This is an optimization exercise on Yosys and OpenROAD, whose aim is small area, not a production implementation. RTL that was checked went through simulation tests only; none was proved equivalent to the original. Not every run is shown, and edits may drop behaviour that the tests do not exercise. No functional check of the RTL was part of runs 7, 8 and 10 to 12. Power is estimated from default activity; no workload was simulated.

run_1/closeup.png
Window x 214 to 244, y 61 to 91 um. Cells in gray, sequential cells in the stronger gray; small squares are vias.
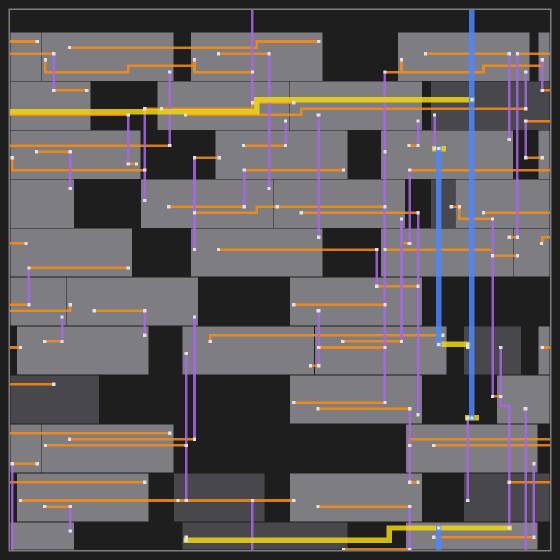
run_1/chip.png
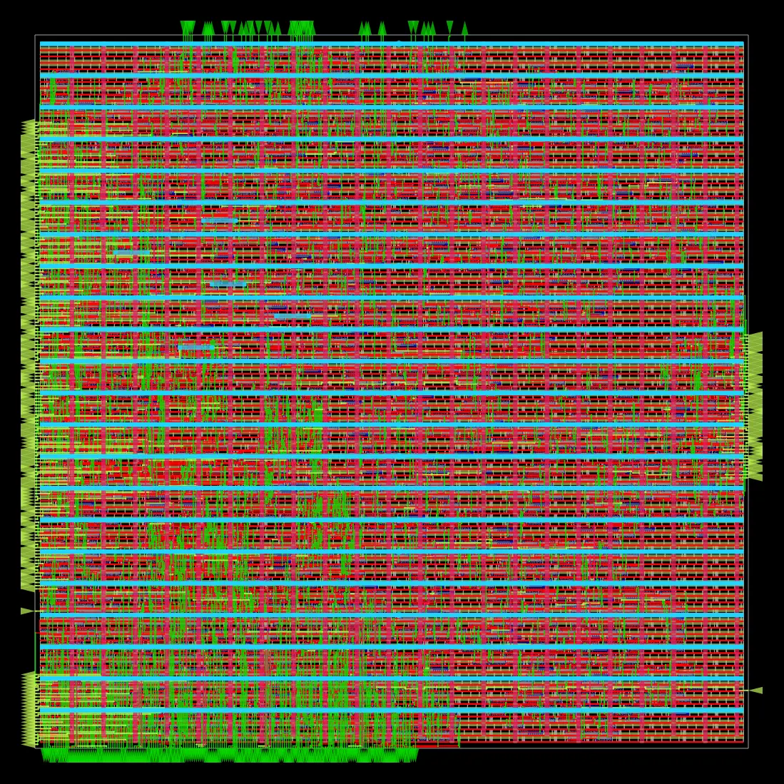
run_1/layers.png
Scale: 1 px per um. Only two layers are drawn.
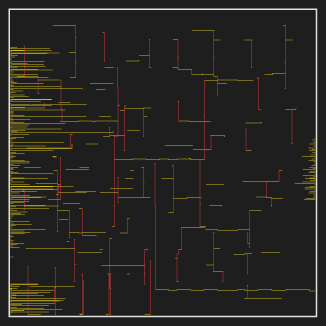
`flow/config.mk`:
```
export PLATFORM = sky130hd
export DESIGN_NAME = axisafety
export DESIGN_NICKNAME = axisafety
export VERILOG_FILES = /design/flow/design.v
export SDC_FILE = /design/flow/constraint.sdc
export NUM_CORES = 4
export LEC_CHECK = 0
export CAP_MARGIN = 20
export CORE_MARGIN = 2
export CORE_UTILIZATION = 40
export SLEW_MARGIN = 20
```
`flow/constraint.sdc`:
```
create_clock -name core_clock -period 10.0 [get_ports {S_AXI_ACLK}]
set_input_delay 2.0000 -clock core_clock [delete_from_list [all_inputs] [get_ports {S_AXI_ACLK}]]
set_output_delay 2.0000 -clock core_clock [all_outputs]
set_load 0.01 [all_outputs]
```
`flow/design.v`:
```
`default_nettype	none
module axisafety #(
	parameter C_S_AXI_ID_WIDTH	= 6,
	parameter C_S_AXI_DATA_WIDTH	= 32,
	parameter C_S_AXI_ADDR_WIDTH	= 28,
	parameter [0:0] OPT_SELF_RESET  = 1,
	parameter	OPT_TIMEOUT = 100000
	) (
		output	reg	o_read_fault,
		output	reg	o_write_fault,
		input	wire			S_AXI_ACLK,
		input	wire			S_AXI_ARESETN,
		output	reg			M_AXI_ARESETN,
		output  wire        comb_aresetn,
		input   wire        ext_resetn,
		output  wire        channel_up,
		input	wire [C_S_AXI_ID_WIDTH-1 : 0]		S_AXI_AWID,
		input	wire [C_S_AXI_ADDR_WIDTH-1 : 0]		S_AXI_AWADDR,
		input	wire [7 : 0]		S_AXI_AWLEN,
		input	wire [2 : 0]		S_AXI_AWSIZE,
		input	wire [1 : 0]		S_AXI_AWBURST,
		input	wire			S_AXI_AWLOCK,
		input	wire [3 : 0]		S_AXI_AWCACHE,
		input	wire [2 : 0]		S_AXI_AWPROT,
		input	wire [3 : 0]		S_AXI_AWQOS,
		input	wire			S_AXI_AWVALID,
		output	reg			S_AXI_AWREADY,
		input	wire [C_S_AXI_DATA_WIDTH-1 : 0]		S_AXI_WDATA,
		input	wire [(C_S_AXI_DATA_WIDTH/8)-1 : 0]	S_AXI_WSTRB,
		input	wire			S_AXI_WLAST,
		input	wire			S_AXI_WVALID,
		output	reg			S_AXI_WREADY,
		output	reg [C_S_AXI_ID_WIDTH-1 : 0]		S_AXI_BID,
		output	reg [1 : 0]		S_AXI_BRESP,
		output	reg			S_AXI_BVALID,
		input	wire			S_AXI_BREADY,
		input	wire [C_S_AXI_ID_WIDTH-1 : 0]		S_AXI_ARID,
		input	wire [C_S_AXI_ADDR_WIDTH-1 : 0]		S_AXI_ARADDR,
		input	wire [7 : 0]		S_AXI_ARLEN,
		input	wire [2 : 0]		S_AXI_ARSIZE,
		input	wire [1 : 0]		S_AXI_ARBURST,
		input	wire			S_AXI_ARLOCK,
		input	wire [3 : 0]		S_AXI_ARCACHE,
		input	wire [2 : 0]		S_AXI_ARPROT,
		input	wire [3 : 0]		S_AXI_ARQOS,
		input	wire			S_AXI_ARVALID,
		output	reg			S_AXI_ARREADY,
		output	reg [C_S_AXI_ID_WIDTH-1 : 0]		S_AXI_RID,
		output	reg [C_S_AXI_DATA_WIDTH-1 : 0]		S_AXI_RDATA,
		output	reg [1 : 0]		S_AXI_RRESP,
		output	reg			S_AXI_RLAST,
		output	reg			S_AXI_RVALID,
		input	wire			S_AXI_RREADY,
		output	reg [C_S_AXI_ID_WIDTH-1 : 0]		M_AXI_AWID,
		output	reg [C_S_AXI_ADDR_WIDTH-1 : 0]		M_AXI_AWADDR,
		output	reg [7 : 0]		M_AXI_AWLEN,
		output	reg [2 : 0]		M_AXI_AWSIZE,
		output	reg [1 : 0]		M_AXI_AWBURST,
		output	reg			M_AXI_AWLOCK,
		output	reg [3 : 0]		M_AXI_AWCACHE,
		output	reg [2 : 0]		M_AXI_AWPROT,
		output	reg [3 : 0]		M_AXI_AWQOS,
		output	reg			M_AXI_AWVALID,
		input	wire			M_AXI_AWREADY,
		output	reg [C_S_AXI_DATA_WIDTH-1 : 0]		M_AXI_WDATA,
		output	reg [(C_S_AXI_DATA_WIDTH/8)-1 : 0]	M_AXI_WSTRB,
		output	reg			M_AXI_WLAST,
		output	reg			M_AXI_WVALID,
		input	wire			M_AXI_WREADY,
		input	wire [C_S_AXI_ID_WIDTH-1 : 0]		M_AXI_BID,
		input	wire [1 : 0]		M_AXI_BRESP,
		input	wire			M_AXI_BVALID,
		output	wire			M_AXI_BREADY,
		output	reg [C_S_AXI_ID_WIDTH-1 : 0]		M_AXI_ARID,
		output	reg [C_S_AXI_ADDR_WIDTH-1 : 0]		M_AXI_ARADDR,
		output	reg [7 : 0]		M_AXI_ARLEN,
		output	reg [2 : 0]		M_AXI_ARSIZE,
		output	reg [1 : 0]		M_AXI_ARBURST,
		output	reg			M_AXI_ARLOCK,
		output	reg [3 : 0]		M_AXI_ARCACHE,
		output	reg [2 : 0]		M_AXI_ARPROT,
		output	reg [3 : 0]		M_AXI_ARQOS,
		output	reg			M_AXI_ARVALID,
		input	wire			M_AXI_ARREADY,
		input	wire [C_S_AXI_ID_WIDTH-1 : 0]		M_AXI_RID,
		input	wire [C_S_AXI_DATA_WIDTH-1 : 0]		M_AXI_RDATA,
		input	wire [1 : 0]		M_AXI_RRESP,
		input	wire			M_AXI_RLAST,
		input	wire			M_AXI_RVALID,
		output	wire			M_AXI_RREADY
	);
	reg			faulty_write_return, faulty_read_return;
	reg			clear_fault;
	reg	[($clog2(OPT_TIMEOUT+1))-1:0]	write_timer,   read_timer;
	reg			write_timeout, read_timeout;
	reg		r_awvalid, m_awvalid;
	reg	[C_S_AXI_ID_WIDTH-1:0] r_awid,   m_awid;
	reg	[C_S_AXI_ADDR_WIDTH-1:0] r_awaddr, m_awaddr;
	reg	[7:0]	r_awlen,   m_awlen;
	reg	[2:0]	r_awsize,  m_awsize;
	reg	[1:0]	r_awburst, m_awburst;
	reg		r_awlock,  m_awlock;
	reg	[3:0]	r_awcache, m_awcache;
	reg	[2:0]	r_awprot,  m_awprot;
	reg	[3:0]	r_awqos,   m_awqos;
	reg			r_wvalid,m_wvalid;
	reg	[C_S_AXI_DATA_WIDTH-1:0]	r_wdata, m_wdata;
	reg	[C_S_AXI_DATA_WIDTH/8-1:0]	r_wstrb, m_wstrb;
	reg			r_wlast, m_wlast;
	reg			m_bvalid;	 
	reg	[C_S_AXI_ID_WIDTH-1:0]	m_bid;
	reg	[1:0]		m_bresp;
	reg		r_arvalid, m_arvalid;
	reg	[C_S_AXI_ID_WIDTH-1:0]	r_arid,    m_arid;
	reg	[C_S_AXI_ADDR_WIDTH-1:0] r_araddr, m_araddr;
	reg	[7:0]	r_arlen,   m_arlen;
	reg	[2:0]	r_arsize,  m_arsize;
	reg	[1:0]	r_arburst, m_arburst;
	reg		r_arlock,  m_arlock;
	reg	[3:0]	r_arcache, m_arcache;
	reg	[2:0]	r_arprot,  m_arprot;
	reg	[3:0]	r_arqos,   m_arqos;
	reg			r_rvalid,m_rvalid;
	reg	[C_S_AXI_ID_WIDTH-1:0]	         m_rid;
	reg	[1:0]		r_rresp, m_rresp;
	reg			         m_rlast;
	reg	[C_S_AXI_DATA_WIDTH-1:0]	r_rdata, m_rdata;
	reg	[C_S_AXI_ID_WIDTH-1:0]	wfifo_id;
	reg			wfifo_lock;
	reg	[C_S_AXI_ID_WIDTH-1:0]	rfifo_id;
	reg			rfifo_lock;
	reg	[8:0]		rfifo_counter;
	reg			rfifo_empty, rfifo_last, rfifo_penultimate;
	reg	[0:0]	s_wbursts;
	reg	[8:0]	m_wpending;
	reg		m_wempty, m_wlastctr;
	reg		waddr_valid, raddr_valid;
	always @(posedge S_AXI_ACLK)
	if (!S_AXI_ARESETN)
		S_AXI_AWREADY <= !OPT_SELF_RESET;
	else if (S_AXI_AWVALID && S_AXI_AWREADY)
		S_AXI_AWREADY <= 0;
	else if (clear_fault)
		S_AXI_AWREADY <= 1;
	else if (!S_AXI_AWREADY)
		S_AXI_AWREADY <= !S_AXI_AWREADY && S_AXI_BVALID && S_AXI_BREADY;
	generate if (OPT_SELF_RESET)
	begin
		always @(posedge S_AXI_ACLK)
		if (!S_AXI_ARESETN)
			waddr_valid <= 0;
		else if (S_AXI_AWVALID && S_AXI_AWREADY)
			waddr_valid <= 1;
		else if (waddr_valid)
			waddr_valid <= !S_AXI_BVALID || !S_AXI_BREADY;
	end else begin
		always @(*)
			waddr_valid = !S_AXI_AWREADY;
	end endgenerate
	always @(posedge S_AXI_ACLK)
	begin
		if (S_AXI_AWVALID && S_AXI_AWREADY)
		begin
			r_awvalid <= 1'b0;
			r_awid    <= S_AXI_AWID;
			r_awaddr  <= S_AXI_AWADDR;
			r_awlen   <= S_AXI_AWLEN;
			r_awsize  <= S_AXI_AWSIZE;
			r_awburst <= S_AXI_AWBURST;
			r_awlock  <= S_AXI_AWLOCK;
			r_awcache <= S_AXI_AWCACHE;
			r_awprot  <= S_AXI_AWPROT;
			r_awqos   <= S_AXI_AWQOS;
		end else if (M_AXI_AWREADY)
			r_awvalid <= 0;
		if (!S_AXI_ARESETN)
			r_awvalid <= 0;
	end
	always @(*)
	if (r_awvalid)
	begin
		m_awvalid = r_awvalid;
		m_awid    = r_awid;
		m_awaddr  = r_awaddr;
		m_awlen   = r_awlen;
		m_awsize  = r_awsize;
		m_awburst = r_awburst;
		m_awlock  = r_awlock;
		m_awcache = r_awcache;
		m_awprot  = r_awprot;
		m_awqos   = r_awqos;
	end else begin
		m_awvalid = S_AXI_AWVALID && S_AXI_AWREADY;
		m_awid    = S_AXI_AWID;
		m_awaddr  = S_AXI_AWADDR;
		m_awlen   = S_AXI_AWLEN;
		m_awsize  = S_AXI_AWSIZE;
		m_awburst = S_AXI_AWBURST;
		m_awlock  = S_AXI_AWLOCK;
		m_awcache = S_AXI_AWCACHE;
		m_awprot  = S_AXI_AWPROT;
		m_awqos   = S_AXI_AWQOS;
	end
	always @(posedge S_AXI_ACLK)
	begin
		if (!M_AXI_AWVALID || M_AXI_AWREADY)
		begin
			if (o_write_fault)
				M_AXI_AWVALID <= 0;
			else
				M_AXI_AWVALID <= m_awvalid;
			M_AXI_AWID    <= m_awid;
			M_AXI_AWADDR  <= m_awaddr;
			M_AXI_AWLEN   <= m_awlen;
			M_AXI_AWSIZE  <= m_awsize;
			M_AXI_AWBURST <= m_awburst;
			M_AXI_AWLOCK  <= m_awlock;
			M_AXI_AWCACHE <= m_awcache;
			M_AXI_AWPROT  <= m_awprot;
			M_AXI_AWQOS   <= m_awqos;
		end
		if (!M_AXI_ARESETN)
			M_AXI_AWVALID <= 0;
	end
	always @(posedge S_AXI_ACLK)
	if (!S_AXI_ARESETN)
		s_wbursts <= 0;
	else if (S_AXI_WVALID && S_AXI_WREADY && S_AXI_WLAST)
		s_wbursts <= 1;
	else if (S_AXI_BVALID && S_AXI_BREADY)
		s_wbursts <= 0;
	always @(posedge S_AXI_ACLK)
	if (S_AXI_AWREADY && S_AXI_AWVALID)
	begin
		wfifo_id   <= S_AXI_AWID;
		wfifo_lock <= S_AXI_AWLOCK;
	end
	always @(posedge S_AXI_ACLK)
	if (!S_AXI_ARESETN || o_write_fault)
	begin
		m_wpending <= 0;
		m_wempty   <= 1;
		m_wlastctr <= 0;
	end else if (M_AXI_AWVALID && M_AXI_AWREADY)
	begin
		if (M_AXI_WVALID && M_AXI_WREADY)
		begin
			if (m_wpending == 0)
			begin
				m_wpending <= {1'b0, M_AXI_AWLEN};
				m_wempty   <= (M_AXI_AWLEN == 0);
				m_wlastctr <= (M_AXI_AWLEN == 1);
			end else begin
				m_wpending <= M_AXI_AWLEN+1;
				m_wempty   <= 0;
				m_wlastctr <= (M_AXI_AWLEN == 0);
			end
		end else begin
			m_wpending <= M_AXI_AWLEN+1;
			m_wempty   <= 0;
			m_wlastctr <= (M_AXI_AWLEN == 0);
		end
	end else if (M_AXI_WVALID && M_AXI_WREADY && (!m_wempty))
	begin
		m_wpending <= m_wpending - 1;
		m_wempty   <= (m_wpending <= 1);
		m_wlastctr <= (m_wpending == 2);
	end
	always @(posedge S_AXI_ACLK)
	if (!S_AXI_ARESETN)
		S_AXI_WREADY <= 0;
	else if (S_AXI_WVALID && S_AXI_WREADY)
	begin
		if (S_AXI_WLAST)
			S_AXI_WREADY <= 0;
		else if (o_write_fault)
			S_AXI_WREADY <= 1;
		else if (!M_AXI_WVALID || M_AXI_WREADY)
			S_AXI_WREADY <= 1;
		else
			S_AXI_WREADY <= 0;
	end else if ((s_wbursts == 0)&&(waddr_valid)
				&&(o_write_fault || M_AXI_WREADY))
		S_AXI_WREADY <= 1;
	else if (S_AXI_AWVALID && S_AXI_AWREADY)
		S_AXI_WREADY <= 1;
	always @(posedge S_AXI_ACLK)
	if (!S_AXI_ARESETN)
		r_wvalid <= 0;
	else if (!r_wvalid)
	begin
		r_wvalid <= (S_AXI_WVALID && S_AXI_WREADY
				&& M_AXI_WVALID && !M_AXI_WREADY);
		r_wdata <= S_AXI_WDATA;
		r_wstrb <= S_AXI_WSTRB;
		r_wlast <= S_AXI_WLAST;
	end else if (o_write_fault || M_AXI_WREADY || !M_AXI_ARESETN)
		r_wvalid <= 0;
	always @(*)
	if (o_write_fault)
	begin
		m_wvalid = !m_wempty;
		m_wlast  = m_wlastctr;
		m_wstrb  = 0;
	end else if (r_wvalid)
	begin
		m_wvalid = 1;
		m_wstrb  = r_wstrb;
		m_wlast  = r_wlast;
	end else begin
		m_wvalid = S_AXI_WVALID && S_AXI_WREADY;
		m_wstrb  = S_AXI_WSTRB;
		m_wlast  = S_AXI_WLAST;
	end
	always @(*)
	if (r_wvalid)
		m_wdata = r_wdata;
	else
		m_wdata = S_AXI_WDATA;
	always @(posedge S_AXI_ACLK)
	begin
		if (!M_AXI_WVALID || M_AXI_WREADY)
		begin
			M_AXI_WVALID <= m_wvalid;
			M_AXI_WDATA  <= m_wdata;
			M_AXI_WSTRB  <= m_wstrb;
			M_AXI_WLAST  <= m_wlast;
		end
		if (!M_AXI_ARESETN)
			M_AXI_WVALID <= 0;
	end
	always @(posedge S_AXI_ACLK)
	if (!S_AXI_ARESETN || !waddr_valid)
		write_timer <= 0;
	else if (!o_write_fault && M_AXI_BVALID)
		write_timer <= 0;
	else if (S_AXI_WREADY)
		write_timer <= 0;
	else if (!(&write_timer))
		write_timer <= write_timer + 1;
	always @(posedge S_AXI_ACLK)
	if (!S_AXI_ARESETN || clear_fault)
		write_timeout <= 0;
	else if (M_AXI_BVALID)
		write_timeout <= write_timeout;
	else if (S_AXI_WVALID && S_AXI_WREADY)
		write_timeout <= write_timeout;
	else if (write_timer >= OPT_TIMEOUT)
		write_timeout <= 1;
	always @(*)
	begin
		faulty_write_return = 0;
		if (M_AXI_WVALID && M_AXI_WREADY
				&& M_AXI_AWVALID && !M_AXI_AWREADY)
			faulty_write_return = 1;
		if (M_AXI_BVALID)
		begin
			if (M_AXI_AWVALID || M_AXI_WVALID)
				faulty_write_return = 1;
			if (!m_wempty)
				faulty_write_return = 1;
			if (s_wbursts <= (S_AXI_BVALID ? 1:0))
				faulty_write_return = 1;
			if (M_AXI_BID != wfifo_id)
				faulty_write_return = 1;
			if (M_AXI_BRESP == 2'b01 && !wfifo_lock)
				faulty_write_return = 1;
		end
	end
	always @(posedge S_AXI_ACLK)
	if (!S_AXI_ARESETN || clear_fault)
		o_write_fault <= 0;
	else if ((!M_AXI_ARESETN&&o_read_fault) || write_timeout)
		o_write_fault <= 1;
	else if (M_AXI_BVALID && M_AXI_BREADY)
		o_write_fault <= (o_write_fault) || faulty_write_return;
	else if (M_AXI_WVALID && M_AXI_WREADY
			&& M_AXI_AWVALID && !M_AXI_AWREADY)
		o_write_fault <= 1;
	always @(*)
	if (o_write_fault)
	begin
		m_bvalid = (s_wbursts > (S_AXI_BVALID ? 1:0));
		m_bid    = wfifo_id;
		m_bresp  = 2'b10;
	end else begin
		m_bvalid = M_AXI_BVALID;
		if (faulty_write_return)
			m_bvalid = 0;
		m_bid    = wfifo_id;
		m_bresp  = M_AXI_BRESP;
	end
	assign M_AXI_BREADY = 1;
	always @(posedge S_AXI_ACLK)
	if (!S_AXI_ARESETN)
		S_AXI_BVALID <= 0;
	else if (!S_AXI_BVALID || S_AXI_BREADY)
		S_AXI_BVALID <= m_bvalid;
	always @(posedge S_AXI_ACLK)
	if (!S_AXI_BVALID || S_AXI_BREADY)
	begin
		S_AXI_BID    <= m_bid;
		S_AXI_BRESP  <= m_bresp;
	end
	always @(posedge S_AXI_ACLK)
	if (!S_AXI_ARESETN)
		S_AXI_ARREADY <= !OPT_SELF_RESET;
	else if (S_AXI_ARVALID && S_AXI_ARREADY)
		S_AXI_ARREADY <= 0;
	else if (clear_fault)
		S_AXI_ARREADY <= 1;
	else if (!S_AXI_ARREADY)
		S_AXI_ARREADY <= (S_AXI_RVALID && S_AXI_RLAST && S_AXI_RREADY);
	always @(*)
	if (OPT_SELF_RESET)
		raddr_valid = !rfifo_empty;
	else
		raddr_valid = !S_AXI_ARREADY;
	always @(posedge S_AXI_ACLK)
	begin
		if (S_AXI_ARVALID && S_AXI_ARREADY)
		begin
			r_arvalid <= (M_AXI_ARVALID && !M_AXI_ARREADY);
			r_arid    <= S_AXI_ARID;
			r_araddr  <= S_AXI_ARADDR;
			r_arlen   <= S_AXI_ARLEN;
			r_arsize  <= S_AXI_ARSIZE;
			r_arburst <= S_AXI_ARBURST;
			r_arlock  <= S_AXI_ARLOCK;
			r_arcache <= S_AXI_ARCACHE;
			r_arprot  <= S_AXI_ARPROT;
			r_arqos   <= S_AXI_ARQOS;
		end else if (M_AXI_ARREADY)
			r_arvalid <= 0;
		if (!M_AXI_ARESETN)
			r_arvalid <= 0;
	end
	always @(*)
	if (r_arvalid)
	begin
		m_arvalid = r_arvalid;
		m_arid    = r_arid;
		m_araddr  = r_araddr;
		m_arlen   = r_arlen;
		m_arsize  = r_arsize;
		m_arburst = r_arburst;
		m_arlock  = r_arlock;
		m_arcache = r_arcache;
		m_arprot  = r_arprot;
		m_arqos   = r_arqos;
	end else begin
		m_arvalid = S_AXI_ARVALID && S_AXI_ARREADY;
		m_arid    = S_AXI_ARID;
		m_araddr  = S_AXI_ARADDR;
		m_arlen   = S_AXI_ARLEN;
		m_arsize  = S_AXI_ARSIZE;
		m_arburst = S_AXI_ARBURST;
		m_arlock  = S_AXI_ARLOCK;
		m_arcache = S_AXI_ARCACHE;
		m_arprot  = S_AXI_ARPROT;
		m_arqos   = S_AXI_ARQOS;
	end
	always @(posedge S_AXI_ACLK)
	begin
		if (!M_AXI_ARVALID || M_AXI_ARREADY)
		begin
			if (o_read_fault)
				M_AXI_ARVALID <= 0;
			else
				M_AXI_ARVALID <= m_arvalid;
			M_AXI_ARID    <= m_arid;
			M_AXI_ARADDR  <= m_araddr;
			M_AXI_ARLEN   <= m_arlen;
			M_AXI_ARSIZE  <= m_arsize;
			M_AXI_ARBURST <= m_arburst;
			M_AXI_ARLOCK  <= m_arlock;
			M_AXI_ARCACHE <= m_arcache;
			M_AXI_ARPROT  <= m_arprot;
			M_AXI_ARQOS   <= m_arqos;
		end
		if (!M_AXI_ARESETN)
			M_AXI_ARVALID <= 0;
	end
	always @(posedge S_AXI_ACLK)
	if (!S_AXI_ARESETN || clear_fault)
		read_timer <= 0;
	else if (rfifo_empty||(S_AXI_RVALID))
		read_timer <= 0;
	else if (M_AXI_RVALID)
		read_timer <= 0;
	else if (!(&read_timer))
		read_timer <= read_timer + 1;
	always @(posedge S_AXI_ACLK)
	if (!S_AXI_ARESETN || clear_fault)
		read_timeout <= 0;
	else if (rfifo_empty||S_AXI_RVALID)
		read_timeout <= read_timeout;
	else if (M_AXI_RVALID)
		read_timeout <= read_timeout;
	else if (read_timer == OPT_TIMEOUT)
		read_timeout <= 1;
	always @(*)
	begin
		faulty_read_return = 0;
		if (M_AXI_RVALID)
		begin
			if (M_AXI_ARVALID)
				faulty_read_return = 1;
			if (M_AXI_RID != rfifo_id)
				faulty_read_return = 1;
			if (rfifo_last && (S_AXI_RVALID || !M_AXI_RLAST))
				faulty_read_return = 1;
			if (rfifo_penultimate && S_AXI_RVALID && (r_rvalid || !M_AXI_RLAST))
				faulty_read_return = 1;
			if (M_AXI_RRESP == 2'b01 && !rfifo_lock)
				faulty_read_return = 1;
		end
	end
	always @(posedge S_AXI_ACLK)
	if (!S_AXI_ARESETN || clear_fault)
		o_read_fault <= 0;
	else if ((!M_AXI_ARESETN && o_write_fault) || read_timeout)
		o_read_fault <= 1;
	else if (M_AXI_RVALID)
	begin
		if (faulty_read_return)
			o_read_fault <= 1;
		if (!raddr_valid)
			o_read_fault <= 1;
	end
	always @(posedge S_AXI_ACLK)
	if (!S_AXI_ARESETN || o_read_fault)
		r_rvalid <= 0;
	else if (!r_rvalid)
	begin
		if (faulty_read_return)
			r_rvalid <= 0;
		else if (o_read_fault)
			r_rvalid <= 0;
		r_rvalid <= M_AXI_RVALID && M_AXI_RREADY
				&& (S_AXI_RVALID && !S_AXI_RREADY);
	end else if (S_AXI_RREADY)
		r_rvalid <= 0;
	always @(posedge S_AXI_ACLK)
	if (!r_rvalid)
	begin
		r_rresp  <= M_AXI_RRESP;
		r_rdata  <= M_AXI_RDATA;
	end
	assign M_AXI_RREADY = !r_rvalid;
	always @(posedge S_AXI_ACLK)
	if (S_AXI_ARVALID && S_AXI_ARREADY)
	begin
		rfifo_id   <= S_AXI_ARID;
		rfifo_lock <= S_AXI_ARLOCK;
	end
	always @(posedge S_AXI_ACLK)
	if (!S_AXI_ARESETN)
	begin
		rfifo_counter    <= 0;
		rfifo_empty      <= 1;
		rfifo_last       <= 0;
		rfifo_penultimate<= 0;
	end else if (S_AXI_ARVALID && S_AXI_ARREADY)
	begin
		rfifo_counter <= S_AXI_ARLEN+1;
		rfifo_empty   <= 0;
		rfifo_last    <= (S_AXI_ARLEN == 0);
		rfifo_penultimate <= (S_AXI_ARLEN == 1);
	end else if (!rfifo_empty)
	begin
		if (S_AXI_RVALID && S_AXI_RREADY)
		begin
			rfifo_counter <= rfifo_counter - 1;
			rfifo_empty   <= (rfifo_counter <= 1);
			rfifo_last    <= (rfifo_counter == 2);
			rfifo_penultimate <= (rfifo_counter == 3);
		end
	end
	always @(*)
	if (o_read_fault || (!M_AXI_ARESETN && OPT_SELF_RESET))
	begin
		m_rvalid = !rfifo_empty;
		if (S_AXI_RVALID && rfifo_last)
			m_rvalid = 0;
		m_rresp  = 2'b10;
	end else if (r_rvalid)
	begin
		m_rvalid = r_rvalid;
		m_rresp  = r_rresp;
	end else begin
		m_rvalid = M_AXI_RVALID && raddr_valid && !faulty_read_return;
		m_rresp  = M_AXI_RRESP;
	end
	always @(*)
		m_rid = rfifo_id;
	always @(*)
	if (S_AXI_RVALID)
		m_rlast = rfifo_penultimate;
	else
		m_rlast = (rfifo_last);
	always @(*)
	if (r_rvalid)
		m_rdata = r_rdata;
	else
		m_rdata = M_AXI_RDATA;
	always @(posedge S_AXI_ACLK)
	if (!S_AXI_ARESETN)
		S_AXI_RVALID <= 0;
	else if (!S_AXI_RVALID || S_AXI_RREADY)
		S_AXI_RVALID <= m_rvalid;
	always @(posedge S_AXI_ACLK)
	if (!S_AXI_RVALID || S_AXI_RREADY)
	begin
		S_AXI_RID    <= m_rid;
		S_AXI_RRESP  <= m_rresp;
		S_AXI_RLAST  <= m_rlast;
		S_AXI_RDATA  <= m_rdata;
	end
	(* async_reg *) reg [2:0] ext_resetn_r;
	(* async_reg *) reg [1023:0] channel_up_r;
	always @(posedge S_AXI_ACLK)
	begin
	   ext_resetn_r = {ext_resetn_r[1:0], ext_resetn};
	   channel_up_r = {channel_up_r[1022:0], ext_resetn};
	end
	assign channel_up = channel_up_r[1023];
	assign comb_aresetn = M_AXI_ARESETN & ext_resetn_r[2];
	generate if (OPT_SELF_RESET)
	begin
		reg	[4:0]	reset_counter;
		reg		reset_timeout, r_clear_fault;
		always @(posedge S_AXI_ACLK)
		if (S_AXI_ARESETN == 1'b0) 
			M_AXI_ARESETN <= 0;
		else if (clear_fault)
			M_AXI_ARESETN <= 1;
		else if (o_read_fault || o_write_fault)
			M_AXI_ARESETN <= 0;
		always @(posedge S_AXI_ACLK)
		if (M_AXI_ARESETN)
			reset_counter <= 0;
		else if (!reset_timeout)
			reset_counter <= reset_counter+1;
		always @(*)
			reset_timeout <= reset_counter[4];
		always @(posedge S_AXI_ACLK)
		if (!S_AXI_ARESETN)
			r_clear_fault <= 1;
		else if (!M_AXI_ARESETN && !reset_timeout)
			r_clear_fault <= 0;
		else if (!o_read_fault && !o_write_fault)
			r_clear_fault <= 0;
		else if (raddr_valid || waddr_valid)
			r_clear_fault <= 0;
		else
			r_clear_fault <= 1;
		always @(*)
		if (S_AXI_AWVALID || S_AXI_ARVALID)
			clear_fault = 0;
		else if (raddr_valid || waddr_valid)
			clear_fault = 0;
		else
			clear_fault = r_clear_fault;
	end else begin
		always @(*)
			M_AXI_ARESETN = S_AXI_ARESETN;
		always @(*)
			clear_fault = 0;
	end endgenerate
	/*verilator lint_off UNUSED*/
	wire	unused;
	assign	unused = &{ 1'b0 };
	/*verilator lint_on UNUSED*/
endmodule
`default_nettype wire
```
`flow/run.sh`:
```
#!/bin/bash
# synth_recipe.tcl (not shown) runs the flow's synth.tcl, then flattens the netlist and writes it again
# the make line also repeats each setting of config.mk as NAME=value (left out here)
make -C /OpenROAD-flow-scripts/flow DESIGN_CONFIG=/design/flow/config.mk WORK_HOME=/design/flow/orfs CLKGATE_MAP_FILE= SYNTH_SCRIPT=/design/flow/synth_recipe.tcl finish
```
==> metrics.cfg, run 1 <==
[global_route]
grtUsageTotal_pct = 13.6

[drt]
met1_length_um = 26500
vias = 16700
viasPerCell = 4.29
drcViolationCount = 0

[yosys]
post-synth-top-count-cell = dfxtp_1
synth-edff-count = 307
synth_compound_area_share_pct = 1.38
yosysSeqAreaShare_pct = 87.9
synth.area.mux_share_pct = 4.24
synth-xor-area-share_pct = 1.71
synth_top_family_by_area = multiplexers

[critical_path]
r2r-start = write_timer[6]$_SDFFE_PP0N_
crit_end = o_write_fault
slowest_delay_ns = 0.88

[cells_and_area]
fillCellCount = 7227
layout_common_cells = 1,137 x dfxtp_1, 433 x clkdlybuf4s50_1, 307 x edfxtp_1
nNonClkBuffers = 442
areaGrowthSynthToFinish_pct = 28.9
layout.nonclk_buf_share_pct = 9.37

[pwr]
p_comb_w = 0.000352
peakVddDrop_mv = 0.161
power.density_nw_per_um2 = 249

[clock_tree]
cts_tree = yes
clk_latency_ns = 0.71

[timing]
worst_slack_ns = 5.73
finalClockSkew_ns = 0.0288

[status]
status = timing/DRC/antenna clean

[job]
max_cap_violations = 0

About closeup.png:
Key: M2 = purple; M3 = yellow; M4 = blue; M1 = orange
Most frequent: dfxtp_1 (26), clkbuf_16 (4). 33 logic cells have their middle in the window. Netlist names of flops here include channel_up_r (26). Sequential cells in the window: 26.

About chip.png:
Layout Cell Area excl Fill: 47,000 um2
row count: 110
area of the die: 93,500 um2
Die Width: 306 um

About layers.png:
Key: M4 = red [wire length 2,020 um]; M3 = yellow [wire length 5,350 um]

==> run 2: a larger rewrite; changed files in full <==
removed: flow/run.sh
==> flow/design.v <==
`default_nettype	none
module axisafety (
		output	reg		o_read_fault,
		output	reg		o_write_fault,
		input	wire		S_AXI_ACLK,
		input	wire		S_AXI_ARESETN,
		output	reg		M_AXI_ARESETN,
		output	wire		comb_aresetn,
		input	wire		ext_resetn,
		output	wire		channel_up,
		input	wire [5:0]	S_AXI_AWID,
		input	wire [27:0]	S_AXI_AWADDR,
		input	wire [7:0]	S_AXI_AWLEN,
		input	wire [2:0]	S_AXI_AWSIZE,
		input	wire [1:0]	S_AXI_AWBURST,
		input	wire		S_AXI_AWLOCK,
		input	wire [3:0]	S_AXI_AWCACHE,
		input	wire [2:0]	S_AXI_AWPROT,
		input	wire [3:0]	S_AXI_AWQOS,
		input	wire		S_AXI_AWVALID,
		output	reg		S_AXI_AWREADY,
		input	wire [31:0]	S_AXI_WDATA,
		input	wire [3:0]	S_AXI_WSTRB,
		input	wire		S_AXI_WLAST,
		input	wire		S_AXI_WVALID,
		output	reg		S_AXI_WREADY,
		output	wire [5:0]	S_AXI_BID,
		output	reg [1:0]	S_AXI_BRESP,
		output	reg		S_AXI_BVALID,
		input	wire		S_AXI_BREADY,
		input	wire [5:0]	S_AXI_ARID,
		input	wire [27:0]	S_AXI_ARADDR,
		input	wire [7:0]	S_AXI_ARLEN,
		input	wire [2:0]	S_AXI_ARSIZE,
		input	wire [1:0]	S_AXI_ARBURST,
		input	wire		S_AXI_ARLOCK,
		input	wire [3:0]	S_AXI_ARCACHE,
		input	wire [2:0]	S_AXI_ARPROT,
		input	wire [3:0]	S_AXI_ARQOS,
		input	wire		S_AXI_ARVALID,
		output	reg		S_AXI_ARREADY,
		output	wire [5:0]	S_AXI_RID,
		output	reg [31:0]	S_AXI_RDATA,
		output	reg [1:0]	S_AXI_RRESP,
		output	reg		S_AXI_RLAST,
		output	reg		S_AXI_RVALID,
		input	wire		S_AXI_RREADY,
		output	reg [5:0]	M_AXI_AWID,
		output	reg [27:0]	M_AXI_AWADDR,
		output	reg [7:0]	M_AXI_AWLEN,
		output	reg [2:0]	M_AXI_AWSIZE,
		output	reg [1:0]	M_AXI_AWBURST,
		output	reg		M_AXI_AWLOCK,
		output	reg [3:0]	M_AXI_AWCACHE,
		output	reg [2:0]	M_AXI_AWPROT,
		output	reg [3:0]	M_AXI_AWQOS,
		output	reg		M_AXI_AWVALID,
		input	wire		M_AXI_AWREADY,
		output	reg [31:0]	M_AXI_WDATA,
		output	reg [3:0]	M_AXI_WSTRB,
		output	reg		M_AXI_WLAST,
		output	reg		M_AXI_WVALID,
		input	wire		M_AXI_WREADY,
		input	wire [5:0]	M_AXI_BID,
		input	wire [1:0]	M_AXI_BRESP,
		input	wire		M_AXI_BVALID,
		output	wire		M_AXI_BREADY,
		output	reg [5:0]	M_AXI_ARID,
		output	reg [27:0]	M_AXI_ARADDR,
		output	reg [7:0]	M_AXI_ARLEN,
		output	reg [2:0]	M_AXI_ARSIZE,
		output	reg [1:0]	M_AXI_ARBURST,
		output	reg		M_AXI_ARLOCK,
		output	reg [3:0]	M_AXI_ARCACHE,
		output	reg [2:0]	M_AXI_ARPROT,
		output	reg [3:0]	M_AXI_ARQOS,
		output	reg		M_AXI_ARVALID,
		input	wire		M_AXI_ARREADY,
		input	wire [5:0]	M_AXI_RID,
		input	wire [31:0]	M_AXI_RDATA,
		input	wire [1:0]	M_AXI_RRESP,
		input	wire		M_AXI_RLAST,
		input	wire		M_AXI_RVALID,
		output	wire		M_AXI_RREADY
	);
	localparam	OPT_TIMEOUT = 100000;
	localparam [1:0] EXOKAY = 2'b01, SLAVE_ERROR = 2'b10;
	reg		faulty_write_return, faulty_read_return;
	reg		clear_fault;
	reg	[16:0]	write_timer, read_timer;
	reg		write_timeout, read_timeout;
	reg		r_wvalid, m_wvalid;
	reg	[31:0]	r_wdata, m_wdata;
	reg	[3:0]	r_wstrb, m_wstrb;
	reg		r_wlast, m_wlast;
	reg		m_bvalid;
	reg	[1:0]	m_bresp;
	reg		r_rvalid, m_rvalid;
	reg	[1:0]	r_rresp, m_rresp;
	reg		m_rlast;
	reg	[31:0]	r_rdata, m_rdata;
	reg	[8:0]	rfifo_counter;
	reg		rfifo_empty, rfifo_last, rfifo_penultimate;
	reg		s_wbursts;
	reg	[8:0]	m_wpending;
	reg		m_wempty, m_wlastctr;
	reg		waddr_valid;
	wire		raddr_valid;
	wire		aw_accept = S_AXI_AWVALID && S_AXI_AWREADY;
	wire		ar_accept = S_AXI_ARVALID && S_AXI_ARREADY;
	wire	[5:0]	wfifo_id   = M_AXI_AWID;
	wire		wfifo_lock = M_AXI_AWLOCK;
	wire	[5:0]	rfifo_id   = M_AXI_ARID;
	wire		rfifo_lock = M_AXI_ARLOCK;
	always @(posedge S_AXI_ACLK)
	if (!S_AXI_ARESETN)
		S_AXI_AWREADY <= 0;
	else if (aw_accept)
		S_AXI_AWREADY <= 0;
	else if (clear_fault)
		S_AXI_AWREADY <= 1;
	else if (!S_AXI_AWREADY)
		S_AXI_AWREADY <= S_AXI_BVALID && S_AXI_BREADY;
	always @(posedge S_AXI_ACLK)
	if (!S_AXI_ARESETN)
		waddr_valid <= 0;
	else if (aw_accept)
		waddr_valid <= 1;
	else if (waddr_valid)
		waddr_valid <= !S_AXI_BVALID || !S_AXI_BREADY;
	always @(posedge S_AXI_ACLK)
	if (aw_accept)
	begin
		M_AXI_AWID    <= S_AXI_AWID;
		M_AXI_AWADDR  <= S_AXI_AWADDR;
		M_AXI_AWLEN   <= S_AXI_AWLEN;
		M_AXI_AWSIZE  <= S_AXI_AWSIZE;
		M_AXI_AWBURST <= S_AXI_AWBURST;
		M_AXI_AWLOCK  <= S_AXI_AWLOCK;
		M_AXI_AWCACHE <= S_AXI_AWCACHE;
		M_AXI_AWPROT  <= S_AXI_AWPROT;
		M_AXI_AWQOS   <= S_AXI_AWQOS;
	end
	always @(posedge S_AXI_ACLK)
	if (!M_AXI_ARESETN)
		M_AXI_AWVALID <= 0;
	else if (!M_AXI_AWVALID || M_AXI_AWREADY)
		M_AXI_AWVALID <= !o_write_fault && aw_accept;
	always @(posedge S_AXI_ACLK)
	if (!S_AXI_ARESETN)
		s_wbursts <= 0;
	else if (S_AXI_WVALID && S_AXI_WREADY && S_AXI_WLAST)
		s_wbursts <= 1;
	else if (S_AXI_BVALID && S_AXI_BREADY)
		s_wbursts <= 0;
	always @(posedge S_AXI_ACLK)
	if (!S_AXI_ARESETN || o_write_fault)
	begin
		m_wpending <= 0;
		m_wempty   <= 1;
		m_wlastctr <= 0;
	end else if (M_AXI_AWVALID && M_AXI_AWREADY)
	begin
		if (M_AXI_WVALID && M_AXI_WREADY && (m_wpending == 0))
		begin
			m_wpending <= {1'b0, M_AXI_AWLEN};
			m_wempty   <= (M_AXI_AWLEN == 0);
			m_wlastctr <= (M_AXI_AWLEN == 1);
		end else begin
			m_wpending <= M_AXI_AWLEN+1;
			m_wempty   <= 0;
			m_wlastctr <= (M_AXI_AWLEN == 0);
		end
	end else if (M_AXI_WVALID && M_AXI_WREADY && (!m_wempty))
	begin
		m_wpending <= m_wpending - 1;
		m_wempty   <= (m_wpending <= 1);
		m_wlastctr <= (m_wpending == 2);
	end
	always @(posedge S_AXI_ACLK)
	if (!S_AXI_ARESETN)
		S_AXI_WREADY <= 0;
	else if (S_AXI_WVALID && S_AXI_WREADY)
	begin
		if (S_AXI_WLAST)
			S_AXI_WREADY <= 0;
		else if (o_write_fault)
			S_AXI_WREADY <= 1;
		else if (!M_AXI_WVALID || M_AXI_WREADY)
			S_AXI_WREADY <= 1;
		else
			S_AXI_WREADY <= 0;
	end else if ((!s_wbursts)&&(waddr_valid)
				&&(o_write_fault || M_AXI_WREADY))
		S_AXI_WREADY <= 1;
	else if (aw_accept)
		S_AXI_WREADY <= 1;
	always @(posedge S_AXI_ACLK)
	if (!S_AXI_ARESETN)
		r_wvalid <= 0;
	else if (!r_wvalid)
	begin
		r_wvalid <= (S_AXI_WVALID && S_AXI_WREADY
				&& M_AXI_WVALID && !M_AXI_WREADY);
		r_wdata <= S_AXI_WDATA;
		r_wstrb <= S_AXI_WSTRB;
		r_wlast <= S_AXI_WLAST;
	end else if (o_write_fault || M_AXI_WREADY || !M_AXI_ARESETN)
		r_wvalid <= 0;
	always @(*)
	if (o_write_fault)
	begin
		m_wvalid = !m_wempty;
		m_wlast  = m_wlastctr;
		m_wstrb  = 0;
	end else if (r_wvalid)
	begin
		m_wvalid = 1;
		m_wstrb  = r_wstrb;
		m_wlast  = r_wlast;
	end else begin
		m_wvalid = S_AXI_WVALID && S_AXI_WREADY;
		m_wstrb  = S_AXI_WSTRB;
		m_wlast  = S_AXI_WLAST;
	end
	always @(*)
	if (r_wvalid)
		m_wdata = r_wdata;
	else
		m_wdata = S_AXI_WDATA;
	always @(posedge S_AXI_ACLK)
	begin
		if (!M_AXI_WVALID || M_AXI_WREADY)
		begin
			M_AXI_WVALID <= m_wvalid;
			M_AXI_WDATA  <= m_wdata;
			M_AXI_WSTRB  <= m_wstrb;
			M_AXI_WLAST  <= m_wlast;
		end
		if (!M_AXI_ARESETN)
			M_AXI_WVALID <= 0;
	end
	always @(posedge S_AXI_ACLK)
	if (!S_AXI_ARESETN || !waddr_valid)
		write_timer <= 0;
	else if (!o_write_fault && M_AXI_BVALID)
		write_timer <= 0;
	else if (S_AXI_WREADY)
		write_timer <= 0;
	else if (!(&write_timer))
		write_timer <= write_timer + 1;
	always @(posedge S_AXI_ACLK)
	if (!S_AXI_ARESETN || clear_fault)
		write_timeout <= 0;
	else if (M_AXI_BVALID)
		write_timeout <= write_timeout;
	else if (S_AXI_WVALID && S_AXI_WREADY)
		write_timeout <= write_timeout;
	else if (write_timer >= OPT_TIMEOUT)
		write_timeout <= 1;
	always @(*)
	begin
		faulty_write_return = 0;
		if (M_AXI_WVALID && M_AXI_WREADY
				&& M_AXI_AWVALID && !M_AXI_AWREADY)
			faulty_write_return = 1;
		if (M_AXI_BVALID)
		begin
			if (M_AXI_AWVALID || M_AXI_WVALID)
				faulty_write_return = 1;
			if (!m_wempty)
				faulty_write_return = 1;
			if (s_wbursts <= (S_AXI_BVALID ? 1'b1:1'b0))
				faulty_write_return = 1;
			if (M_AXI_BID != wfifo_id)
				faulty_write_return = 1;
			if (M_AXI_BRESP == EXOKAY && !wfifo_lock)
				faulty_write_return = 1;
		end
	end
	always @(posedge S_AXI_ACLK)
	if (!S_AXI_ARESETN || clear_fault)
		o_write_fault <= 0;
	else if ((!M_AXI_ARESETN&&o_read_fault) || write_timeout)
		o_write_fault <= 1;
	else if (M_AXI_BVALID && M_AXI_BREADY)
		o_write_fault <= (o_write_fault) || faulty_write_return;
	else if (M_AXI_WVALID && M_AXI_WREADY
			&& M_AXI_AWVALID && !M_AXI_AWREADY)
		o_write_fault <= 1;
	always @(*)
	if (o_write_fault)
	begin
		m_bvalid = s_wbursts && !S_AXI_BVALID;
		m_bresp  = SLAVE_ERROR;
	end else begin
		m_bvalid = M_AXI_BVALID && !faulty_write_return;
		m_bresp  = M_AXI_BRESP;
	end
	assign M_AXI_BREADY = 1;
	always @(posedge S_AXI_ACLK)
	if (!S_AXI_ARESETN)
		S_AXI_BVALID <= 0;
	else if (!S_AXI_BVALID || S_AXI_BREADY)
		S_AXI_BVALID <= m_bvalid;
	always @(posedge S_AXI_ACLK)
	if (!S_AXI_BVALID || S_AXI_BREADY)
		S_AXI_BRESP  <= m_bresp;
	assign	S_AXI_BID = wfifo_id;
	always @(posedge S_AXI_ACLK)
	if (!S_AXI_ARESETN)
		S_AXI_ARREADY <= 0;
	else if (ar_accept)
		S_AXI_ARREADY <= 0;
	else if (clear_fault)
		S_AXI_ARREADY <= 1;
	else if (!S_AXI_ARREADY)
		S_AXI_ARREADY <= (S_AXI_RVALID && S_AXI_RLAST && S_AXI_RREADY);
	assign	raddr_valid = !rfifo_empty;
	always @(posedge S_AXI_ACLK)
	if (ar_accept)
	begin
		M_AXI_ARID    <= S_AXI_ARID;
		M_AXI_ARADDR  <= S_AXI_ARADDR;
		M_AXI_ARLEN   <= S_AXI_ARLEN;
		M_AXI_ARSIZE  <= S_AXI_ARSIZE;
		M_AXI_ARBURST <= S_AXI_ARBURST;
		M_AXI_ARLOCK  <= S_AXI_ARLOCK;
		M_AXI_ARCACHE <= S_AXI_ARCACHE;
		M_AXI_ARPROT  <= S_AXI_ARPROT;
		M_AXI_ARQOS   <= S_AXI_ARQOS;
	end
	always @(posedge S_AXI_ACLK)
	if (!M_AXI_ARESETN)
		M_AXI_ARVALID <= 0;
	else if (!M_AXI_ARVALID || M_AXI_ARREADY)
		M_AXI_ARVALID <= !o_read_fault && ar_accept;
	always @(posedge S_AXI_ACLK)
	if (!S_AXI_ARESETN || clear_fault)
		read_timer <= 0;
	else if (rfifo_empty||(S_AXI_RVALID))
		read_timer <= 0;
	else if (M_AXI_RVALID)
		read_timer <= 0;
	else if (!(&read_timer))
		read_timer <= read_timer + 1;
	always @(posedge S_AXI_ACLK)
	if (!S_AXI_ARESETN || clear_fault)
		read_timeout <= 0;
	else if (rfifo_empty||S_AXI_RVALID)
		read_timeout <= read_timeout;
	else if (M_AXI_RVALID)
		read_timeout <= read_timeout;
	else if (read_timer == OPT_TIMEOUT)
		read_timeout <= 1;
	always @(*)
	begin
		faulty_read_return = 0;
		if (M_AXI_RVALID)
		begin
			if (M_AXI_ARVALID)
				faulty_read_return = 1;
			if (M_AXI_RID != rfifo_id)
				faulty_read_return = 1;
			if (rfifo_last && (S_AXI_RVALID || !M_AXI_RLAST))
				faulty_read_return = 1;
			if (rfifo_penultimate && S_AXI_RVALID && (r_rvalid || !M_AXI_RLAST))
				faulty_read_return = 1;
			if (M_AXI_RRESP == EXOKAY && !rfifo_lock)
				faulty_read_return = 1;
		end
	end
	always @(posedge S_AXI_ACLK)
	if (!S_AXI_ARESETN || clear_fault)
		o_read_fault <= 0;
	else if ((!M_AXI_ARESETN && o_write_fault) || read_timeout)
		o_read_fault <= 1;
	else if (M_AXI_RVALID && (faulty_read_return || !raddr_valid))
		o_read_fault <= 1;
	always @(posedge S_AXI_ACLK)
	if (!S_AXI_ARESETN || o_read_fault)
		r_rvalid <= 0;
	else if (!r_rvalid)
		r_rvalid <= M_AXI_RVALID && S_AXI_RVALID && !S_AXI_RREADY;
	else if (S_AXI_RREADY)
		r_rvalid <= 0;
	always @(posedge S_AXI_ACLK)
	if (!r_rvalid)
	begin
		r_rresp  <= M_AXI_RRESP;
		r_rdata  <= M_AXI_RDATA;
	end
	assign M_AXI_RREADY = !r_rvalid;
	always @(posedge S_AXI_ACLK)
	if (!S_AXI_ARESETN)
	begin
		rfifo_counter    <= 0;
		rfifo_empty      <= 1;
		rfifo_last       <= 0;
		rfifo_penultimate<= 0;
	end else if (ar_accept)
	begin
		rfifo_counter <= S_AXI_ARLEN+1;
		rfifo_empty   <= 0;
		rfifo_last    <= (S_AXI_ARLEN == 0);
		rfifo_penultimate <= (S_AXI_ARLEN == 1);
	end else if (!rfifo_empty && S_AXI_RVALID && S_AXI_RREADY)
	begin
		rfifo_counter <= rfifo_counter - 1;
		rfifo_empty   <= (rfifo_counter <= 1);
		rfifo_last    <= (rfifo_counter == 2);
		rfifo_penultimate <= (rfifo_counter == 3);
	end
	always @(*)
	if (o_read_fault || !M_AXI_ARESETN)
	begin
		m_rvalid = !rfifo_empty && !(S_AXI_RVALID && rfifo_last);
		m_rresp  = SLAVE_ERROR;
	end else if (r_rvalid)
	begin
		m_rvalid = 1;
		m_rresp  = r_rresp;
	end else begin
		m_rvalid = M_AXI_RVALID && raddr_valid && !faulty_read_return;
		m_rresp  = M_AXI_RRESP;
	end
	always @(*)
	if (S_AXI_RVALID)
		m_rlast = rfifo_penultimate;
	else
		m_rlast = rfifo_last;
	always @(*)
	if (r_rvalid)
		m_rdata = r_rdata;
	else
		m_rdata = M_AXI_RDATA;
	always @(posedge S_AXI_ACLK)
	if (!S_AXI_ARESETN)
		S_AXI_RVALID <= 0;
	else if (!S_AXI_RVALID || S_AXI_RREADY)
		S_AXI_RVALID <= m_rvalid;
	always @(posedge S_AXI_ACLK)
	if (!S_AXI_RVALID || S_AXI_RREADY)
	begin
		S_AXI_RRESP  <= m_rresp;
		S_AXI_RLAST  <= m_rlast;
		S_AXI_RDATA  <= m_rdata;
	end
	assign	S_AXI_RID = rfifo_id;
	reg	[2:0]	ext_resetn_r;
	reg	[9:0]	chup_count;
	always @(posedge S_AXI_ACLK)
		ext_resetn_r <= {ext_resetn_r[1:0], ext_resetn};
	always @(posedge S_AXI_ACLK)
	if (ext_resetn != ext_resetn_r[0])
		chup_count <= 0;
	else if (!(&chup_count))
		chup_count <= chup_count + 1;
	assign channel_up = ext_resetn_r[0] ^ !(&chup_count);
	assign comb_aresetn = M_AXI_ARESETN & ext_resetn_r[2];
	reg	[4:0]	reset_counter;
	reg		r_clear_fault;
	wire		reset_timeout = reset_counter[4];
	always @(posedge S_AXI_ACLK)
	if (!S_AXI_ARESETN)
		M_AXI_ARESETN <= 0;
	else if (clear_fault)
		M_AXI_ARESETN <= 1;
	else if (o_read_fault || o_write_fault)
		M_AXI_ARESETN <= 0;
	always @(posedge S_AXI_ACLK)
	if (M_AXI_ARESETN)
		reset_counter <= 0;
	else if (!reset_timeout)
		reset_counter <= reset_counter+1;
	always @(posedge S_AXI_ACLK)
	if (!S_AXI_ARESETN)
		r_clear_fault <= 1;
	else if (!M_AXI_ARESETN && !reset_timeout)
		r_clear_fault <= 0;
	else if (!o_read_fault && !o_write_fault)
		r_clear_fault <= 0;
	else if (raddr_valid || waddr_valid)
		r_clear_fault <= 0;
	else
		r_clear_fault <= 1;
	always @(*)
	if (S_AXI_AWVALID || S_AXI_ARVALID)
		clear_fault = 0;
	else if (raddr_valid || waddr_valid)
		clear_fault = 0;
	else
		clear_fault = r_clear_fault;
endmodule
==> flow/flow/run.sh <==
#!/bin/bash
# Standard ORFS layout, with the port buffers made of the smallest buffer cell.
set -euo pipefail
bash standard.sh "BUFFER_PORTS_ARGS=-buffer_cell sky130_fd_sc_hd__buf_1" finish > orfs_make.log 2>&1
==> flow/standard.sh <==
#!/bin/bash
# synth_recipe.tcl (not shown) runs the flow's synth.tcl, then flattens the netlist and writes it again
# the make line also repeats each setting of config.mk as NAME=value (left out here)
make -C /OpenROAD-flow-scripts/flow DESIGN_CONFIG=/design/flow/config.mk WORK_HOME=/design/flow/orfs CLKGATE_MAP_FILE= SYNTH_SCRIPT=/design/flow/synth_recipe.tcl "${@:-finish}"
run_2/layers.png
Scale: 2 px per um. Only two layers are drawn.
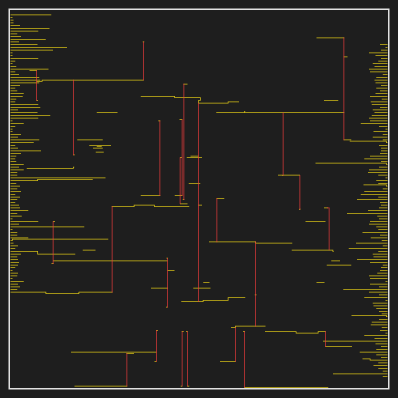
Key: M4 = red [wire length 739 um]; M3 = yellow [wire length 2,480 um]

run_2/closeup.png
Window x 127 to 157, y 32 to 62 um. Cells in gray, sequential cells in the stronger gray; small squares are vias.
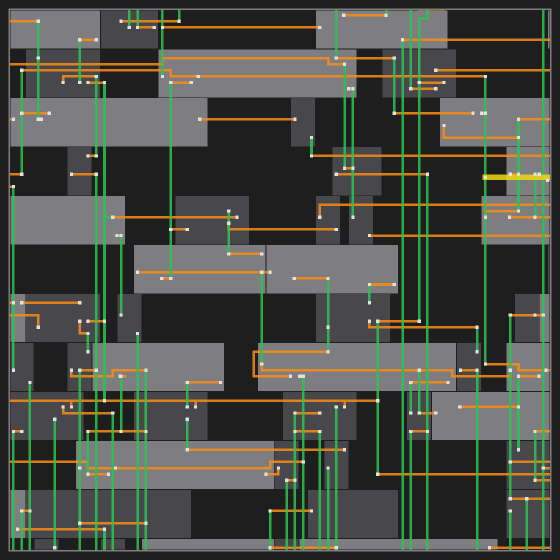
Key: M2 = green; M1 = orange; M3 = yellow
38 logic cells have their middle in the window. Most frequent: buf_1 (11), mux2_2 (9), dfxtp_1 (7). Sequential cells in the window: 13. Netlist names of flops here include r_rdata (7), S_AXI_RDATA (6).

==> run 2 against run 1 <==
Net effect:
- still clean on timing, DRC and antenna
- clock skew is 0.0057 ns lower
- setup slack worse by 0.15 ns
- fmax down 3.3%
- critical path depth up 4
- via count fell by 44%
- sequential power decreased by 72%
- clock power fell by 72%
- final area down 64%
- die area fell by 62%
- non-clock buffer count did not move
- synthesized cell count shrank 53%
- critical path type unchanged
- critical endpoint is now channel_up
- largest power group unchanged
- highest routed layer is now met4
==> metrics.cfg, run 2 <==
[cells_and_area]
layout_common_cells = 433 x buf_1, 229 x edfxtp_1, 126 x dfxtp_1
layout.nonclk_buf_share_pct = 9.90
fillCellCount = 3021
final_common_cell = buf_1
areaGrowthSynthToFinish_pct = 24.7
nNonClkBuffers = 442
final_cells = 1895
multi_input_area_um2 = 3970
final_core_util_pct = 50.8
final_area_um2 = 17100

[clock_tree]
clk_latency_ns = 0.55
cts_tree = yes
cts_buffer_depth = 3
cts_sinks = 356

[global_route]
met1_usage_pct = 21.8
gr-total-overflow = 0
grtUsageTotal_pct = 17.3

[yosys]
yosys.area.top_type_share_pct = 50.2
synth-xor-area-share_pct = 3.84
synth_top_family_by_area = simple AND/OR/NAND/NOR gates
yosysSeqAreaShare_pct = 68.8
synth_area_per_cell_um2 = 14.1
synth-edff-count = 229
synth_cells = 970
synth.area.mux_share_pct = 6.66
post-synth-top-count-cell = edfxtp_1
synth_compound_area_share_pct = 5.66

[timing]
worst_slack_ns = 5.58
finalClockSkew_ns = 0.0230
rsz0062_at_grt = false
finalSetupTns_ns = 0
max_freq_mhz = 226

[drt]
drcViolationCount = 0
met1_length_um = 13800
vias = 9327
viasPerCell = 4.92
antenna_left = 0
first_pass_iters = 5

[worst_hold_path]
worstHoldPathCells = 0
min_to = ext_resetn_r[2]$_DFF_P_

[job]
max_cap_violations = 0

[status]
status = timing/DRC/antenna clean

[pwr]
peakVddDrop_mv = 0.117
power.density_nw_per_um2 = 195
power_frac_clock_pct = 43.1
p_comb_w = 0.000210
comb_power_share_pct = 6.3

[die]
rows = 67
die_w_um = 189
die_area_um2 = 35700

[critical_path]
crit_end = channel_up
r2r-start = write_timer[9]$_SDFFE_PP0N_
worstSetupStartpoint = chup_count[0]$_SDFFE_PP0N_
path_buf_inv = 1
slowest_delay_ns = 0.68
reg2reg_slack_ns = 7.80

[placement]
dp_cells = 1821

## Run 3: what changed since run 2
--- a/flow/config.mk
+++ b/flow/config.mk
@@ -5,6 +5,7 @@
 export SDC_FILE = /design/flow/constraint.sdc
 export NUM_CORES = 4
 export LEC_CHECK = 0
+export ABC_AREA = 1
 export CAP_MARGIN = 20
 export CORE_MARGIN = 2
 export CORE_UTILIZATION = 40
run_3/layers.png
Scale: 2 px per um. Only two layers are drawn.
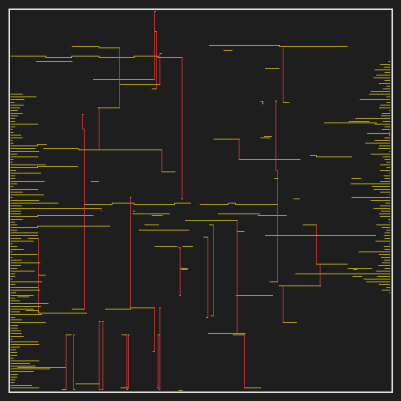
Key: M3 = yellow [wire length 2,430 um]; M4 = red [wire length 1,040 um]

run_3/util_map.png
Scale: 2 px per um. The die is cut into 19 by 19 equal tiles; white is low, dark blue is high, 0 to 100% covered.
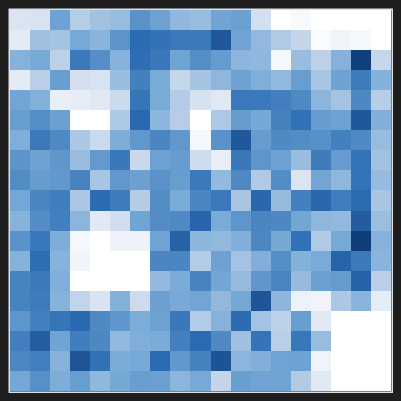
6.9% of the tiles are over 75% full. 8.0% of the tiles are nearly empty. The mean over all tiles is 46%. The emptiest ninth of the die: lower right. The fullest tile reaches 95%.

==> run 3 against run 2 <==
Net effect:
- sequential power about the same
- clock power about the same
- combinational power about the same
- global-route usage up 1.2 points
- clock skew down 0.013 ns
- utilization down 0.65 points
- register-to-register slack about the same
- critical path type unchanged
- highest routed layer is now met5
==> metrics.cfg, run 3 <==
[status]
status = timing/DRC/antenna clean

[yosys]
synth_top_family_by_area = simple AND/OR/NAND/NOR gates
post-synth-top-count-cell = nand2_1
yosysSeqAreaShare_pct = 67.6
synth_compound_area_share_pct = 6.63
synth.area.mux_share_pct = 0
ys_warn_count = 1
synth-xor-area-share_pct = 1.19
synth_area_per_cell_um2 = 10.6
synth-edff-count = 229
synth_cells = 1313

[cells_and_area]
layout.nonclk_buf_share_pct = 9.78
multi_input_area_um2 = 3770
layout_common_cells = 433 x buf_1, 355 x nand2_1, 229 x edfxtp_1
final_common_cell = buf_1
nNonClkBuffers = 442
final_core_util_pct = 50.1
final_cells = 2244
final_area_um2 = 17300

[clock_tree]
cts_buffer_depth = 3
cts_tree = yes
clk_latency_ns = 0.54
cts_sinks = 356

[critical_path]
r2r-start = read_timer[8]$_SDFFE_PP0N_
slowest_delay_ns = 0.37
path_buf_inv = 1
worstSetupStartpoint = chup_count[0]$_SDFFE_PP0N_
reg2reg_slack_ns = 7.79

[timing]
finalClockSkew_ns = 0.0101
rsz0062_at_grt = false
worst_slack_ns = 5.94
finalSetupTns_ns = 0
max_freq_mhz = 246

[drt]
antenna_left = 0
first_pass_iters = 5
viasPerCell = 4.71
drcViolationCount = 0
vias = 10600

[die]
rows = 68
die_area_um2 = 36400

[pwr]
power.density_nw_per_um2 = 192
comb_power_share_pct = 6.3

[placement]
dp_cells = 2171

[job]
max_cap_violations = 0

[global_route]
met1_usage_pct = 22.7

[worst_hold_path]
worstHoldPathCells = 0
min_to = ext_resetn_r[2]$_DFF_P_

## Run 4: what changed since run 3
--- a/flow/config.mk
+++ b/flow/config.mk
@@ -5,8 +5,10 @@
 export SDC_FILE = /design/flow/constraint.sdc
 export NUM_CORES = 4
 export LEC_CHECK = 0
-export ABC_AREA = 1
 export CAP_MARGIN = 20
 export CORE_MARGIN = 2
 export CORE_UTILIZATION = 40
+export CTS_BUF_LIST = sky130_fd_sc_hd__clkbuf_4 sky130_fd_sc_hd__clkbuf_8
+export CTS_CLUSTER_DIAMETER = 60
+export CTS_CLUSTER_SIZE = 12
 export SLEW_MARGIN = 20
run_4/chip.png
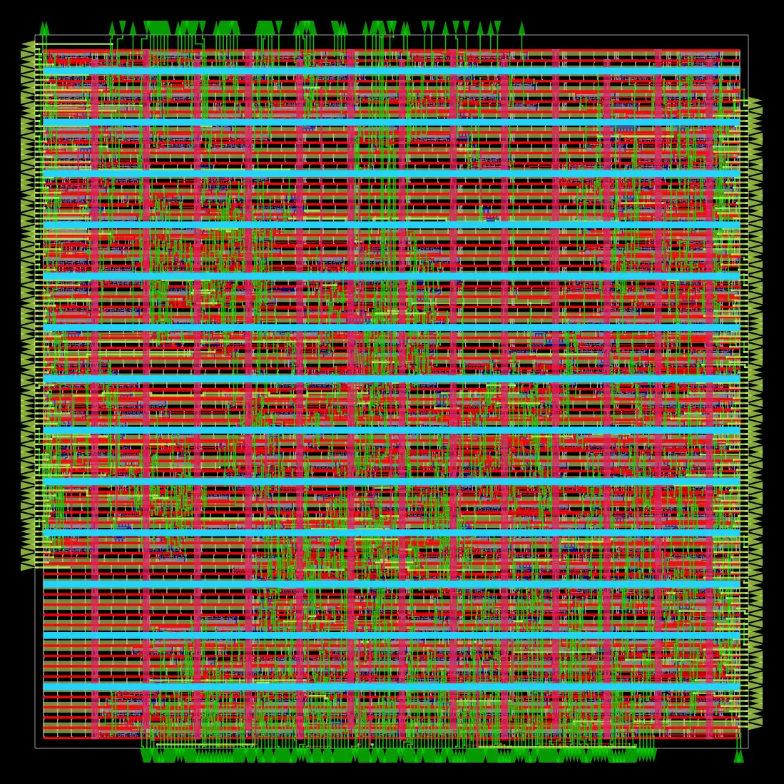
area of the die: 35,700 um2
Die Span Y: 189 um
Layout Cell Area excl Fill: 16,600 um2
Die Width: 189 um

run_4/gates.png
Scale: 2 px per um.
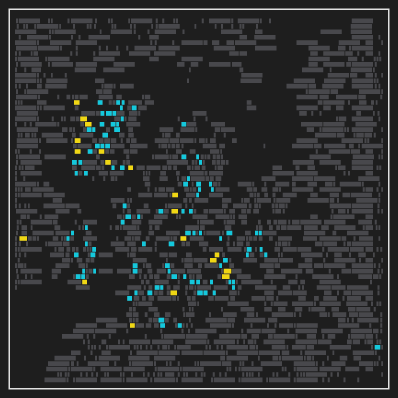
Key: non-inverting ao/oa cells = yellow [cells 19, most used o21a_1]; aoi and oai cells = cyan [cells 94, most used a21oi_1]

==> run 4 against run 3 <==
Net effect:
- still clean
- clock skew rose by 0.0085 ns
- clock-buffer cell count rose by 8
- critical path depth down 1
- largest power group unchanged
- highest routed layer is now met4
==> metrics.cfg, run 4 <==
[cells_and_area]
layout_common_cells = 433 x buf_1, 229 x edfxtp_1, 126 x dfxtp_1
fillCellCount = 3051
multi_input_area_um2 = 3970

[timing]
finalClockSkew_ns = 0.0186
worst_slack_ns = 5.55

[yosys]
synth-edff-count = 229
synth_area_per_cell_um2 = 14.1
synth.area.mux_share_pct = 6.66
yosysSeqAreaShare_pct = 68.8

[worst_hold_path]
worstHoldPathCells = 0
min_to = ext_resetn_r[2]$_DFF_P_

[drt]
viasPerCell = 4.93
drcViolationCount = 0
antenna_left = 0
met1_length_um = 13700

[pwr]
power.density_nw_per_um2 = 177
peakVddDrop_mv = 0.106
comb_power_share_pct = 7.1
power_frac_clock_pct = 35.5

[global_route]
met1_usage_pct = 21.8
gr-total-overflow = 0

[job]
max_cap_violations = 0

[critical_path]
reg2reg_slack_ns = 7.80
worstSetupStartpoint = chup_count[1]$_SDFFE_PP0N_

[clock_tree]
cts_tree = yes

[status]
status = timing/DRC/antenna clean

## Run 5: what changed since run 4
--- a/flow/config.mk
+++ b/flow/config.mk
@@ -8,7 +8,7 @@
 export CAP_MARGIN = 20
 export CORE_MARGIN = 2
 export CORE_UTILIZATION = 40
-export CTS_BUF_LIST = sky130_fd_sc_hd__clkbuf_4 sky130_fd_sc_hd__clkbuf_8
+export CTS_BUF_LIST = sky130_fd_sc_hd__clkbuf_16
 export CTS_CLUSTER_DIAMETER = 60
-export CTS_CLUSTER_SIZE = 12
+export CTS_CLUSTER_SIZE = 40
 export SLEW_MARGIN = 20
run_5/chip.png
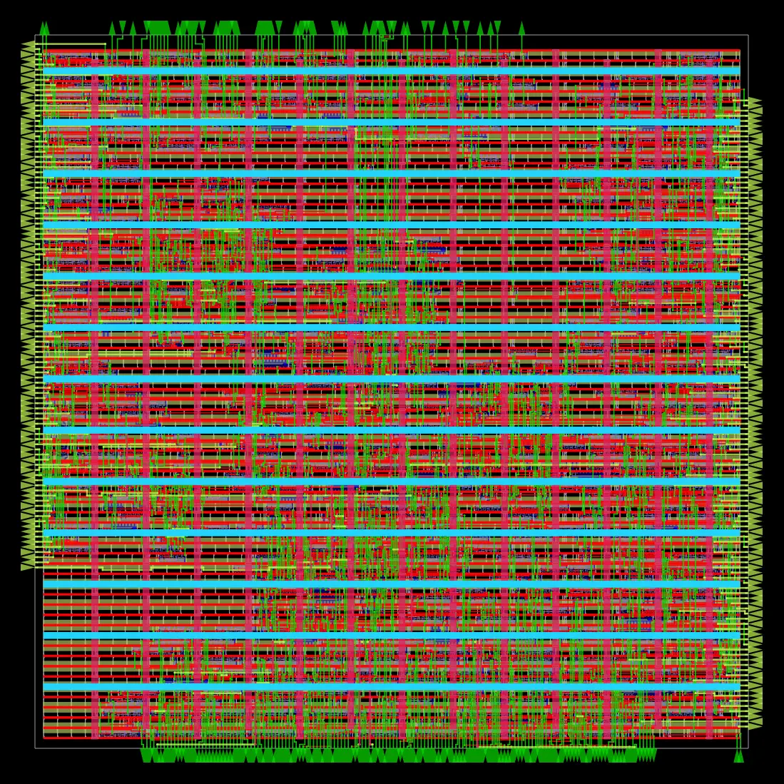
Non-Filler Instances: 1,880
IO Pins: 436

run_5/util_map.png
Scale: 2 px per um. The die is cut into 19 by 19 equal tiles; white is low, dark blue is high, 0 to 100% covered.
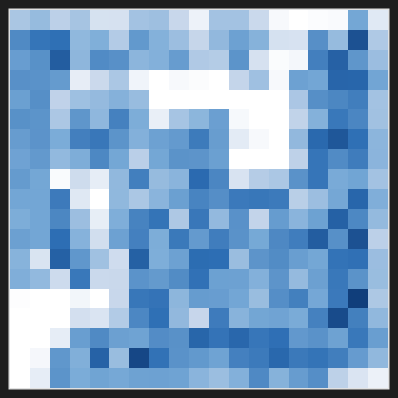
6.4% of the tiles are over 75% full. The fullest tile reaches 95%. The mean over all tiles is 46%. 8.3% of the tiles are nearly empty.

==> run 5 against run 4 <==
Net effect:
- final area grew 1.6%
- clock skew grew 0.0049 ns
- sequential power is essentially flat
- largest power group unchanged
- setup slack worse by 0.023 ns
- final cell count is 0.58% lower
==> metrics.cfg, run 5 <==
[status]
status = timing/DRC/antenna clean

[placement]
dp_cells = 1821
place.gp.congestion = 0.809

[cells_and_area]
final_common_cell = buf_1
layout.nonclk_buf_share_pct = 10.0
layout_common_cells = 433 x buf_1, 229 x edfxtp_1, 126 x dfxtp_1
fillCellCount = 3018
nNonClkBuffers = 442

[timing]
rsz0062_at_grt = false
max_freq_mhz = 224
finalClockSkew_ns = 0.0235
finalSetupTns_ns = 0

[drt]
first_pass_iters = 4
viasPerCell = 4.94
vias = 9293
met1_length_um = 13800

[global_route]
antenna_found_initial = 1
gr-total-overflow = 0
grtUsageTotal_pct = 17.0

[pwr]
power_top_consumer = sequential cells
power_frac_clock_pct = 40.0
peakVddDrop_mv = 0.136
comb_power_share_pct = 6.6
power.density_nw_per_um2 = 187

[critical_path]
cp_slowest_cell = nor3_1
worstSetupStartpoint = chup_count[0]$_SDFFE_PP0N_
worst-setup-path-type = flip-flop to output pin
slowest_delay_ns = 0.68
crit_end = channel_up
reg2reg_slack_ns = 7.80
r2r-start = write_timer[9]$_SDFFE_PP0N_
path_buf_inv = 1

[die]
die_w_um = 189
die_area_um2 = 35700
rows = 67
die_h_um = 189

[clock_tree]
cts_sinks = 356
cts_buffer_depth = 3

[yosys]
synth-edff-count = 229
synth-xor-area-share_pct = 3.84
synth_cells = 970
synth_compound_area_share_pct = 5.66
synth_area_per_cell_um2 = 14.1
synth_top_family_by_area = simple AND/OR/NAND/NOR gates
ys_warn_count = 1
post-synth-top-count-cell = edfxtp_1
yosys.area.top_type_share_pct = 50.2
synth.area.mux_share_pct = 6.66

[worst_hold_path]
min_to = ext_resetn_r[2]$_DFF_P_
worstHoldPathCells = 0

[job]
max_cap_violations = 0

## Run 6: what changed since run 5
==> flow/run.sh (new file) <==
#!/bin/bash
# synth_recipe.tcl (not shown) runs the flow's synth.tcl, then flattens the netlist and writes it again
# the make line also repeats each setting of config.mk as NAME=value (left out here)
make -C /OpenROAD-flow-scripts/flow DESIGN_CONFIG=/design/flow/config.mk WORK_HOME=/design/flow/orfs CLKGATE_MAP_FILE= SYNTH_SCRIPT=/design/flow/synth_recipe.tcl finish
--- a/flow/config.mk
+++ b/flow/config.mk
@@ -8,7 +8,4 @@
 export CAP_MARGIN = 20
 export CORE_MARGIN = 2
 export CORE_UTILIZATION = 40
-export CTS_BUF_LIST = sky130_fd_sc_hd__clkbuf_16
-export CTS_CLUSTER_DIAMETER = 60
-export CTS_CLUSTER_SIZE = 40
 export SLEW_MARGIN = 20
removed: flow/flow/run.sh
removed: flow/standard.sh
run_6/gates.png
Scale: 2 px per um.
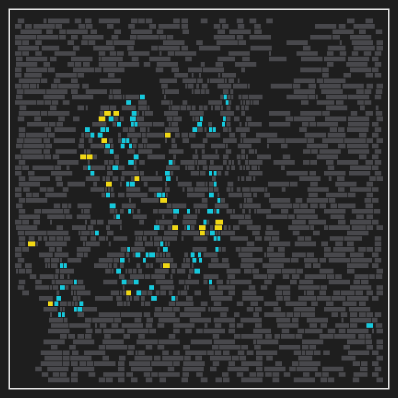
Key: non-inverting ao/oa cells = yellow [cells 19, most used o21a_1]; aoi and oai cells = cyan [cells 94, most used a21oi_1]

run_6/closeup.png
Window x 127 to 157, y 32 to 62 um. Cells in gray, sequential cells in the stronger gray; small squares are vias.
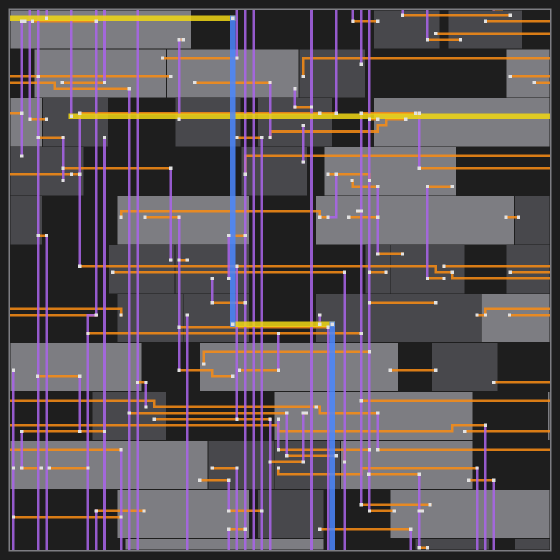
Key: M1 = orange; M4 = blue; M3 = yellow; M2 = purple
37 logic cells have their middle in the window. Most frequent: clkdlybuf4s50_1 (14), dfxtp_1 (8), edfxtp_1 (7). Sequential cells in the window: 15. Netlist names of flops here include r_rdata (8), S_AXI_RDATA (6).

==> run 6 against run 5 <==
Net effect:
- clock power increased by 8%
- first-iteration DRC count is 6.2% lower
- non-clock buffer count shrank 2
- combinational power up 48%
- global-route usage increased by 1.9 points
- setup slack worse by 0.30 ns
- critical path type unchanged
==> metrics.cfg, run 6 <==
[cells_and_area]
areaGrowthSynthToFinish_pct = 43.6
multi_input_area_um2 = 3960
clock_area_share_pct = 6.19
layout.nonclk_buf_share_pct = 22.3
final_common_cell = clkdlybuf4s50_1
final_core_util_pct = 58.5
layout_common_cells = 433 x clkdlybuf4s50_1, 229 x edfxtp_1, 125 x dfxtp_1
nNonClkBuffers = 440
final_area_um2 = 19700
fillCellCount = 2760
final_cells = 1892

[die]
core_area_um2 = 33600
rows = 67
ios = 436
die_w_um = 189
die_h_um = 189

[drt]
first_pass_iters = 5
drcViolationCount = 0
viasPerCell = 4.92
antenna_left = 0
vias = 9318
met1_length_um = 14600

[timing]
worst_slack_ns = 5.23
finalSetupTns_ns = 0
max_freq_mhz = 210
rsz0062_at_grt = false

[yosys]
ys_warn_count = 1
yosys.area.top_type_share_pct = 50.2
synth.area.mux_share_pct = 6.66
synth_compound_area_share_pct = 5.66
synth-xor-area-share_pct = 3.84
yosysSeqAreaShare_pct = 68.8
synth-edff-count = 229
post-synth-top-count-cell = edfxtp_1
synth_cells = 970

[global_route]
first_global_vias = 9213
gr-total-overflow = 0
met1_usage_pct = 23.5
antenna_found_initial = 1
grtUsageTotal_pct = 18.9

[pwr]
comb_power_share_pct = 9.3
p_comb_w = 0.000311
peakVddDrop_mv = 0.137
power_frac_clock_pct = 40.5
power.density_nw_per_um2 = 171
power_top_consumer = sequential cells

[status]
status = timing/DRC/antenna clean

[critical_path]
slowest_delay_ns = 0.64
crit_end = channel_up
worstSetupStartpoint = chup_count[0]$_SDFFE_PP0N_
worst-setup-path-type = flip-flop to output pin
cp_slowest_cell = nor3_1
r2r-start = write_timer[9]$_SDFFE_PP0N_
reg2reg_slack_ns = 7.77

[clock_tree]
cts_buffer_depth = 3
clk_latency_ns = 0.53

[worst_hold_path]
worstHoldPathCells = 0
min_to = ext_resetn_r[2]$_DFF_P_

[placement]
dp_cells = 1819
place.gp.congestion = 0.823

## Run 7: what changed since run 6
--- a/flow/design.v
+++ b/flow/design.v
@@ -83,7 +83,7 @@
 		input	wire		M_AXI_RVALID,
 		output	wire		M_AXI_RREADY
 	);
-	localparam	OPT_TIMEOUT = 100000;
+	localparam [16:0] TIMER_DONE = 17'h0a8d7;
 	localparam [1:0] EXOKAY = 2'b01, SLAVE_ERROR = 2'b10;
 	reg		faulty_write_return, faulty_read_return;
 	reg		clear_fault;
@@ -99,11 +99,11 @@
 	reg	[1:0]	r_rresp, m_rresp;
 	reg		m_rlast;
 	reg	[31:0]	r_rdata, m_rdata;
-	reg	[8:0]	rfifo_counter;
-	reg		rfifo_empty, rfifo_last, rfifo_penultimate;
+	reg		rfifo_empty;
+	wire		rfifo_last, rfifo_penultimate;
 	reg		s_wbursts;
-	reg	[8:0]	m_wpending;
-	reg		m_wempty, m_wlastctr;
+	reg		m_wempty;
+	wire		m_wlastctr;
 	reg		waddr_valid;
 	wire		raddr_valid;
 	wire		aw_accept = S_AXI_AWVALID && S_AXI_AWREADY;
@@ -133,7 +133,6 @@
 	begin
 		M_AXI_AWID    <= S_AXI_AWID;
 		M_AXI_AWADDR  <= S_AXI_AWADDR;
-		M_AXI_AWLEN   <= S_AXI_AWLEN;
 		M_AXI_AWSIZE  <= S_AXI_AWSIZE;
 		M_AXI_AWBURST <= S_AXI_AWBURST;
 		M_AXI_AWLOCK  <= S_AXI_AWLOCK;
@@ -153,30 +152,20 @@
 		s_wbursts <= 1;
 	else if (S_AXI_BVALID && S_AXI_BREADY)
 		s_wbursts <= 0;
+	wire	w_beat = M_AXI_WVALID && M_AXI_WREADY;
+	wire	m_aw_hs = M_AXI_AWVALID && M_AXI_AWREADY;
+	wire	w_dec = w_beat && (m_aw_hs == m_wempty);
+	always @(posedge S_AXI_ACLK)
+	if (aw_accept)
+		M_AXI_AWLEN <= S_AXI_AWLEN;
+	else if (w_dec && S_AXI_ARESETN && !o_write_fault)
+		M_AXI_AWLEN <= M_AXI_AWLEN - 1;
 	always @(posedge S_AXI_ACLK)
 	if (!S_AXI_ARESETN || o_write_fault)
-	begin
-		m_wpending <= 0;
-		m_wempty   <= 1;
-		m_wlastctr <= 0;
-	end else if (M_AXI_AWVALID && M_AXI_AWREADY)
-	begin
-		if (M_AXI_WVALID && M_AXI_WREADY && (m_wpending == 0))
-		begin
-			m_wpending <= {1'b0, M_AXI_AWLEN};
-			m_wempty   <= (M_AXI_AWLEN == 0);
-			m_wlastctr <= (M_AXI_AWLEN == 1);
-		end else begin
-			m_wpending <= M_AXI_AWLEN+1;
-			m_wempty   <= 0;
-			m_wlastctr <= (M_AXI_AWLEN == 0);
-		end
-	end else if (M_AXI_WVALID && M_AXI_WREADY && (!m_wempty))
-	begin
-		m_wpending <= m_wpending - 1;
-		m_wempty   <= (m_wpending <= 1);
-		m_wlastctr <= (m_wpending == 2);
-	end
+		m_wempty <= 1;
+	else if (m_aw_hs || w_dec)
+		m_wempty <= w_dec && (M_AXI_AWLEN == 0);
+	assign	m_wlastctr = !m_wempty && (M_AXI_AWLEN == 0);
 	always @(posedge S_AXI_ACLK)
 	if (!S_AXI_ARESETN)
 		S_AXI_WREADY <= 0;
@@ -241,14 +230,12 @@
 			M_AXI_WVALID <= 0;
 	end
 	always @(posedge S_AXI_ACLK)
-	if (!S_AXI_ARESETN || !waddr_valid)
-		write_timer <= 0;
-	else if (!o_write_fault && M_AXI_BVALID)
+	if (!S_AXI_ARESETN || !waddr_valid
+			|| (!o_write_fault && M_AXI_BVALID) || S_AXI_WREADY)
 		write_timer <= 0;
-	else if (S_AXI_WREADY)
-		write_timer <= 0;
-	else if (!(&write_timer))
-		write_timer <= write_timer + 1;
+	else
+		write_timer <= { write_timer[15:0],
+				!(write_timer[16] ^ write_timer[13]) };
 	always @(posedge S_AXI_ACLK)
 	if (!S_AXI_ARESETN || clear_fault)
 		write_timeout <= 0;
@@ -256,7 +243,7 @@
 		write_timeout <= write_timeout;
 	else if (S_AXI_WVALID && S_AXI_WREADY)
 		write_timeout <= write_timeout;
-	else if (write_timer >= OPT_TIMEOUT)
+	else if (write_timer == TIMER_DONE)
 		write_timeout <= 1;
 	always @(*)
 	begin
@@ -322,7 +309,6 @@
 	begin
 		M_AXI_ARID    <= S_AXI_ARID;
 		M_AXI_ARADDR  <= S_AXI_ARADDR;
-		M_AXI_ARLEN   <= S_AXI_ARLEN;
 		M_AXI_ARSIZE  <= S_AXI_ARSIZE;
 		M_AXI_ARBURST <= S_AXI_ARBURST;
 		M_AXI_ARLOCK  <= S_AXI_ARLOCK;
@@ -336,14 +322,12 @@
 	else if (!M_AXI_ARVALID || M_AXI_ARREADY)
 		M_AXI_ARVALID <= !o_read_fault && ar_accept;
 	always @(posedge S_AXI_ACLK)
-	if (!S_AXI_ARESETN || clear_fault)
-		read_timer <= 0;
-	else if (rfifo_empty||(S_AXI_RVALID))
+	if (!S_AXI_ARESETN || clear_fault || rfifo_empty || S_AXI_RVALID
+			|| M_AXI_RVALID)
 		read_timer <= 0;
-	else if (M_AXI_RVALID)
-		read_timer <= 0;
-	else if (!(&read_timer))
-		read_timer <= read_timer + 1;
+	else
+		read_timer <= { read_timer[15:0],
+				!(read_timer[16] ^ read_timer[13]) };
 	always @(posedge S_AXI_ACLK)
 	if (!S_AXI_ARESETN || clear_fault)
 		read_timeout <= 0;
@@ -351,7 +335,7 @@
 		read_timeout <= read_timeout;
 	else if (M_AXI_RVALID)
 		read_timeout <= read_timeout;
-	else if (read_timer == OPT_TIMEOUT)
+	else if (read_timer == TIMER_DONE)
 		read_timeout <= 1;
 	always @(*)
 	begin
@@ -391,26 +375,21 @@
 		r_rdata  <= M_AXI_RDATA;
 	end
 	assign M_AXI_RREADY = !r_rvalid;
+	wire	r_dec = !rfifo_empty && S_AXI_RVALID && S_AXI_RREADY;
+	always @(posedge S_AXI_ACLK)
+	if (ar_accept)
+		M_AXI_ARLEN <= S_AXI_ARLEN;
+	else if (r_dec)
+		M_AXI_ARLEN <= M_AXI_ARLEN - 1;
 	always @(posedge S_AXI_ACLK)
 	if (!S_AXI_ARESETN)
-	begin
-		rfifo_counter    <= 0;
-		rfifo_empty      <= 1;
-		rfifo_last       <= 0;
-		rfifo_penultimate<= 0;
-	end else if (ar_accept)
-	begin
-		rfifo_counter <= S_AXI_ARLEN+1;
-		rfifo_empty   <= 0;
-		rfifo_last    <= (S_AXI_ARLEN == 0);
-		rfifo_penultimate <= (S_AXI_ARLEN == 1);
-	end else if (!rfifo_empty && S_AXI_RVALID && S_AXI_RREADY)
-	begin
-		rfifo_counter <= rfifo_counter - 1;
-		rfifo_empty   <= (rfifo_counter <= 1);
-		rfifo_last    <= (rfifo_counter == 2);
-		rfifo_penultimate <= (rfifo_counter == 3);
-	end
+		rfifo_empty <= 1;
+	else if (ar_accept)
+		rfifo_empty <= 0;
+	else if (r_dec)
+		rfifo_empty <= (M_AXI_ARLEN == 0);
+	assign	rfifo_last        = !rfifo_empty && (M_AXI_ARLEN == 0);
+	assign	rfifo_penultimate = !rfifo_empty && (M_AXI_ARLEN == 1);
 	always @(*)
 	if (o_read_fault || !M_AXI_ARESETN)
 	begin
==> flow/flow/run.sh (new file) <==
#!/bin/bash
# Standard ORFS layout, with the port buffers made of the smallest buffer cell.
set -euo pipefail
bash standard.sh "BUFFER_PORTS_ARGS=-buffer_cell sky130_fd_sc_hd__buf_1" finish > orfs_make.log 2>&1
==> flow/standard.sh (new file) <==
#!/bin/bash
# synth_recipe.tcl (not shown) runs the flow's synth.tcl, then flattens the netlist and writes it again
# the make line also repeats each setting of config.mk as NAME=value (left out here)
make -C /OpenROAD-flow-scripts/flow DESIGN_CONFIG=/design/flow/config.mk WORK_HOME=/design/flow/orfs CLKGATE_MAP_FILE= SYNTH_SCRIPT=/design/flow/synth_recipe.tcl "${@:-finish}"
--- a/flow/config.mk
+++ b/flow/config.mk
@@ -8,4 +8,7 @@
 export CAP_MARGIN = 20
 export CORE_MARGIN = 2
 export CORE_UTILIZATION = 40
+export CTS_BUF_LIST = sky130_fd_sc_hd__clkbuf_4 sky130_fd_sc_hd__clkbuf_8
+export CTS_CLUSTER_DIAMETER = 60
+export CTS_CLUSTER_SIZE = 12
 export SLEW_MARGIN = 20
removed: flow/run.sh
run_7/closeup.png
Window x 117 to 147, y 29 to 59 um. Cells in gray, sequential cells in the stronger gray; small squares are vias.
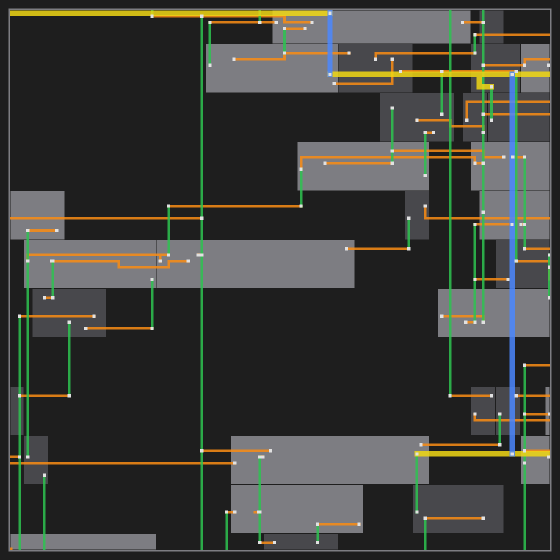
Key: M4 = blue; M3 = yellow; M1 = orange; M2 = green
Most frequent: buf_1 (7), dfxtp_1 (5), mux2_2 (4). Netlist names of flops here include r_rdata (5), S_AXI_RDATA (3). Sequential cells in the window: 8. 22 logic cells have their middle in the window.

run_7/util_map.png
Scale: 2 px per um. The die is cut into 18 by 18 equal tiles; white is low, dark blue is high, 0 to 100% covered.
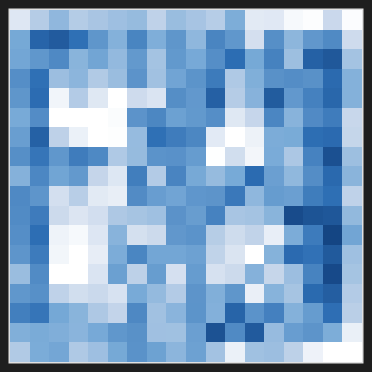
4.9% of the tiles are nearly empty. The fullest tile reaches 92%. The mean over all tiles is 46%.

==> run 7 against run 6 <==
Net effect:
- still clean
- critical path depth unchanged
- die area down 13%
- final cell count down 16%
- sequential share of layout area up 14 points
- utilization down 8.1 points
- clock skew up 0.0052 ns
- critical path type unchanged
==> metrics.cfg, run 7 <==
[status]
status = timing/DRC/antenna clean

[cells_and_area]
final_cells = 1595
multi_input_area_um2 = 2620
nNonClkBuffers = 440
layout_common_cells = 433 x buf_1, 229 x edfxtp_1, 104 x dfxtp_1
clock_area_share_pct = 5.10

[timing]
max_freq_mhz = 234
rsz0062_at_grt = false
finalSetupTns_ns = 0
finalClockSkew_ns = 0.0206
worst_slack_ns = 5.73

[die]
core_area_um2 = 28900
rows = 62
die_w_um = 176

[drt]
antenna_left = 0
first_pass_iters = 4
drcViolationCount = 0
met1_length_um = 10400

[clock_tree]
cts_tree = yes
cts_sinks = 335
cts_buffer_depth = 3

[yosys]
post-synth-top-count-cell = edfxtp_1
yosys.area.top_type_share_pct = 58.1
synth.area.mux_share_pct = 7.26
synth_area_per_cell_um2 = 16.0
synth_cells = 739
synth-xor-area-share_pct = 2.37

[critical_path]
cp_slowest_cell = nor3_2
reg2reg_slack_ns = 7.55

[pwr]
power_top_consumer = sequential cells

[global_route]
met1_usage_pct = 19.5

[placement]
place.gp.congestion = 0.809

## Run 8: what changed since run 7
--- a/flow/config.mk
+++ b/flow/config.mk
@@ -8,7 +8,7 @@
 export CAP_MARGIN = 20
 export CORE_MARGIN = 2
 export CORE_UTILIZATION = 40
-export CTS_BUF_LIST = sky130_fd_sc_hd__clkbuf_4 sky130_fd_sc_hd__clkbuf_8
-export CTS_CLUSTER_DIAMETER = 60
-export CTS_CLUSTER_SIZE = 12
+export CTS_BUF_LIST = sky130_fd_sc_hd__clkbuf_4
+export CTS_CLUSTER_DIAMETER = 50
+export CTS_CLUSTER_SIZE = 10
 export SLEW_MARGIN = 20
run_8/layers.png
Scale: 2 px per um. Only two layers are drawn.
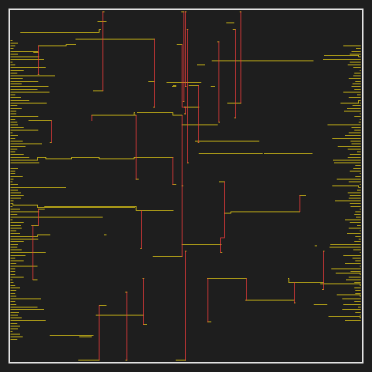
Key: M3 = yellow [wire length 2,170 um]; M4 = red [wire length 862 um]

run_8/gates.png
Scale: 2 px per um.
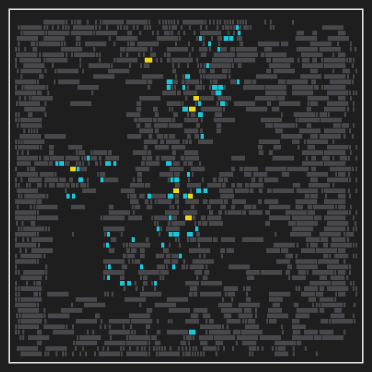
Key: aoi and oai cells = cyan [cells 59, most used a21oi_1]; non-inverting ao/oa cells = yellow [cells 7, where center]

==> run 8 against run 7 <==
Net effect:
- clock skew grew 0.015 ns
- wire length about the same
- still clean
- largest power group unchanged
- final cell count increased by 0.88%
- clock-buffer cell count grew 8
- die area did not move
- critical path depth unchanged
==> metrics.cfg, run 8 <==
[timing]
max_freq_mhz = 227
worst_slack_ns = 5.59
rsz0062_at_grt = false
finalClockSkew_ns = 0.0352

[cells_and_area]
final_common_cell = buf_1
multi_input_area_um2 = 2620
layout_common_cells = 433 x buf_1, 229 x edfxtp_1, 104 x dfxtp_1
fillCellCount = 2608
areaGrowthSynthToFinish_pct = 22.0

[job]
max_cap_violations = 0

[yosys]
yosysSeqAreaShare_pct = 76.0
ys_warn_count = 1
synth_compound_area_share_pct = 3.65

[pwr]
power_frac_clock_pct = 31.1
power.density_nw_per_um2 = 179

[drt]
viasPerCell = 4.70
antenna_left = 0

[clock_tree]
clk_latency_ns = 0.66

[critical_path]
r2r-start = S_AXI_AWREADY$_SDFF_PP0_
worstSetupStartpoint = chup_count[0]$_SDFFE_PP0N_
crit_end = channel_up

[status]
status = timing/DRC/antenna clean

[global_route]
grtUsageTotal_pct = 16.1

[die]
core_area_um2 = 28900
die_area_um2 = 31000

[worst_hold_path]
min_to = ext_resetn_r[2]$_DFF_P_

## Run 9: what changed since run 8
--- a/flow/design.v
+++ b/flow/design.v
@@ -427,15 +427,21 @@
 	end
 	assign	S_AXI_RID = rfifo_id;
 	reg	[2:0]	ext_resetn_r;
-	reg	[9:0]	chup_count;
+	reg	[9:0]	chup_lfsr;
+	reg		chup_done;
 	always @(posedge S_AXI_ACLK)
 		ext_resetn_r <= {ext_resetn_r[1:0], ext_resetn};
 	always @(posedge S_AXI_ACLK)
 	if (ext_resetn != ext_resetn_r[0])
-		chup_count <= 0;
-	else if (!(&chup_count))
-		chup_count <= chup_count + 1;
-	assign channel_up = ext_resetn_r[0] ^ !(&chup_count);
+	begin
+		chup_lfsr <= 0;
+		chup_done <= 0;
+	end else begin
+		chup_lfsr <= { chup_lfsr[8:0], !(chup_lfsr[9] ^ chup_lfsr[6]) };
+		chup_done <= chup_done || (chup_lfsr == 10'h200)
+				|| (chup_lfsr == 10'h3ff);
+	end
+	assign channel_up = ext_resetn_r[0] ^ !chup_done;
 	assign comb_aresetn = M_AXI_ARESETN & ext_resetn_r[2];
 	reg	[4:0]	reset_counter;
 	reg		r_clear_fault;
run_9/util_map.png
Scale: 2 px per um. The die is cut into 18 by 18 equal tiles; white is low, dark blue is high, 0 to 100% covered.
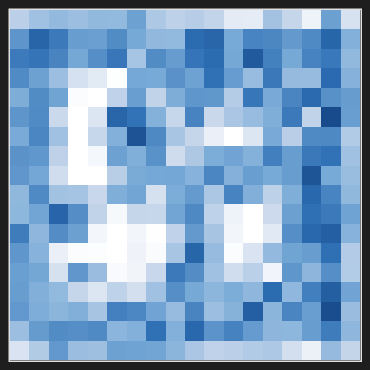
The mean over all tiles is 45%. 5.2% of the tiles are nearly empty. 6.8% of the tiles are over 75% full.

run_9/chip.png
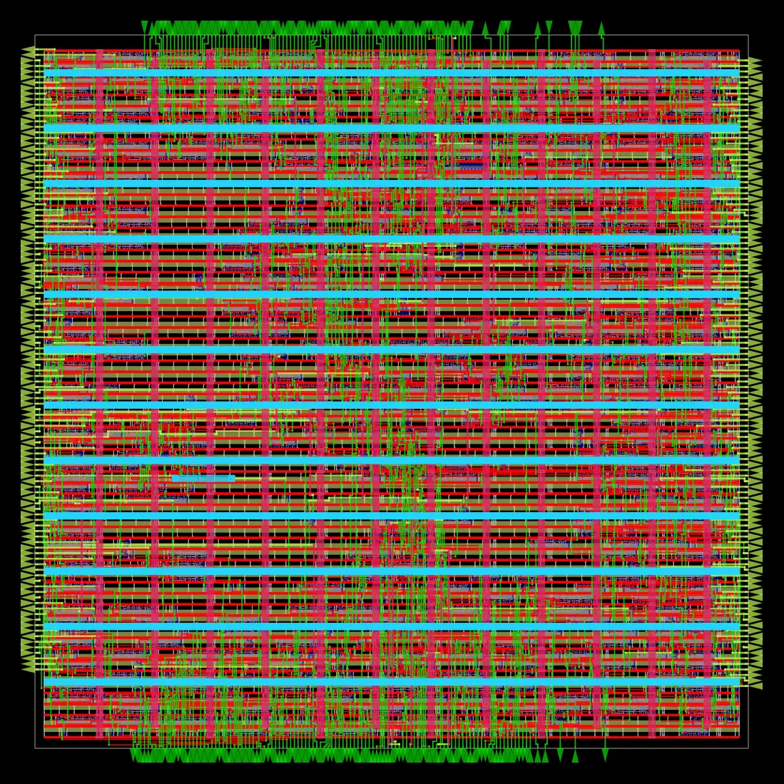
Die Width: 175 um
area of the die: 30,700 um2

==> run 9 against run 8 <==
Net effect:
- first-iteration DRC count up 21%
- critical path type unchanged
- fmax rose by 18%
- sequential power about the same
- via count down 2.2%
- final area down 0.99%
==> metrics.cfg, run 9 <==
[critical_path]
reg2reg_slack_ns = 7.60
worstSetupStartpoint = M_AXI_ARESETN$_SDFFE_PN0P_
crit_end = comb_aresetn

[drt]
drcViolationCount = 0

[cells_and_area]
multi_input_area_um2 = 2480
fillCellCount = 2631
final_common_cell = buf_1
layout.nonclk_buf_share_pct = 11.6
final_core_util_pct = 49.7
layout_common_cells = 433 x buf_1, 229 x edfxtp_1, 105 x dfxtp_1
final_cells = 1589

[global_route]
met1_usage_pct = 21.0
first_global_vias = 7337
antenna_found_initial = 3

[clock_tree]
cts_sinks = 336
cts_buffer_depth = 3

[timing]
finalClockSkew_ns = 0.0250
finalSetupTns_ns = 0
worst_slack_ns = 6.27

[status]
status = timing/DRC/antenna clean

[worst_hold_path]
min_to = ext_resetn_r[2]$_DFF_P_

[die]
ios = 436
rows = 62

[placement]
place.gp.congestion = 0.806

[pwr]
peakVddDrop_mv = 0.0914
power.density_nw_per_um2 = 180
power_top_consumer = sequential cells
comb_power_share_pct = 6.8

[yosys]
synth.area.mux_share_pct = 6.99
synth_compound_area_share_pct = 3.18
yosysSeqAreaShare_pct = 76.9

[job]
max_cap_violations = 0

## Run 10: what changed since run 9
--- a/flow/design.v
+++ b/flow/design.v
@@ -42,7 +42,7 @@
 		output	wire [5:0]	S_AXI_RID,
 		output	reg [31:0]	S_AXI_RDATA,
 		output	reg [1:0]	S_AXI_RRESP,
-		output	reg		S_AXI_RLAST,
+		output	wire		S_AXI_RLAST,
 		output	reg		S_AXI_RVALID,
 		input	wire		S_AXI_RREADY,
 		output	reg [5:0]	M_AXI_AWID,
@@ -97,7 +97,6 @@
 	reg	[1:0]	m_bresp;
 	reg		r_rvalid, m_rvalid;
 	reg	[1:0]	r_rresp, m_rresp;
-	reg		m_rlast;
 	reg	[31:0]	r_rdata, m_rdata;
 	reg		rfifo_empty;
 	wire		rfifo_last, rfifo_penultimate;
@@ -404,11 +403,6 @@
 		m_rresp  = M_AXI_RRESP;
 	end
 	always @(*)
-	if (S_AXI_RVALID)
-		m_rlast = rfifo_penultimate;
-	else
-		m_rlast = rfifo_last;
-	always @(*)
 	if (r_rvalid)
 		m_rdata = r_rdata;
 	else
@@ -422,26 +416,22 @@
 	if (!S_AXI_RVALID || S_AXI_RREADY)
 	begin
 		S_AXI_RRESP  <= m_rresp;
-		S_AXI_RLAST  <= m_rlast;
 		S_AXI_RDATA  <= m_rdata;
 	end
 	assign	S_AXI_RID = rfifo_id;
+	assign	S_AXI_RLAST = rfifo_last;
 	reg	[2:0]	ext_resetn_r;
 	reg	[9:0]	chup_lfsr;
-	reg		chup_done;
+	wire		chup_ones = &chup_lfsr[8:0];
 	always @(posedge S_AXI_ACLK)
 		ext_resetn_r <= {ext_resetn_r[1:0], ext_resetn};
 	always @(posedge S_AXI_ACLK)
 	if (ext_resetn != ext_resetn_r[0])
-	begin
-		chup_lfsr <= 0;
-		chup_done <= 0;
-	end else begin
-		chup_lfsr <= { chup_lfsr[8:0], !(chup_lfsr[9] ^ chup_lfsr[6]) };
-		chup_done <= chup_done || (chup_lfsr == 10'h200)
-				|| (chup_lfsr == 10'h3ff);
-	end
-	assign channel_up = ext_resetn_r[0] ^ !chup_done;
+		chup_lfsr <= 10'h3fe;
+	else
+		chup_lfsr <= { chup_lfsr[8:0],
+			!(chup_lfsr[9] ^ chup_lfsr[6]) || (chup_ones && !chup_lfsr[9]) };
+	assign channel_up = ext_resetn_r[0] ^ !(chup_ones && chup_lfsr[9]);
 	assign comb_aresetn = M_AXI_ARESETN & ext_resetn_r[2];
 	reg	[4:0]	reset_counter;
 	reg		r_clear_fault;
==> flow/flow/run.sh (replaced) <==
#!/bin/bash
# Standard ORFS layout (standard.sh), with two changes:
#  - synthesis maps the logic with an area-oriented ABC script (flow/synth.tcl);
#  - the port buffers are the smallest buffer cell, sky130_fd_sc_hd__buf_1.
# All of the ORFS tools' output goes to orfs_make.log here, and each step's
# own log stays under orfs/logs/.
set -euo pipefail
export FLOW_WORK="$PWD"
bash standard.sh "SYNTH_SCRIPT=$FLOW_WORK/flow/synth.tcl" \
  "BUFFER_PORTS_ARGS=-buffer_cell sky130_fd_sc_hd__buf_1" finish > orfs_make.log 2>&1
==> flow/flow/abc_area.script (new file) <==
strash
dch -f
amap -F 5 -A 5
mfs2
strash
dch -f
amap -F 5 -A 5
==> flow/flow/synth.tcl (new file) <==
# The standard flow's synthesis (synth_recipe.tcl, unchanged), with ABC's technology
# mapping run with an area-oriented script (flow/abc_area.script) in place
# of ORFS's default one.  Registers are mapped before ABC runs, so they
# are the standard synthesis's, with the same names and cells.
proc abc {args} {
  set i [lsearch -exact $args -script]
  if {$i >= 0} {
    lset args [expr {$i + 1}] $::env(FLOW_WORK)/flow/abc_area.script
  }
  yosys abc {*}$args
}
source $::env(FLOW_WORK)/synth_recipe.tcl
run_10/layers.png
Scale: 2 px per um. Only two layers are drawn.
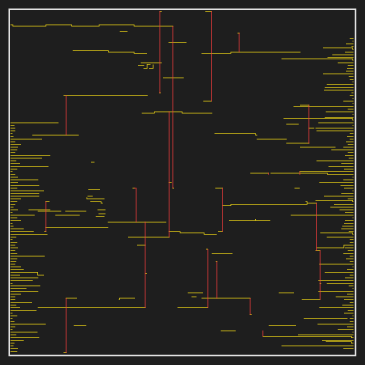
Key: M4 = red [wire length 511 um]; M3 = yellow [wire length 2,420 um]

run_10/util_map.png
Scale: 2 px per um. The die is cut into 17 by 17 equal tiles; white is low, dark blue is high, 0 to 100% covered.
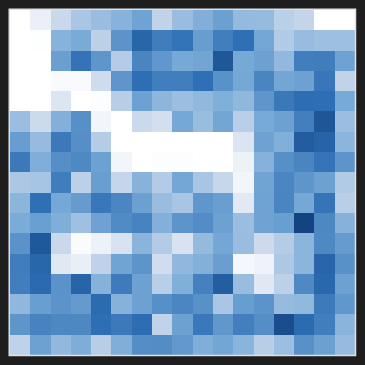
The fullest tile reaches 92%. The emptiest ninth of the die: upper left. 8.7% of the tiles are nearly empty. 6.6% of the tiles are over 75% full.

==> run 10 against run 9 <==
Net effect:
- via count is 3.1% higher
- wire length up 7.9%
- final cell count up 2.1%
- highest routed layer unchanged
- fmax down 8.8%
- first-iteration DRC count increased by 27%
- critical path depth grew 1
- critical path type unchanged
- flip-flop and latch count decreased by 2
- combinational power grew 3%
==> metrics.cfg, run 10 <==
[cells_and_area]
layout_common_cells = 433 x buf_1, 228 x edfxtp_1, 106 x dfxtp_1
areaGrowthSynthToFinish_pct = 23.2
final_common_cell = buf_1
layout.nonclk_buf_share_pct = 12.2
nNonClkBuffers = 443
final_cells = 1622
fillCellCount = 2532
final_area_um2 = 14000

[global_route]
gr-total-overflow = 0
grtUsageTotal_pct = 18.2
first_global_vias = 7339
met1_usage_pct = 22.3
antenna_found_initial = 3

[drt]
drcViolationCount = 0
viasPerCell = 4.71
met1_length_um = 11300
antenna_left = 0
vias = 7637

[die]
die_h_um = 172
die_area_um2 = 29700
ios = 436
core_area_um2 = 27900
rows = 61

[critical_path]
worst-setup-path-type = flip-flop to output pin
path_buf_inv = 2
r2r-start = M_AXI_ARID[3]$_DFFE_PP_
cp_slowest_cell = dfxtp_1

[worst_hold_path]
worstHoldPathCells = 0

[pwr]
power_frac_clock_pct = 29.9
peakVddDrop_mv = 0.104
p_comb_w = 0.000182
power_top_consumer = sequential cells
comb_power_share_pct = 7.2
power.density_nw_per_um2 = 180

[clock_tree]
cts_sinks = 334
cts_tree = yes
clk_latency_ns = 0.66
cts_buffer_depth = 3

[placement]
dp_cells = 1546
place.gp.congestion = 0.804

[timing]
finalClockSkew_ns = 0.0548
worst_slack_ns = 5.91
max_freq_mhz = 244
rsz0062_at_grt = false

[yosys]
synth-xor-area-share_pct = 0.386
synth_area_per_cell_um2 = 15.4
yosysSeqAreaShare_pct = 79.1
synth.area.mux_share_pct = 0
ys_warn_count = 1
post-synth-top-count-cell = edfxtp_1
synth_top_family_by_area = compound AO/OA/AOI/OAI gates
synth_cells = 738

[status]
status = timing/DRC/antenna clean

[job]
max_cap_violations = 0

## Run 11: what changed since run 10
--- a/flow/config.mk
+++ b/flow/config.mk
@@ -8,7 +8,7 @@
 export CAP_MARGIN = 20
 export CORE_MARGIN = 2
 export CORE_UTILIZATION = 40
-export CTS_BUF_LIST = sky130_fd_sc_hd__clkbuf_4
-export CTS_CLUSTER_DIAMETER = 50
-export CTS_CLUSTER_SIZE = 10
+export CTS_BUF_LIST = sky130_fd_sc_hd__clkbuf_16
+export CTS_CLUSTER_DIAMETER = 40
+export CTS_CLUSTER_SIZE = 30
 export SLEW_MARGIN = 20
run_11/closeup.png
Window x 114 to 144, y 28 to 58 um. Cells in gray, sequential cells in the stronger gray; small squares are vias.
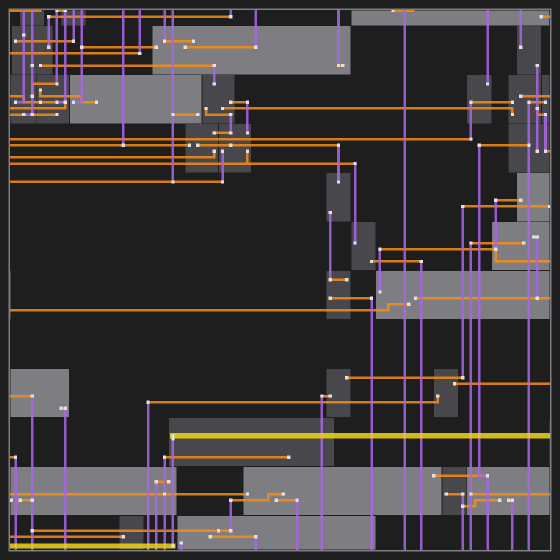
Key: M3 = yellow; M1 = orange; M2 = purple
24 logic cells have their middle in the window. Netlist names of flops here include M_AXI_ARID (2). Sequential cells in the window: 6. Most frequent: buf_1 (8), edfxtp_1 (5), o21ai_0 (3).

run_11/layers.png
Scale: 2 px per um. Only two layers are drawn.
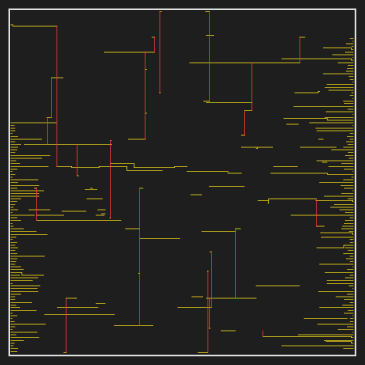
Key: M4 = red [wire length 590 um]; M3 = yellow [wire length 2,310 um]

==> run 11 against run 10 <==
Net effect:
- clock skew shrank 0.040 ns
- non-clock buffer count unchanged
- first-iteration DRC count shrank 22%
- setup slack better by 0.16 ns
- final area up 6.7%
- critical path type unchanged
- largest cell class unchanged
- largest power group unchanged
- highest routed layer unchanged
==> metrics.cfg, run 11 <==
[status]
status = timing/DRC/antenna clean

[drt]
antenna_left = 0
vias = 7668
drcViolationCount = 0

[timing]
finalClockSkew_ns = 0.0151
max_freq_mhz = 254
worst_slack_ns = 6.07

[die]
rows = 61
core_area_um2 = 27900
ios = 436
die_area_um2 = 29700

[cells_and_area]
areaGrowthSynthToFinish_pct = 31.5
layout_common_cells = 433 x buf_1, 228 x edfxtp_1, 106 x dfxtp_1
final_core_util_pct = 53.5
final_common_cell = buf_1
layout.nonclk_buf_share_pct = 11.4
nNonClkBuffers = 443
multi_input_area_um2 = 2040

[yosys]
synth-edff-count = 228
synth_top_family_by_area = compound AO/OA/AOI/OAI gates
yosysSeqAreaShare_pct = 79.1
post-synth-top-count-cell = edfxtp_1
synth.area.mux_share_pct = 0
synth_area_per_cell_um2 = 15.4
ys_warn_count = 1
synth-xor-area-share_pct = 0.386

[clock_tree]
cts_sinks = 334
cts_tree = yes
cts_buffer_depth = 3

[critical_path]
worst-setup-path-type = flip-flop to output pin
crit_end = comb_aresetn
slowest_delay_ns = 0.50
r2r-start = M_AXI_ARID[3]$_DFFE_PP_

[global_route]
gr-total-overflow = 0
grtUsageTotal_pct = 18.4
antenna_found_initial = 1

[worst_hold_path]
min_to = ext_resetn_r[2]$_DFF_P_

[pwr]
p_comb_w = 0.000182

[job]
max_cap_violations = 0

## Run 12: what changed since run 11
--- a/flow/config.mk
+++ b/flow/config.mk
@@ -8,7 +8,7 @@
 export CAP_MARGIN = 20
 export CORE_MARGIN = 2
 export CORE_UTILIZATION = 40
-export CTS_BUF_LIST = sky130_fd_sc_hd__clkbuf_16
+export CTS_BUF_LIST = sky130_fd_sc_hd__clkbuf_8
 export CTS_CLUSTER_DIAMETER = 40
-export CTS_CLUSTER_SIZE = 30
+export CTS_CLUSTER_SIZE = 20
 export SLEW_MARGIN = 20
run_12/gates.png
Scale: 2 px per um.
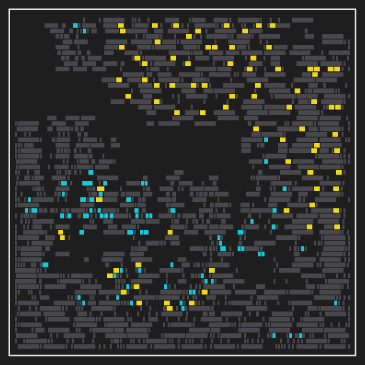
Key: non-inverting ao/oa cells = yellow [cells 81, most used o22a_1, where spread over the die]; aoi and oai cells = cyan [cells 70, most used a21oi_1]

run_12/layers.png
Scale: 2 px per um. Only two layers are drawn.
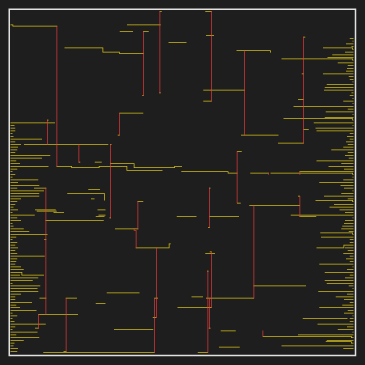
Key: M4 = red [wire length 724 um]; M3 = yellow [wire length 2,360 um]

==> run 12 against run 11 <==
Net effect:
- sequential share of layout area up 1.9 points
- combinational power is essentially flat
- total power shrank 12%
- global-route usage fell by 0.12 points
- synthesized area unchanged
- fmax is 0.68% lower
- sequential power about the same
- worst hold slack improved by 0.0050 ns
- register-to-register slack barely moved
- via count fell by 0.31%
- critical path depth did not move
- clock power decreased by 25%
- critical path type unchanged
- highest routed layer unchanged
==> metrics.cfg, run 12 <==
[yosys]
synth-xor-area-share_pct = 0.386
post-synth-top-count-cell = edfxtp_1
yosysSeqAreaShare_pct = 79.1
ys_warn_count = 1
synth-edff-count = 228
synth_cells = 738
synth_compound_area_share_pct = 9.95
synth_top_family_by_area = compound AO/OA/AOI/OAI gates
synth.area.mux_share_pct = 0
yosys.area.top_type_share_pct = 60.4

[cells_and_area]
final_core_util_pct = 51.8
fillCellCount = 2474
final_common_cell = buf_1
layout_common_cells = 433 x buf_1, 228 x edfxtp_1, 106 x dfxtp_1
nNonClkBuffers = 443
final_cells = 1628
layout.nonclk_buf_share_pct = 11.8
multi_input_area_um2 = 2040
final_area_um2 = 14400

[drt]
viasPerCell = 4.70
first_pass_iters = 4
vias = 7644
met1_length_um = 11300

[placement]
place.gp.congestion = 0.804
dp_cells = 1546

[global_route]
first_global_vias = 7418
met1_usage_pct = 22.3
gr-total-overflow = 0
grtUsageTotal_pct = 18.3

[critical_path]
cp_slowest_cell = dfxtp_1
reg2reg_slack_ns = 7.56
slowest_delay_ns = 0.51
r2r-start = M_AXI_ARID[3]$_DFFE_PP_
crit_end = comb_aresetn
worst-setup-path-type = flip-flop to output pin
path_buf_inv = 2
worstSetupStartpoint = M_AXI_ARESETN$_SDFFE_PN0P_

[clock_tree]
cts_sinks = 334
cts_tree = yes
clk_latency_ns = 0.55
cts_buffer_depth = 3

[pwr]
peakVddDrop_mv = 0.118
p_comb_w = 0.000182
power_frac_clock_pct = 39.4
comb_power_share_pct = 6.3
power_top_consumer = sequential cells

[die]
die_h_um = 172
die_w_um = 172
ios = 436
core_area_um2 = 27900
rows = 61

[status]
status = timing/DRC/antenna clean

[timing]
worst_slack_ns = 6.04
finalSetupTns_ns = 0
finalClockSkew_ns = 0.0261
rsz0062_at_grt = false
max_freq_mhz = 253

[job]
max_cap_violations = 0

[worst_hold_path]
min_to = ext_resetn_r[2]$_DFF_P_

## Run 13: what changed since run 12
--- a/flow/design.v
+++ b/flow/design.v
@@ -85,6 +85,9 @@
 	);
 	localparam [16:0] TIMER_DONE = 17'h0a8d7;
 	localparam [1:0] EXOKAY = 2'b01, SLAVE_ERROR = 2'b10;
+	function [63:0] sel(input s, input [63:0] a, input [63:0] b);
+		sel = (a & {64{s}}) | (b & {64{!s}});
+	endfunction
 	reg		faulty_write_return, faulty_read_return;
 	reg		clear_fault;
 	reg	[16:0]	write_timer, read_timer;
@@ -155,10 +158,8 @@
 	wire	m_aw_hs = M_AXI_AWVALID && M_AXI_AWREADY;
 	wire	w_dec = w_beat && (m_aw_hs == m_wempty);
 	always @(posedge S_AXI_ACLK)
-	if (aw_accept)
-		M_AXI_AWLEN <= S_AXI_AWLEN;
-	else if (w_dec && S_AXI_ARESETN && !o_write_fault)
-		M_AXI_AWLEN <= M_AXI_AWLEN - 1;
+		M_AXI_AWLEN <= sel(aw_accept, S_AXI_AWLEN, M_AXI_AWLEN
+				- (w_dec && S_AXI_ARESETN && !o_write_fault));
 	always @(posedge S_AXI_ACLK)
 	if (!S_AXI_ARESETN || o_write_fault)
 		m_wempty <= 1;
@@ -187,46 +188,39 @@
 	if (!S_AXI_ARESETN)
 		r_wvalid <= 0;
 	else if (!r_wvalid)
-	begin
 		r_wvalid <= (S_AXI_WVALID && S_AXI_WREADY
 				&& M_AXI_WVALID && !M_AXI_WREADY);
-		r_wdata <= S_AXI_WDATA;
-		r_wstrb <= S_AXI_WSTRB;
-		r_wlast <= S_AXI_WLAST;
-	end else if (o_write_fault || M_AXI_WREADY || !M_AXI_ARESETN)
+	else if (o_write_fault || M_AXI_WREADY || !M_AXI_ARESETN)
 		r_wvalid <= 0;
+	wire	[36:0]	w_beat_data = sel(r_wvalid,
+				{ r_wdata, r_wstrb, r_wlast },
+				{ S_AXI_WDATA, S_AXI_WSTRB, S_AXI_WLAST });
+	always @(posedge S_AXI_ACLK)
+		{ r_wdata, r_wstrb, r_wlast } <= w_beat_data;
 	always @(*)
 	if (o_write_fault)
 	begin
 		m_wvalid = !m_wempty;
 		m_wlast  = m_wlastctr;
 		m_wstrb  = 0;
-	end else if (r_wvalid)
-	begin
-		m_wvalid = 1;
-		m_wstrb  = r_wstrb;
-		m_wlast  = r_wlast;
 	end else begin
-		m_wvalid = S_AXI_WVALID && S_AXI_WREADY;
-		m_wstrb  = S_AXI_WSTRB;
-		m_wlast  = S_AXI_WLAST;
+		m_wvalid = r_wvalid || (S_AXI_WVALID && S_AXI_WREADY);
+		m_wstrb  = w_beat_data[4:1];
+		m_wlast  = w_beat_data[0];
 	end
 	always @(*)
-	if (r_wvalid)
-		m_wdata = r_wdata;
-	else
-		m_wdata = S_AXI_WDATA;
+		m_wdata = w_beat_data[36:5];
 	always @(posedge S_AXI_ACLK)
-	begin
-		if (!M_AXI_WVALID || M_AXI_WREADY)
-		begin
-			M_AXI_WVALID <= m_wvalid;
-			M_AXI_WDATA  <= m_wdata;
-			M_AXI_WSTRB  <= m_wstrb;
-			M_AXI_WLAST  <= m_wlast;
-		end
-		if (!M_AXI_ARESETN)
-			M_AXI_WVALID <= 0;
+	if (!M_AXI_ARESETN)
+		M_AXI_WVALID <= 0;
+	else if (!M_AXI_WVALID || M_AXI_WREADY)
+		M_AXI_WVALID <= m_wvalid;
+	always @(posedge S_AXI_ACLK)
+	if (!M_AXI_WVALID || M_AXI_WREADY)
+	begin
+		M_AXI_WDATA  <= m_wdata;
+		M_AXI_WSTRB  <= m_wstrb;
+		M_AXI_WLAST  <= m_wlast;
 	end
 	always @(posedge S_AXI_ACLK)
 	if (!S_AXI_ARESETN || !waddr_valid
@@ -367,19 +361,14 @@
 		r_rvalid <= M_AXI_RVALID && S_AXI_RVALID && !S_AXI_RREADY;
 	else if (S_AXI_RREADY)
 		r_rvalid <= 0;
+	wire	[33:0]	r_beat_data = sel(r_rvalid, { r_rdata, r_rresp },
+					{ M_AXI_RDATA, M_AXI_RRESP });
 	always @(posedge S_AXI_ACLK)
-	if (!r_rvalid)
-	begin
-		r_rresp  <= M_AXI_RRESP;
-		r_rdata  <= M_AXI_RDATA;
-	end
+		{ r_rdata, r_rresp } <= r_beat_data;
 	assign M_AXI_RREADY = !r_rvalid;
 	wire	r_dec = !rfifo_empty && S_AXI_RVALID && S_AXI_RREADY;
 	always @(posedge S_AXI_ACLK)
-	if (ar_accept)
-		M_AXI_ARLEN <= S_AXI_ARLEN;
-	else if (r_dec)
-		M_AXI_ARLEN <= M_AXI_ARLEN - 1;
+		M_AXI_ARLEN <= sel(ar_accept, S_AXI_ARLEN, M_AXI_ARLEN - r_dec);
 	always @(posedge S_AXI_ACLK)
 	if (!S_AXI_ARESETN)
 		rfifo_empty <= 1;
@@ -394,19 +383,13 @@
 	begin
 		m_rvalid = !rfifo_empty && !(S_AXI_RVALID && rfifo_last);
 		m_rresp  = SLAVE_ERROR;
-	end else if (r_rvalid)
-	begin
-		m_rvalid = 1;
-		m_rresp  = r_rresp;
 	end else begin
-		m_rvalid = M_AXI_RVALID && raddr_valid && !faulty_read_return;
-		m_rresp  = M_AXI_RRESP;
+		m_rvalid = r_rvalid
+			|| (M_AXI_RVALID && raddr_valid && !faulty_read_return);
+		m_rresp  = r_beat_data[1:0];
 	end
 	always @(*)
-	if (r_rvalid)
-		m_rdata = r_rdata;
-	else
-		m_rdata = M_AXI_RDATA;
+		m_rdata = r_beat_data[33:2];
 	always @(posedge S_AXI_ACLK)
 	if (!S_AXI_ARESETN)
 		S_AXI_RVALID <= 0;
==> flow/flow/run.sh (replaced) <==
#!/bin/bash
# Standard ORFS layout (standard.sh), with these changes:
#  - synthesis maps the logic with an area-oriented ABC script (flow/synth.tcl);
#  - the port buffers are the smallest buffer cell, sky130_fd_sc_hd__buf_1;
#  - clock tree synthesis uses small clock buffers, without dummy loads.
# All of the ORFS tools' output goes to orfs_make.log here, and each step's
# own log stays under orfs/logs/.
set -euo pipefail
export FLOW_WORK="$PWD"
bash standard.sh "SYNTH_SCRIPT=$FLOW_WORK/flow/synth.tcl" \
  "BUFFER_PORTS_ARGS=-buffer_cell sky130_fd_sc_hd__buf_1" \
  "CTS_ARGS=-sink_clustering_enable -repair_clock_nets -sink_clustering_size 6 -sink_clustering_max_diameter 30 -buf_list sky130_fd_sc_hd__clkbuf_2 -dont_use_dummy_load" \
  finish > orfs_make.log 2>&1
--- a/flow/config.mk
+++ b/flow/config.mk
@@ -8,7 +8,4 @@
 export CAP_MARGIN = 20
 export CORE_MARGIN = 2
 export CORE_UTILIZATION = 40
-export CTS_BUF_LIST = sky130_fd_sc_hd__clkbuf_8
-export CTS_CLUSTER_DIAMETER = 40
-export CTS_CLUSTER_SIZE = 20
 export SLEW_MARGIN = 20
run_13/closeup.png
Window x 111 to 141, y 27 to 57 um. Cells in gray, sequential cells in the stronger gray; small squares are vias.
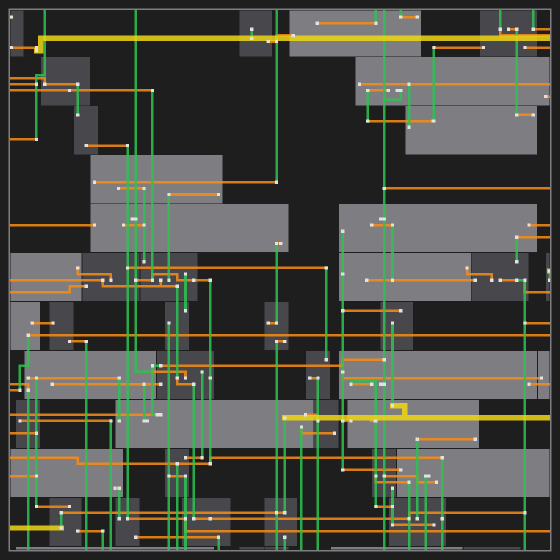
Key: M2 = green; M1 = orange; M3 = yellow
36 logic cells have their middle in the window. Netlist names of flops here include S_AXI_RDATA (7), r_rdata (7). Sequential cells in the window: 14. Most frequent: buf_1 (9), edfxtp_1 (7), dfxtp_1 (7).

run_13/layers.png
Scale: 2 px per um. Only two layers are drawn.
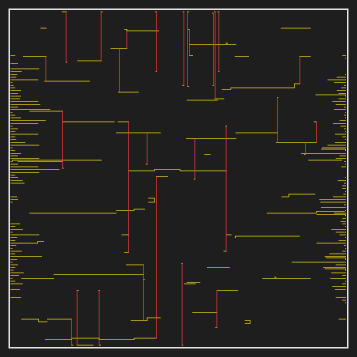
Key: M4 = red [wire length 799 um]; M3 = yellow [wire length 1,730 um]

==> run 13 against run 12 <==
Net effect:
- still clean on timing, DRC and antenna
- total power shrank 15%
- fmax shrank 5.3%
- sequential share of layout area grew 1.7 points
- highest routed layer is now met4
==> metrics.cfg, run 13 <==
[drt]
first_pass_iters = 4
met1_length_um = 10400
viasPerCell = 4.72
drcViolationCount = 0

[critical_path]
slowest_delay_ns = 0.36
reg2reg_slack_ns = 7.73
crit_end = S_AXI_RLAST
cp_slowest_cell = dfxtp_1
worstSetupStartpoint = M_AXI_ARLEN[6]$_DFF_P_
path_buf_inv = 1
r2r-start = M_AXI_AWVALID$_SDFFE_PN0P_
worst-setup-path-type = flip-flop to output pin

[yosys]
yosys.area.top_type_share_pct = 48.5
synth-edff-count = 175
synth_cells = 737
synth-xor-area-share_pct = 0.404
synth_area_per_cell_um2 = 14.7
yosysSeqAreaShare_pct = 77.9
post-synth-top-count-cell = edfxtp_1
synth.area.mux_share_pct = 0

[global_route]
grtUsageTotal_pct = 17.2
first_global_vias = 7687
antenna_found_initial = 1
met1_usage_pct = 20.7

[die]
ios = 436
rows = 60
die_area_um2 = 28400
die_h_um = 169

[pwr]
peakVddDrop_mv = 0.0901
comb_power_share_pct = 10.2
p_comb_w = 0.000254
power_top_consumer = sequential cells
power.density_nw_per_um2 = 188
power_frac_clock_pct = 25.7

[timing]
finalSetupTns_ns = 0
finalClockSkew_ns = 0.108
rsz0062_at_grt = false
max_freq_mhz = 239
worst_slack_ns = 5.82

[cells_and_area]
layout.nonclk_buf_share_pct = 12.8
layout_common_cells = 434 x buf_1, 175 x edfxtp_1, 159 x dfxtp_1
final_area_um2 = 13200
clock_area_share_pct = 2.87
final_core_util_pct = 49.4
final_cells = 1584
fillCellCount = 2504
final_common_cell = buf_1

[status]
status = timing/DRC/antenna clean

[worst_hold_path]
worstHoldPathCells = 0

[clock_tree]
clk_latency_ns = 0.80

[placement]
dp_cells = 1507

## Run 14: what changed since run 13
--- a/flow/flow/run.sh
+++ b/flow/flow/run.sh
@@ -9,5 +9,5 @@
 export FLOW_WORK="$PWD"
 bash standard.sh "SYNTH_SCRIPT=$FLOW_WORK/flow/synth.tcl" \
   "BUFFER_PORTS_ARGS=-buffer_cell sky130_fd_sc_hd__buf_1" \
-  "CTS_ARGS=-sink_clustering_enable -repair_clock_nets -sink_clustering_size 6 -sink_clustering_max_diameter 30 -buf_list sky130_fd_sc_hd__clkbuf_2 -dont_use_dummy_load" \
+  "CTS_ARGS=-sink_clustering_enable -repair_clock_nets -sink_clustering_size 11 -sink_clustering_max_diameter 35 -buf_list sky130_fd_sc_hd__clkbuf_4 -dont_use_dummy_load" \
   finish > orfs_make.log 2>&1
run_14/gates.png
Scale: 2 px per um.
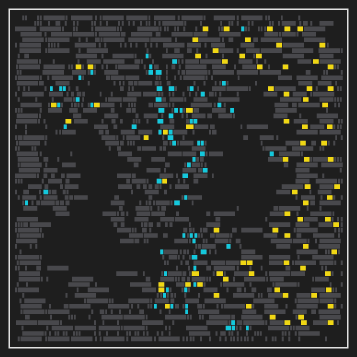
Key: non-inverting ao/oa cells = yellow [cells 82, most used o22a_1]; aoi and oai cells = cyan [cells 70, most used a21oi_1]

run_14/layers.png
Scale: 2 px per um. Only two layers are drawn.
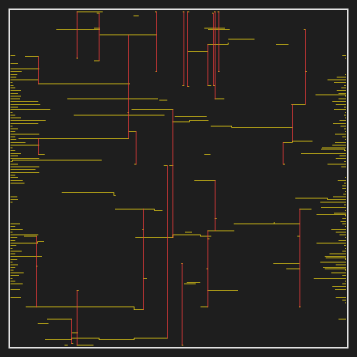
Key: M3 = yellow [wire length 1,720 um]; M4 = red [wire length 866 um]

==> run 14 against run 13 <==
Net effect:
- via count shrank 0.49%
- non-clock buffer count did not move
- largest cell class unchanged
- still clean on timing, DRC and antenna
- combinational power hardly changed
- final cell count down 1.6%
==> metrics.cfg, run 14 <==
[pwr]
power_top_consumer = sequential cells
power_frac_clock_pct = 25.6
p_comb_w = 0.000253
comb_power_share_pct = 10.2

[cells_and_area]
final_area_um2 = 13200
final_common_cell = buf_1
layout_common_cells = 434 x buf_1, 175 x edfxtp_1, 159 x dfxtp_1
clock_area_share_pct = 2.84
fillCellCount = 2482
final_cells = 1558
multi_input_area_um2 = 2050

[yosys]
synth_top_family_by_area = compound AO/OA/AOI/OAI gates
ys_warn_count = 1
synth_cells = 737
post-synth-top-count-cell = edfxtp_1
synth-edff-count = 175

[global_route]
antenna_found_initial = 1
first_global_vias = 7478
gr-total-overflow = 0

[die]
core_area_um2 = 26800
rows = 60
die_w_um = 169
die_area_um2 = 28400

[clock_tree]
clk_latency_ns = 0.66
cts_buffer_depth = 3

[timing]
max_freq_mhz = 248
finalSetupTns_ns = 0
worst_slack_ns = 5.97

[critical_path]
slowest_delay_ns = 0.35
r2r-start = m_wempty$_SDFFE_PP1P_
cp_slowest_cell = dfxtp_1

[status]
status = timing/DRC/antenna clean

[placement]
place.gp.congestion = 0.822

[drt]
met1_length_um = 10300
first_pass_iters = 7

[job]
max_cap_violations = 0

## Run 15: what changed since run 14
--- a/flow/flow/run.sh
+++ b/flow/flow/run.sh
@@ -9,5 +9,5 @@
 export FLOW_WORK="$PWD"
 bash standard.sh "SYNTH_SCRIPT=$FLOW_WORK/flow/synth.tcl" \
   "BUFFER_PORTS_ARGS=-buffer_cell sky130_fd_sc_hd__buf_1" \
-  "CTS_ARGS=-sink_clustering_enable -repair_clock_nets -sink_clustering_size 11 -sink_clustering_max_diameter 35 -buf_list sky130_fd_sc_hd__clkbuf_4 -dont_use_dummy_load" \
+  "CTS_ARGS=-sink_clustering_enable -repair_clock_nets -sink_clustering_size 10 -sink_clustering_max_diameter 50 -buf_list sky130_fd_sc_hd__clkbuf_4 -dont_use_dummy_load" \
   finish > orfs_make.log 2>&1
--- a/flow/config.mk
+++ b/flow/config.mk
@@ -7,5 +7,5 @@
 export LEC_CHECK = 0
 export CAP_MARGIN = 20
 export CORE_MARGIN = 2
-export CORE_UTILIZATION = 40
+export CORE_UTILIZATION = 65
 export SLEW_MARGIN = 20
run_15/layers.png
Scale: 3 px per um. Only two layers are drawn.
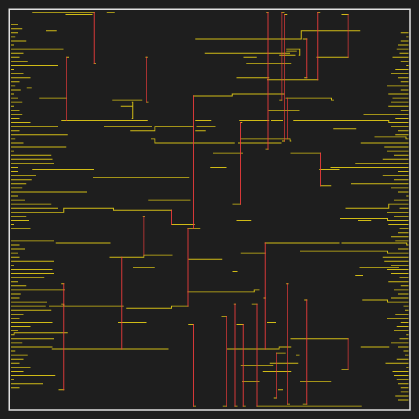
Key: M3 = yellow [wire length 2,170 um]; M4 = red [wire length 713 um]

run_15/chip.png
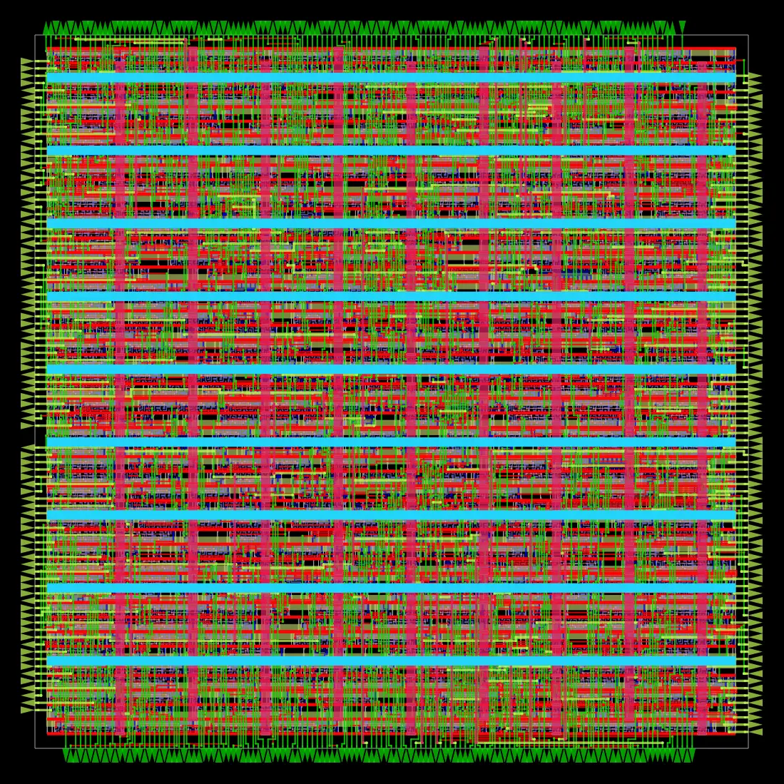
area of the die: 17,700 um2
Die Width: 133 um
Routed Wire Length: 25,200 um
Non-Filler Instances: 1,425

==> run 15 against run 14 <==
Net effect:
- final cell count decreased by 8.5%
- setup slack got worse by 0.026 ns
- die area down 38%
- first-iteration DRC count is 55% higher
- sequential share of layout area is 0.90 points higher
- synthesized cell count unchanged
- total power down 2.3%
- still clean
- clock-buffer cell count down 11
- critical path depth is the same
- non-clock buffer count stayed put
- largest cell class unchanged
- fmax shrank 0.65%
==> metrics.cfg, run 15 <==
[status]
status = timing/DRC/antenna clean

[pwr]
power.density_nw_per_um2 = 186
comb_power_share_pct = 10.8
power_frac_clock_pct = 23.4

[cells_and_area]
layout.nonclk_buf_share_pct = 13.4
final_area_um2 = 13000
multi_input_area_um2 = 2050
areaGrowthSynthToFinish_pct = 20.5
nNonClkBuffers = 442
final_core_util_pct = 79.5
final_common_cell = buf_1
fillCellCount = 1089

[placement]
dp_cells = 1385
place.gp.congestion = 0.904

[critical_path]
worst-setup-path-type = flip-flop to output pin
cp_slowest_cell = dfxtp_1
slowest_delay_ns = 0.36

[yosys]
synth_top_family_by_area = compound AO/OA/AOI/OAI gates
ys_warn_count = 1
synth_compound_area_share_pct = 10.7
yosysSeqAreaShare_pct = 77.9
post-synth-top-count-cell = edfxtp_1
yosys.area.top_type_share_pct = 48.5
synth.area.mux_share_pct = 0

[global_route]
met1_usage_pct = 33.6
antenna_found_initial = 0
gr-total-overflow = 0

[die]
ios = 436
core_area_um2 = 16400

[timing]
worst_slack_ns = 5.95
finalClockSkew_ns = 0.0238

[worst_hold_path]
worstHoldPathCells = 0
min_to = ext_resetn_r[2]$_DFF_P_

[job]
max_cap_violations = 0

[drt]
first_pass_iters = 5
viasPerCell = 5.34
antenna_left = 0

[clock_tree]
cts_tree = yes
clk_latency_ns = 0.63

## port drivers added, routing unchanged
The flow's constraints put no driver on any port. The routed layouts listed below were extracted and timed again, unchanged, in two steps.
Step 1: set_driving_cell puts a clkbuf_16 on S_AXI_ACLK and a buf_2 on each other input, an assumption about the parent block.
Step 2 also shifts input and output timing later by t, the mid clock arrival at the registers, as if the neighbouring blocks saw the same clock.
Three values: no drivers, after step 1, after step 2; two values: the first two.
| run | t (ns) | slack for setup (ns) | clock arrival spread, ns | pins driven straight from the clock port |
|---|---|---|---|---|
| run 1 | 0.766 | 5.730 / 5.664 / 5.755 | 0.031 / 0.031 | 1 |
| run 2 | 0.575 | 5.584 / 5.542 / 6.056 | 0.028 / 0.028 | 1 |
| run 3 | 0.589 | 5.937 / 5.887 / 5.444 | 0.012 / 0.012 | 1 |
| run 4 | 0.609 | 5.554 / 5.514 / 6.059 | 0.027 / 0.027 | 1 |
| run 5 | 0.607 | 5.531 / 5.486 / 6.062 | 0.029 / 0.030 | 1 |
| run 6 | 0.568 | 5.228 / 5.181 / 5.748 | 0.019 / 0.019 | 1 |
| run 7 | 0.563 | 5.728 / 5.694 / 5.795 | 0.022 / 0.022 | 1 |
| run 8 | 0.681 | 5.587 / 5.553 / 5.783 | 0.041 / 0.041 | 1 |
| run 9 | 0.673 | 6.265 / 6.234 / 5.813 | 0.035 / 0.035 | 1 |
| run 10 | 0.680 | 5.905 / 5.860 / 5.942 | 0.063 / 0.064 | 1 |
| run 11 | 0.562 | 6.067 / 6.020 / 5.936 | 0.021 / 0.022 | 1 |
| run 12 | 0.583 | 6.040 / 5.998 / 5.936 | 0.032 / 0.032 | 1 |
| run 13 | 0.789 | 5.818 / 5.776 / 5.634 | 0.133 / 0.133 | 1 |
| run 14 | 0.687 | 5.973 / 5.928 / 5.694 | 0.057 / 0.058 | 1 |
| run 15 | 0.650 | 5.947 / 5.919 / 5.691 | 0.037 / 0.038 | 1 |
After both steps setup and hold are still met in every run listed. The setup slack of run 3, which loses most, moves by -0.050 ns with the drivers and by -0.493 ns with both steps.
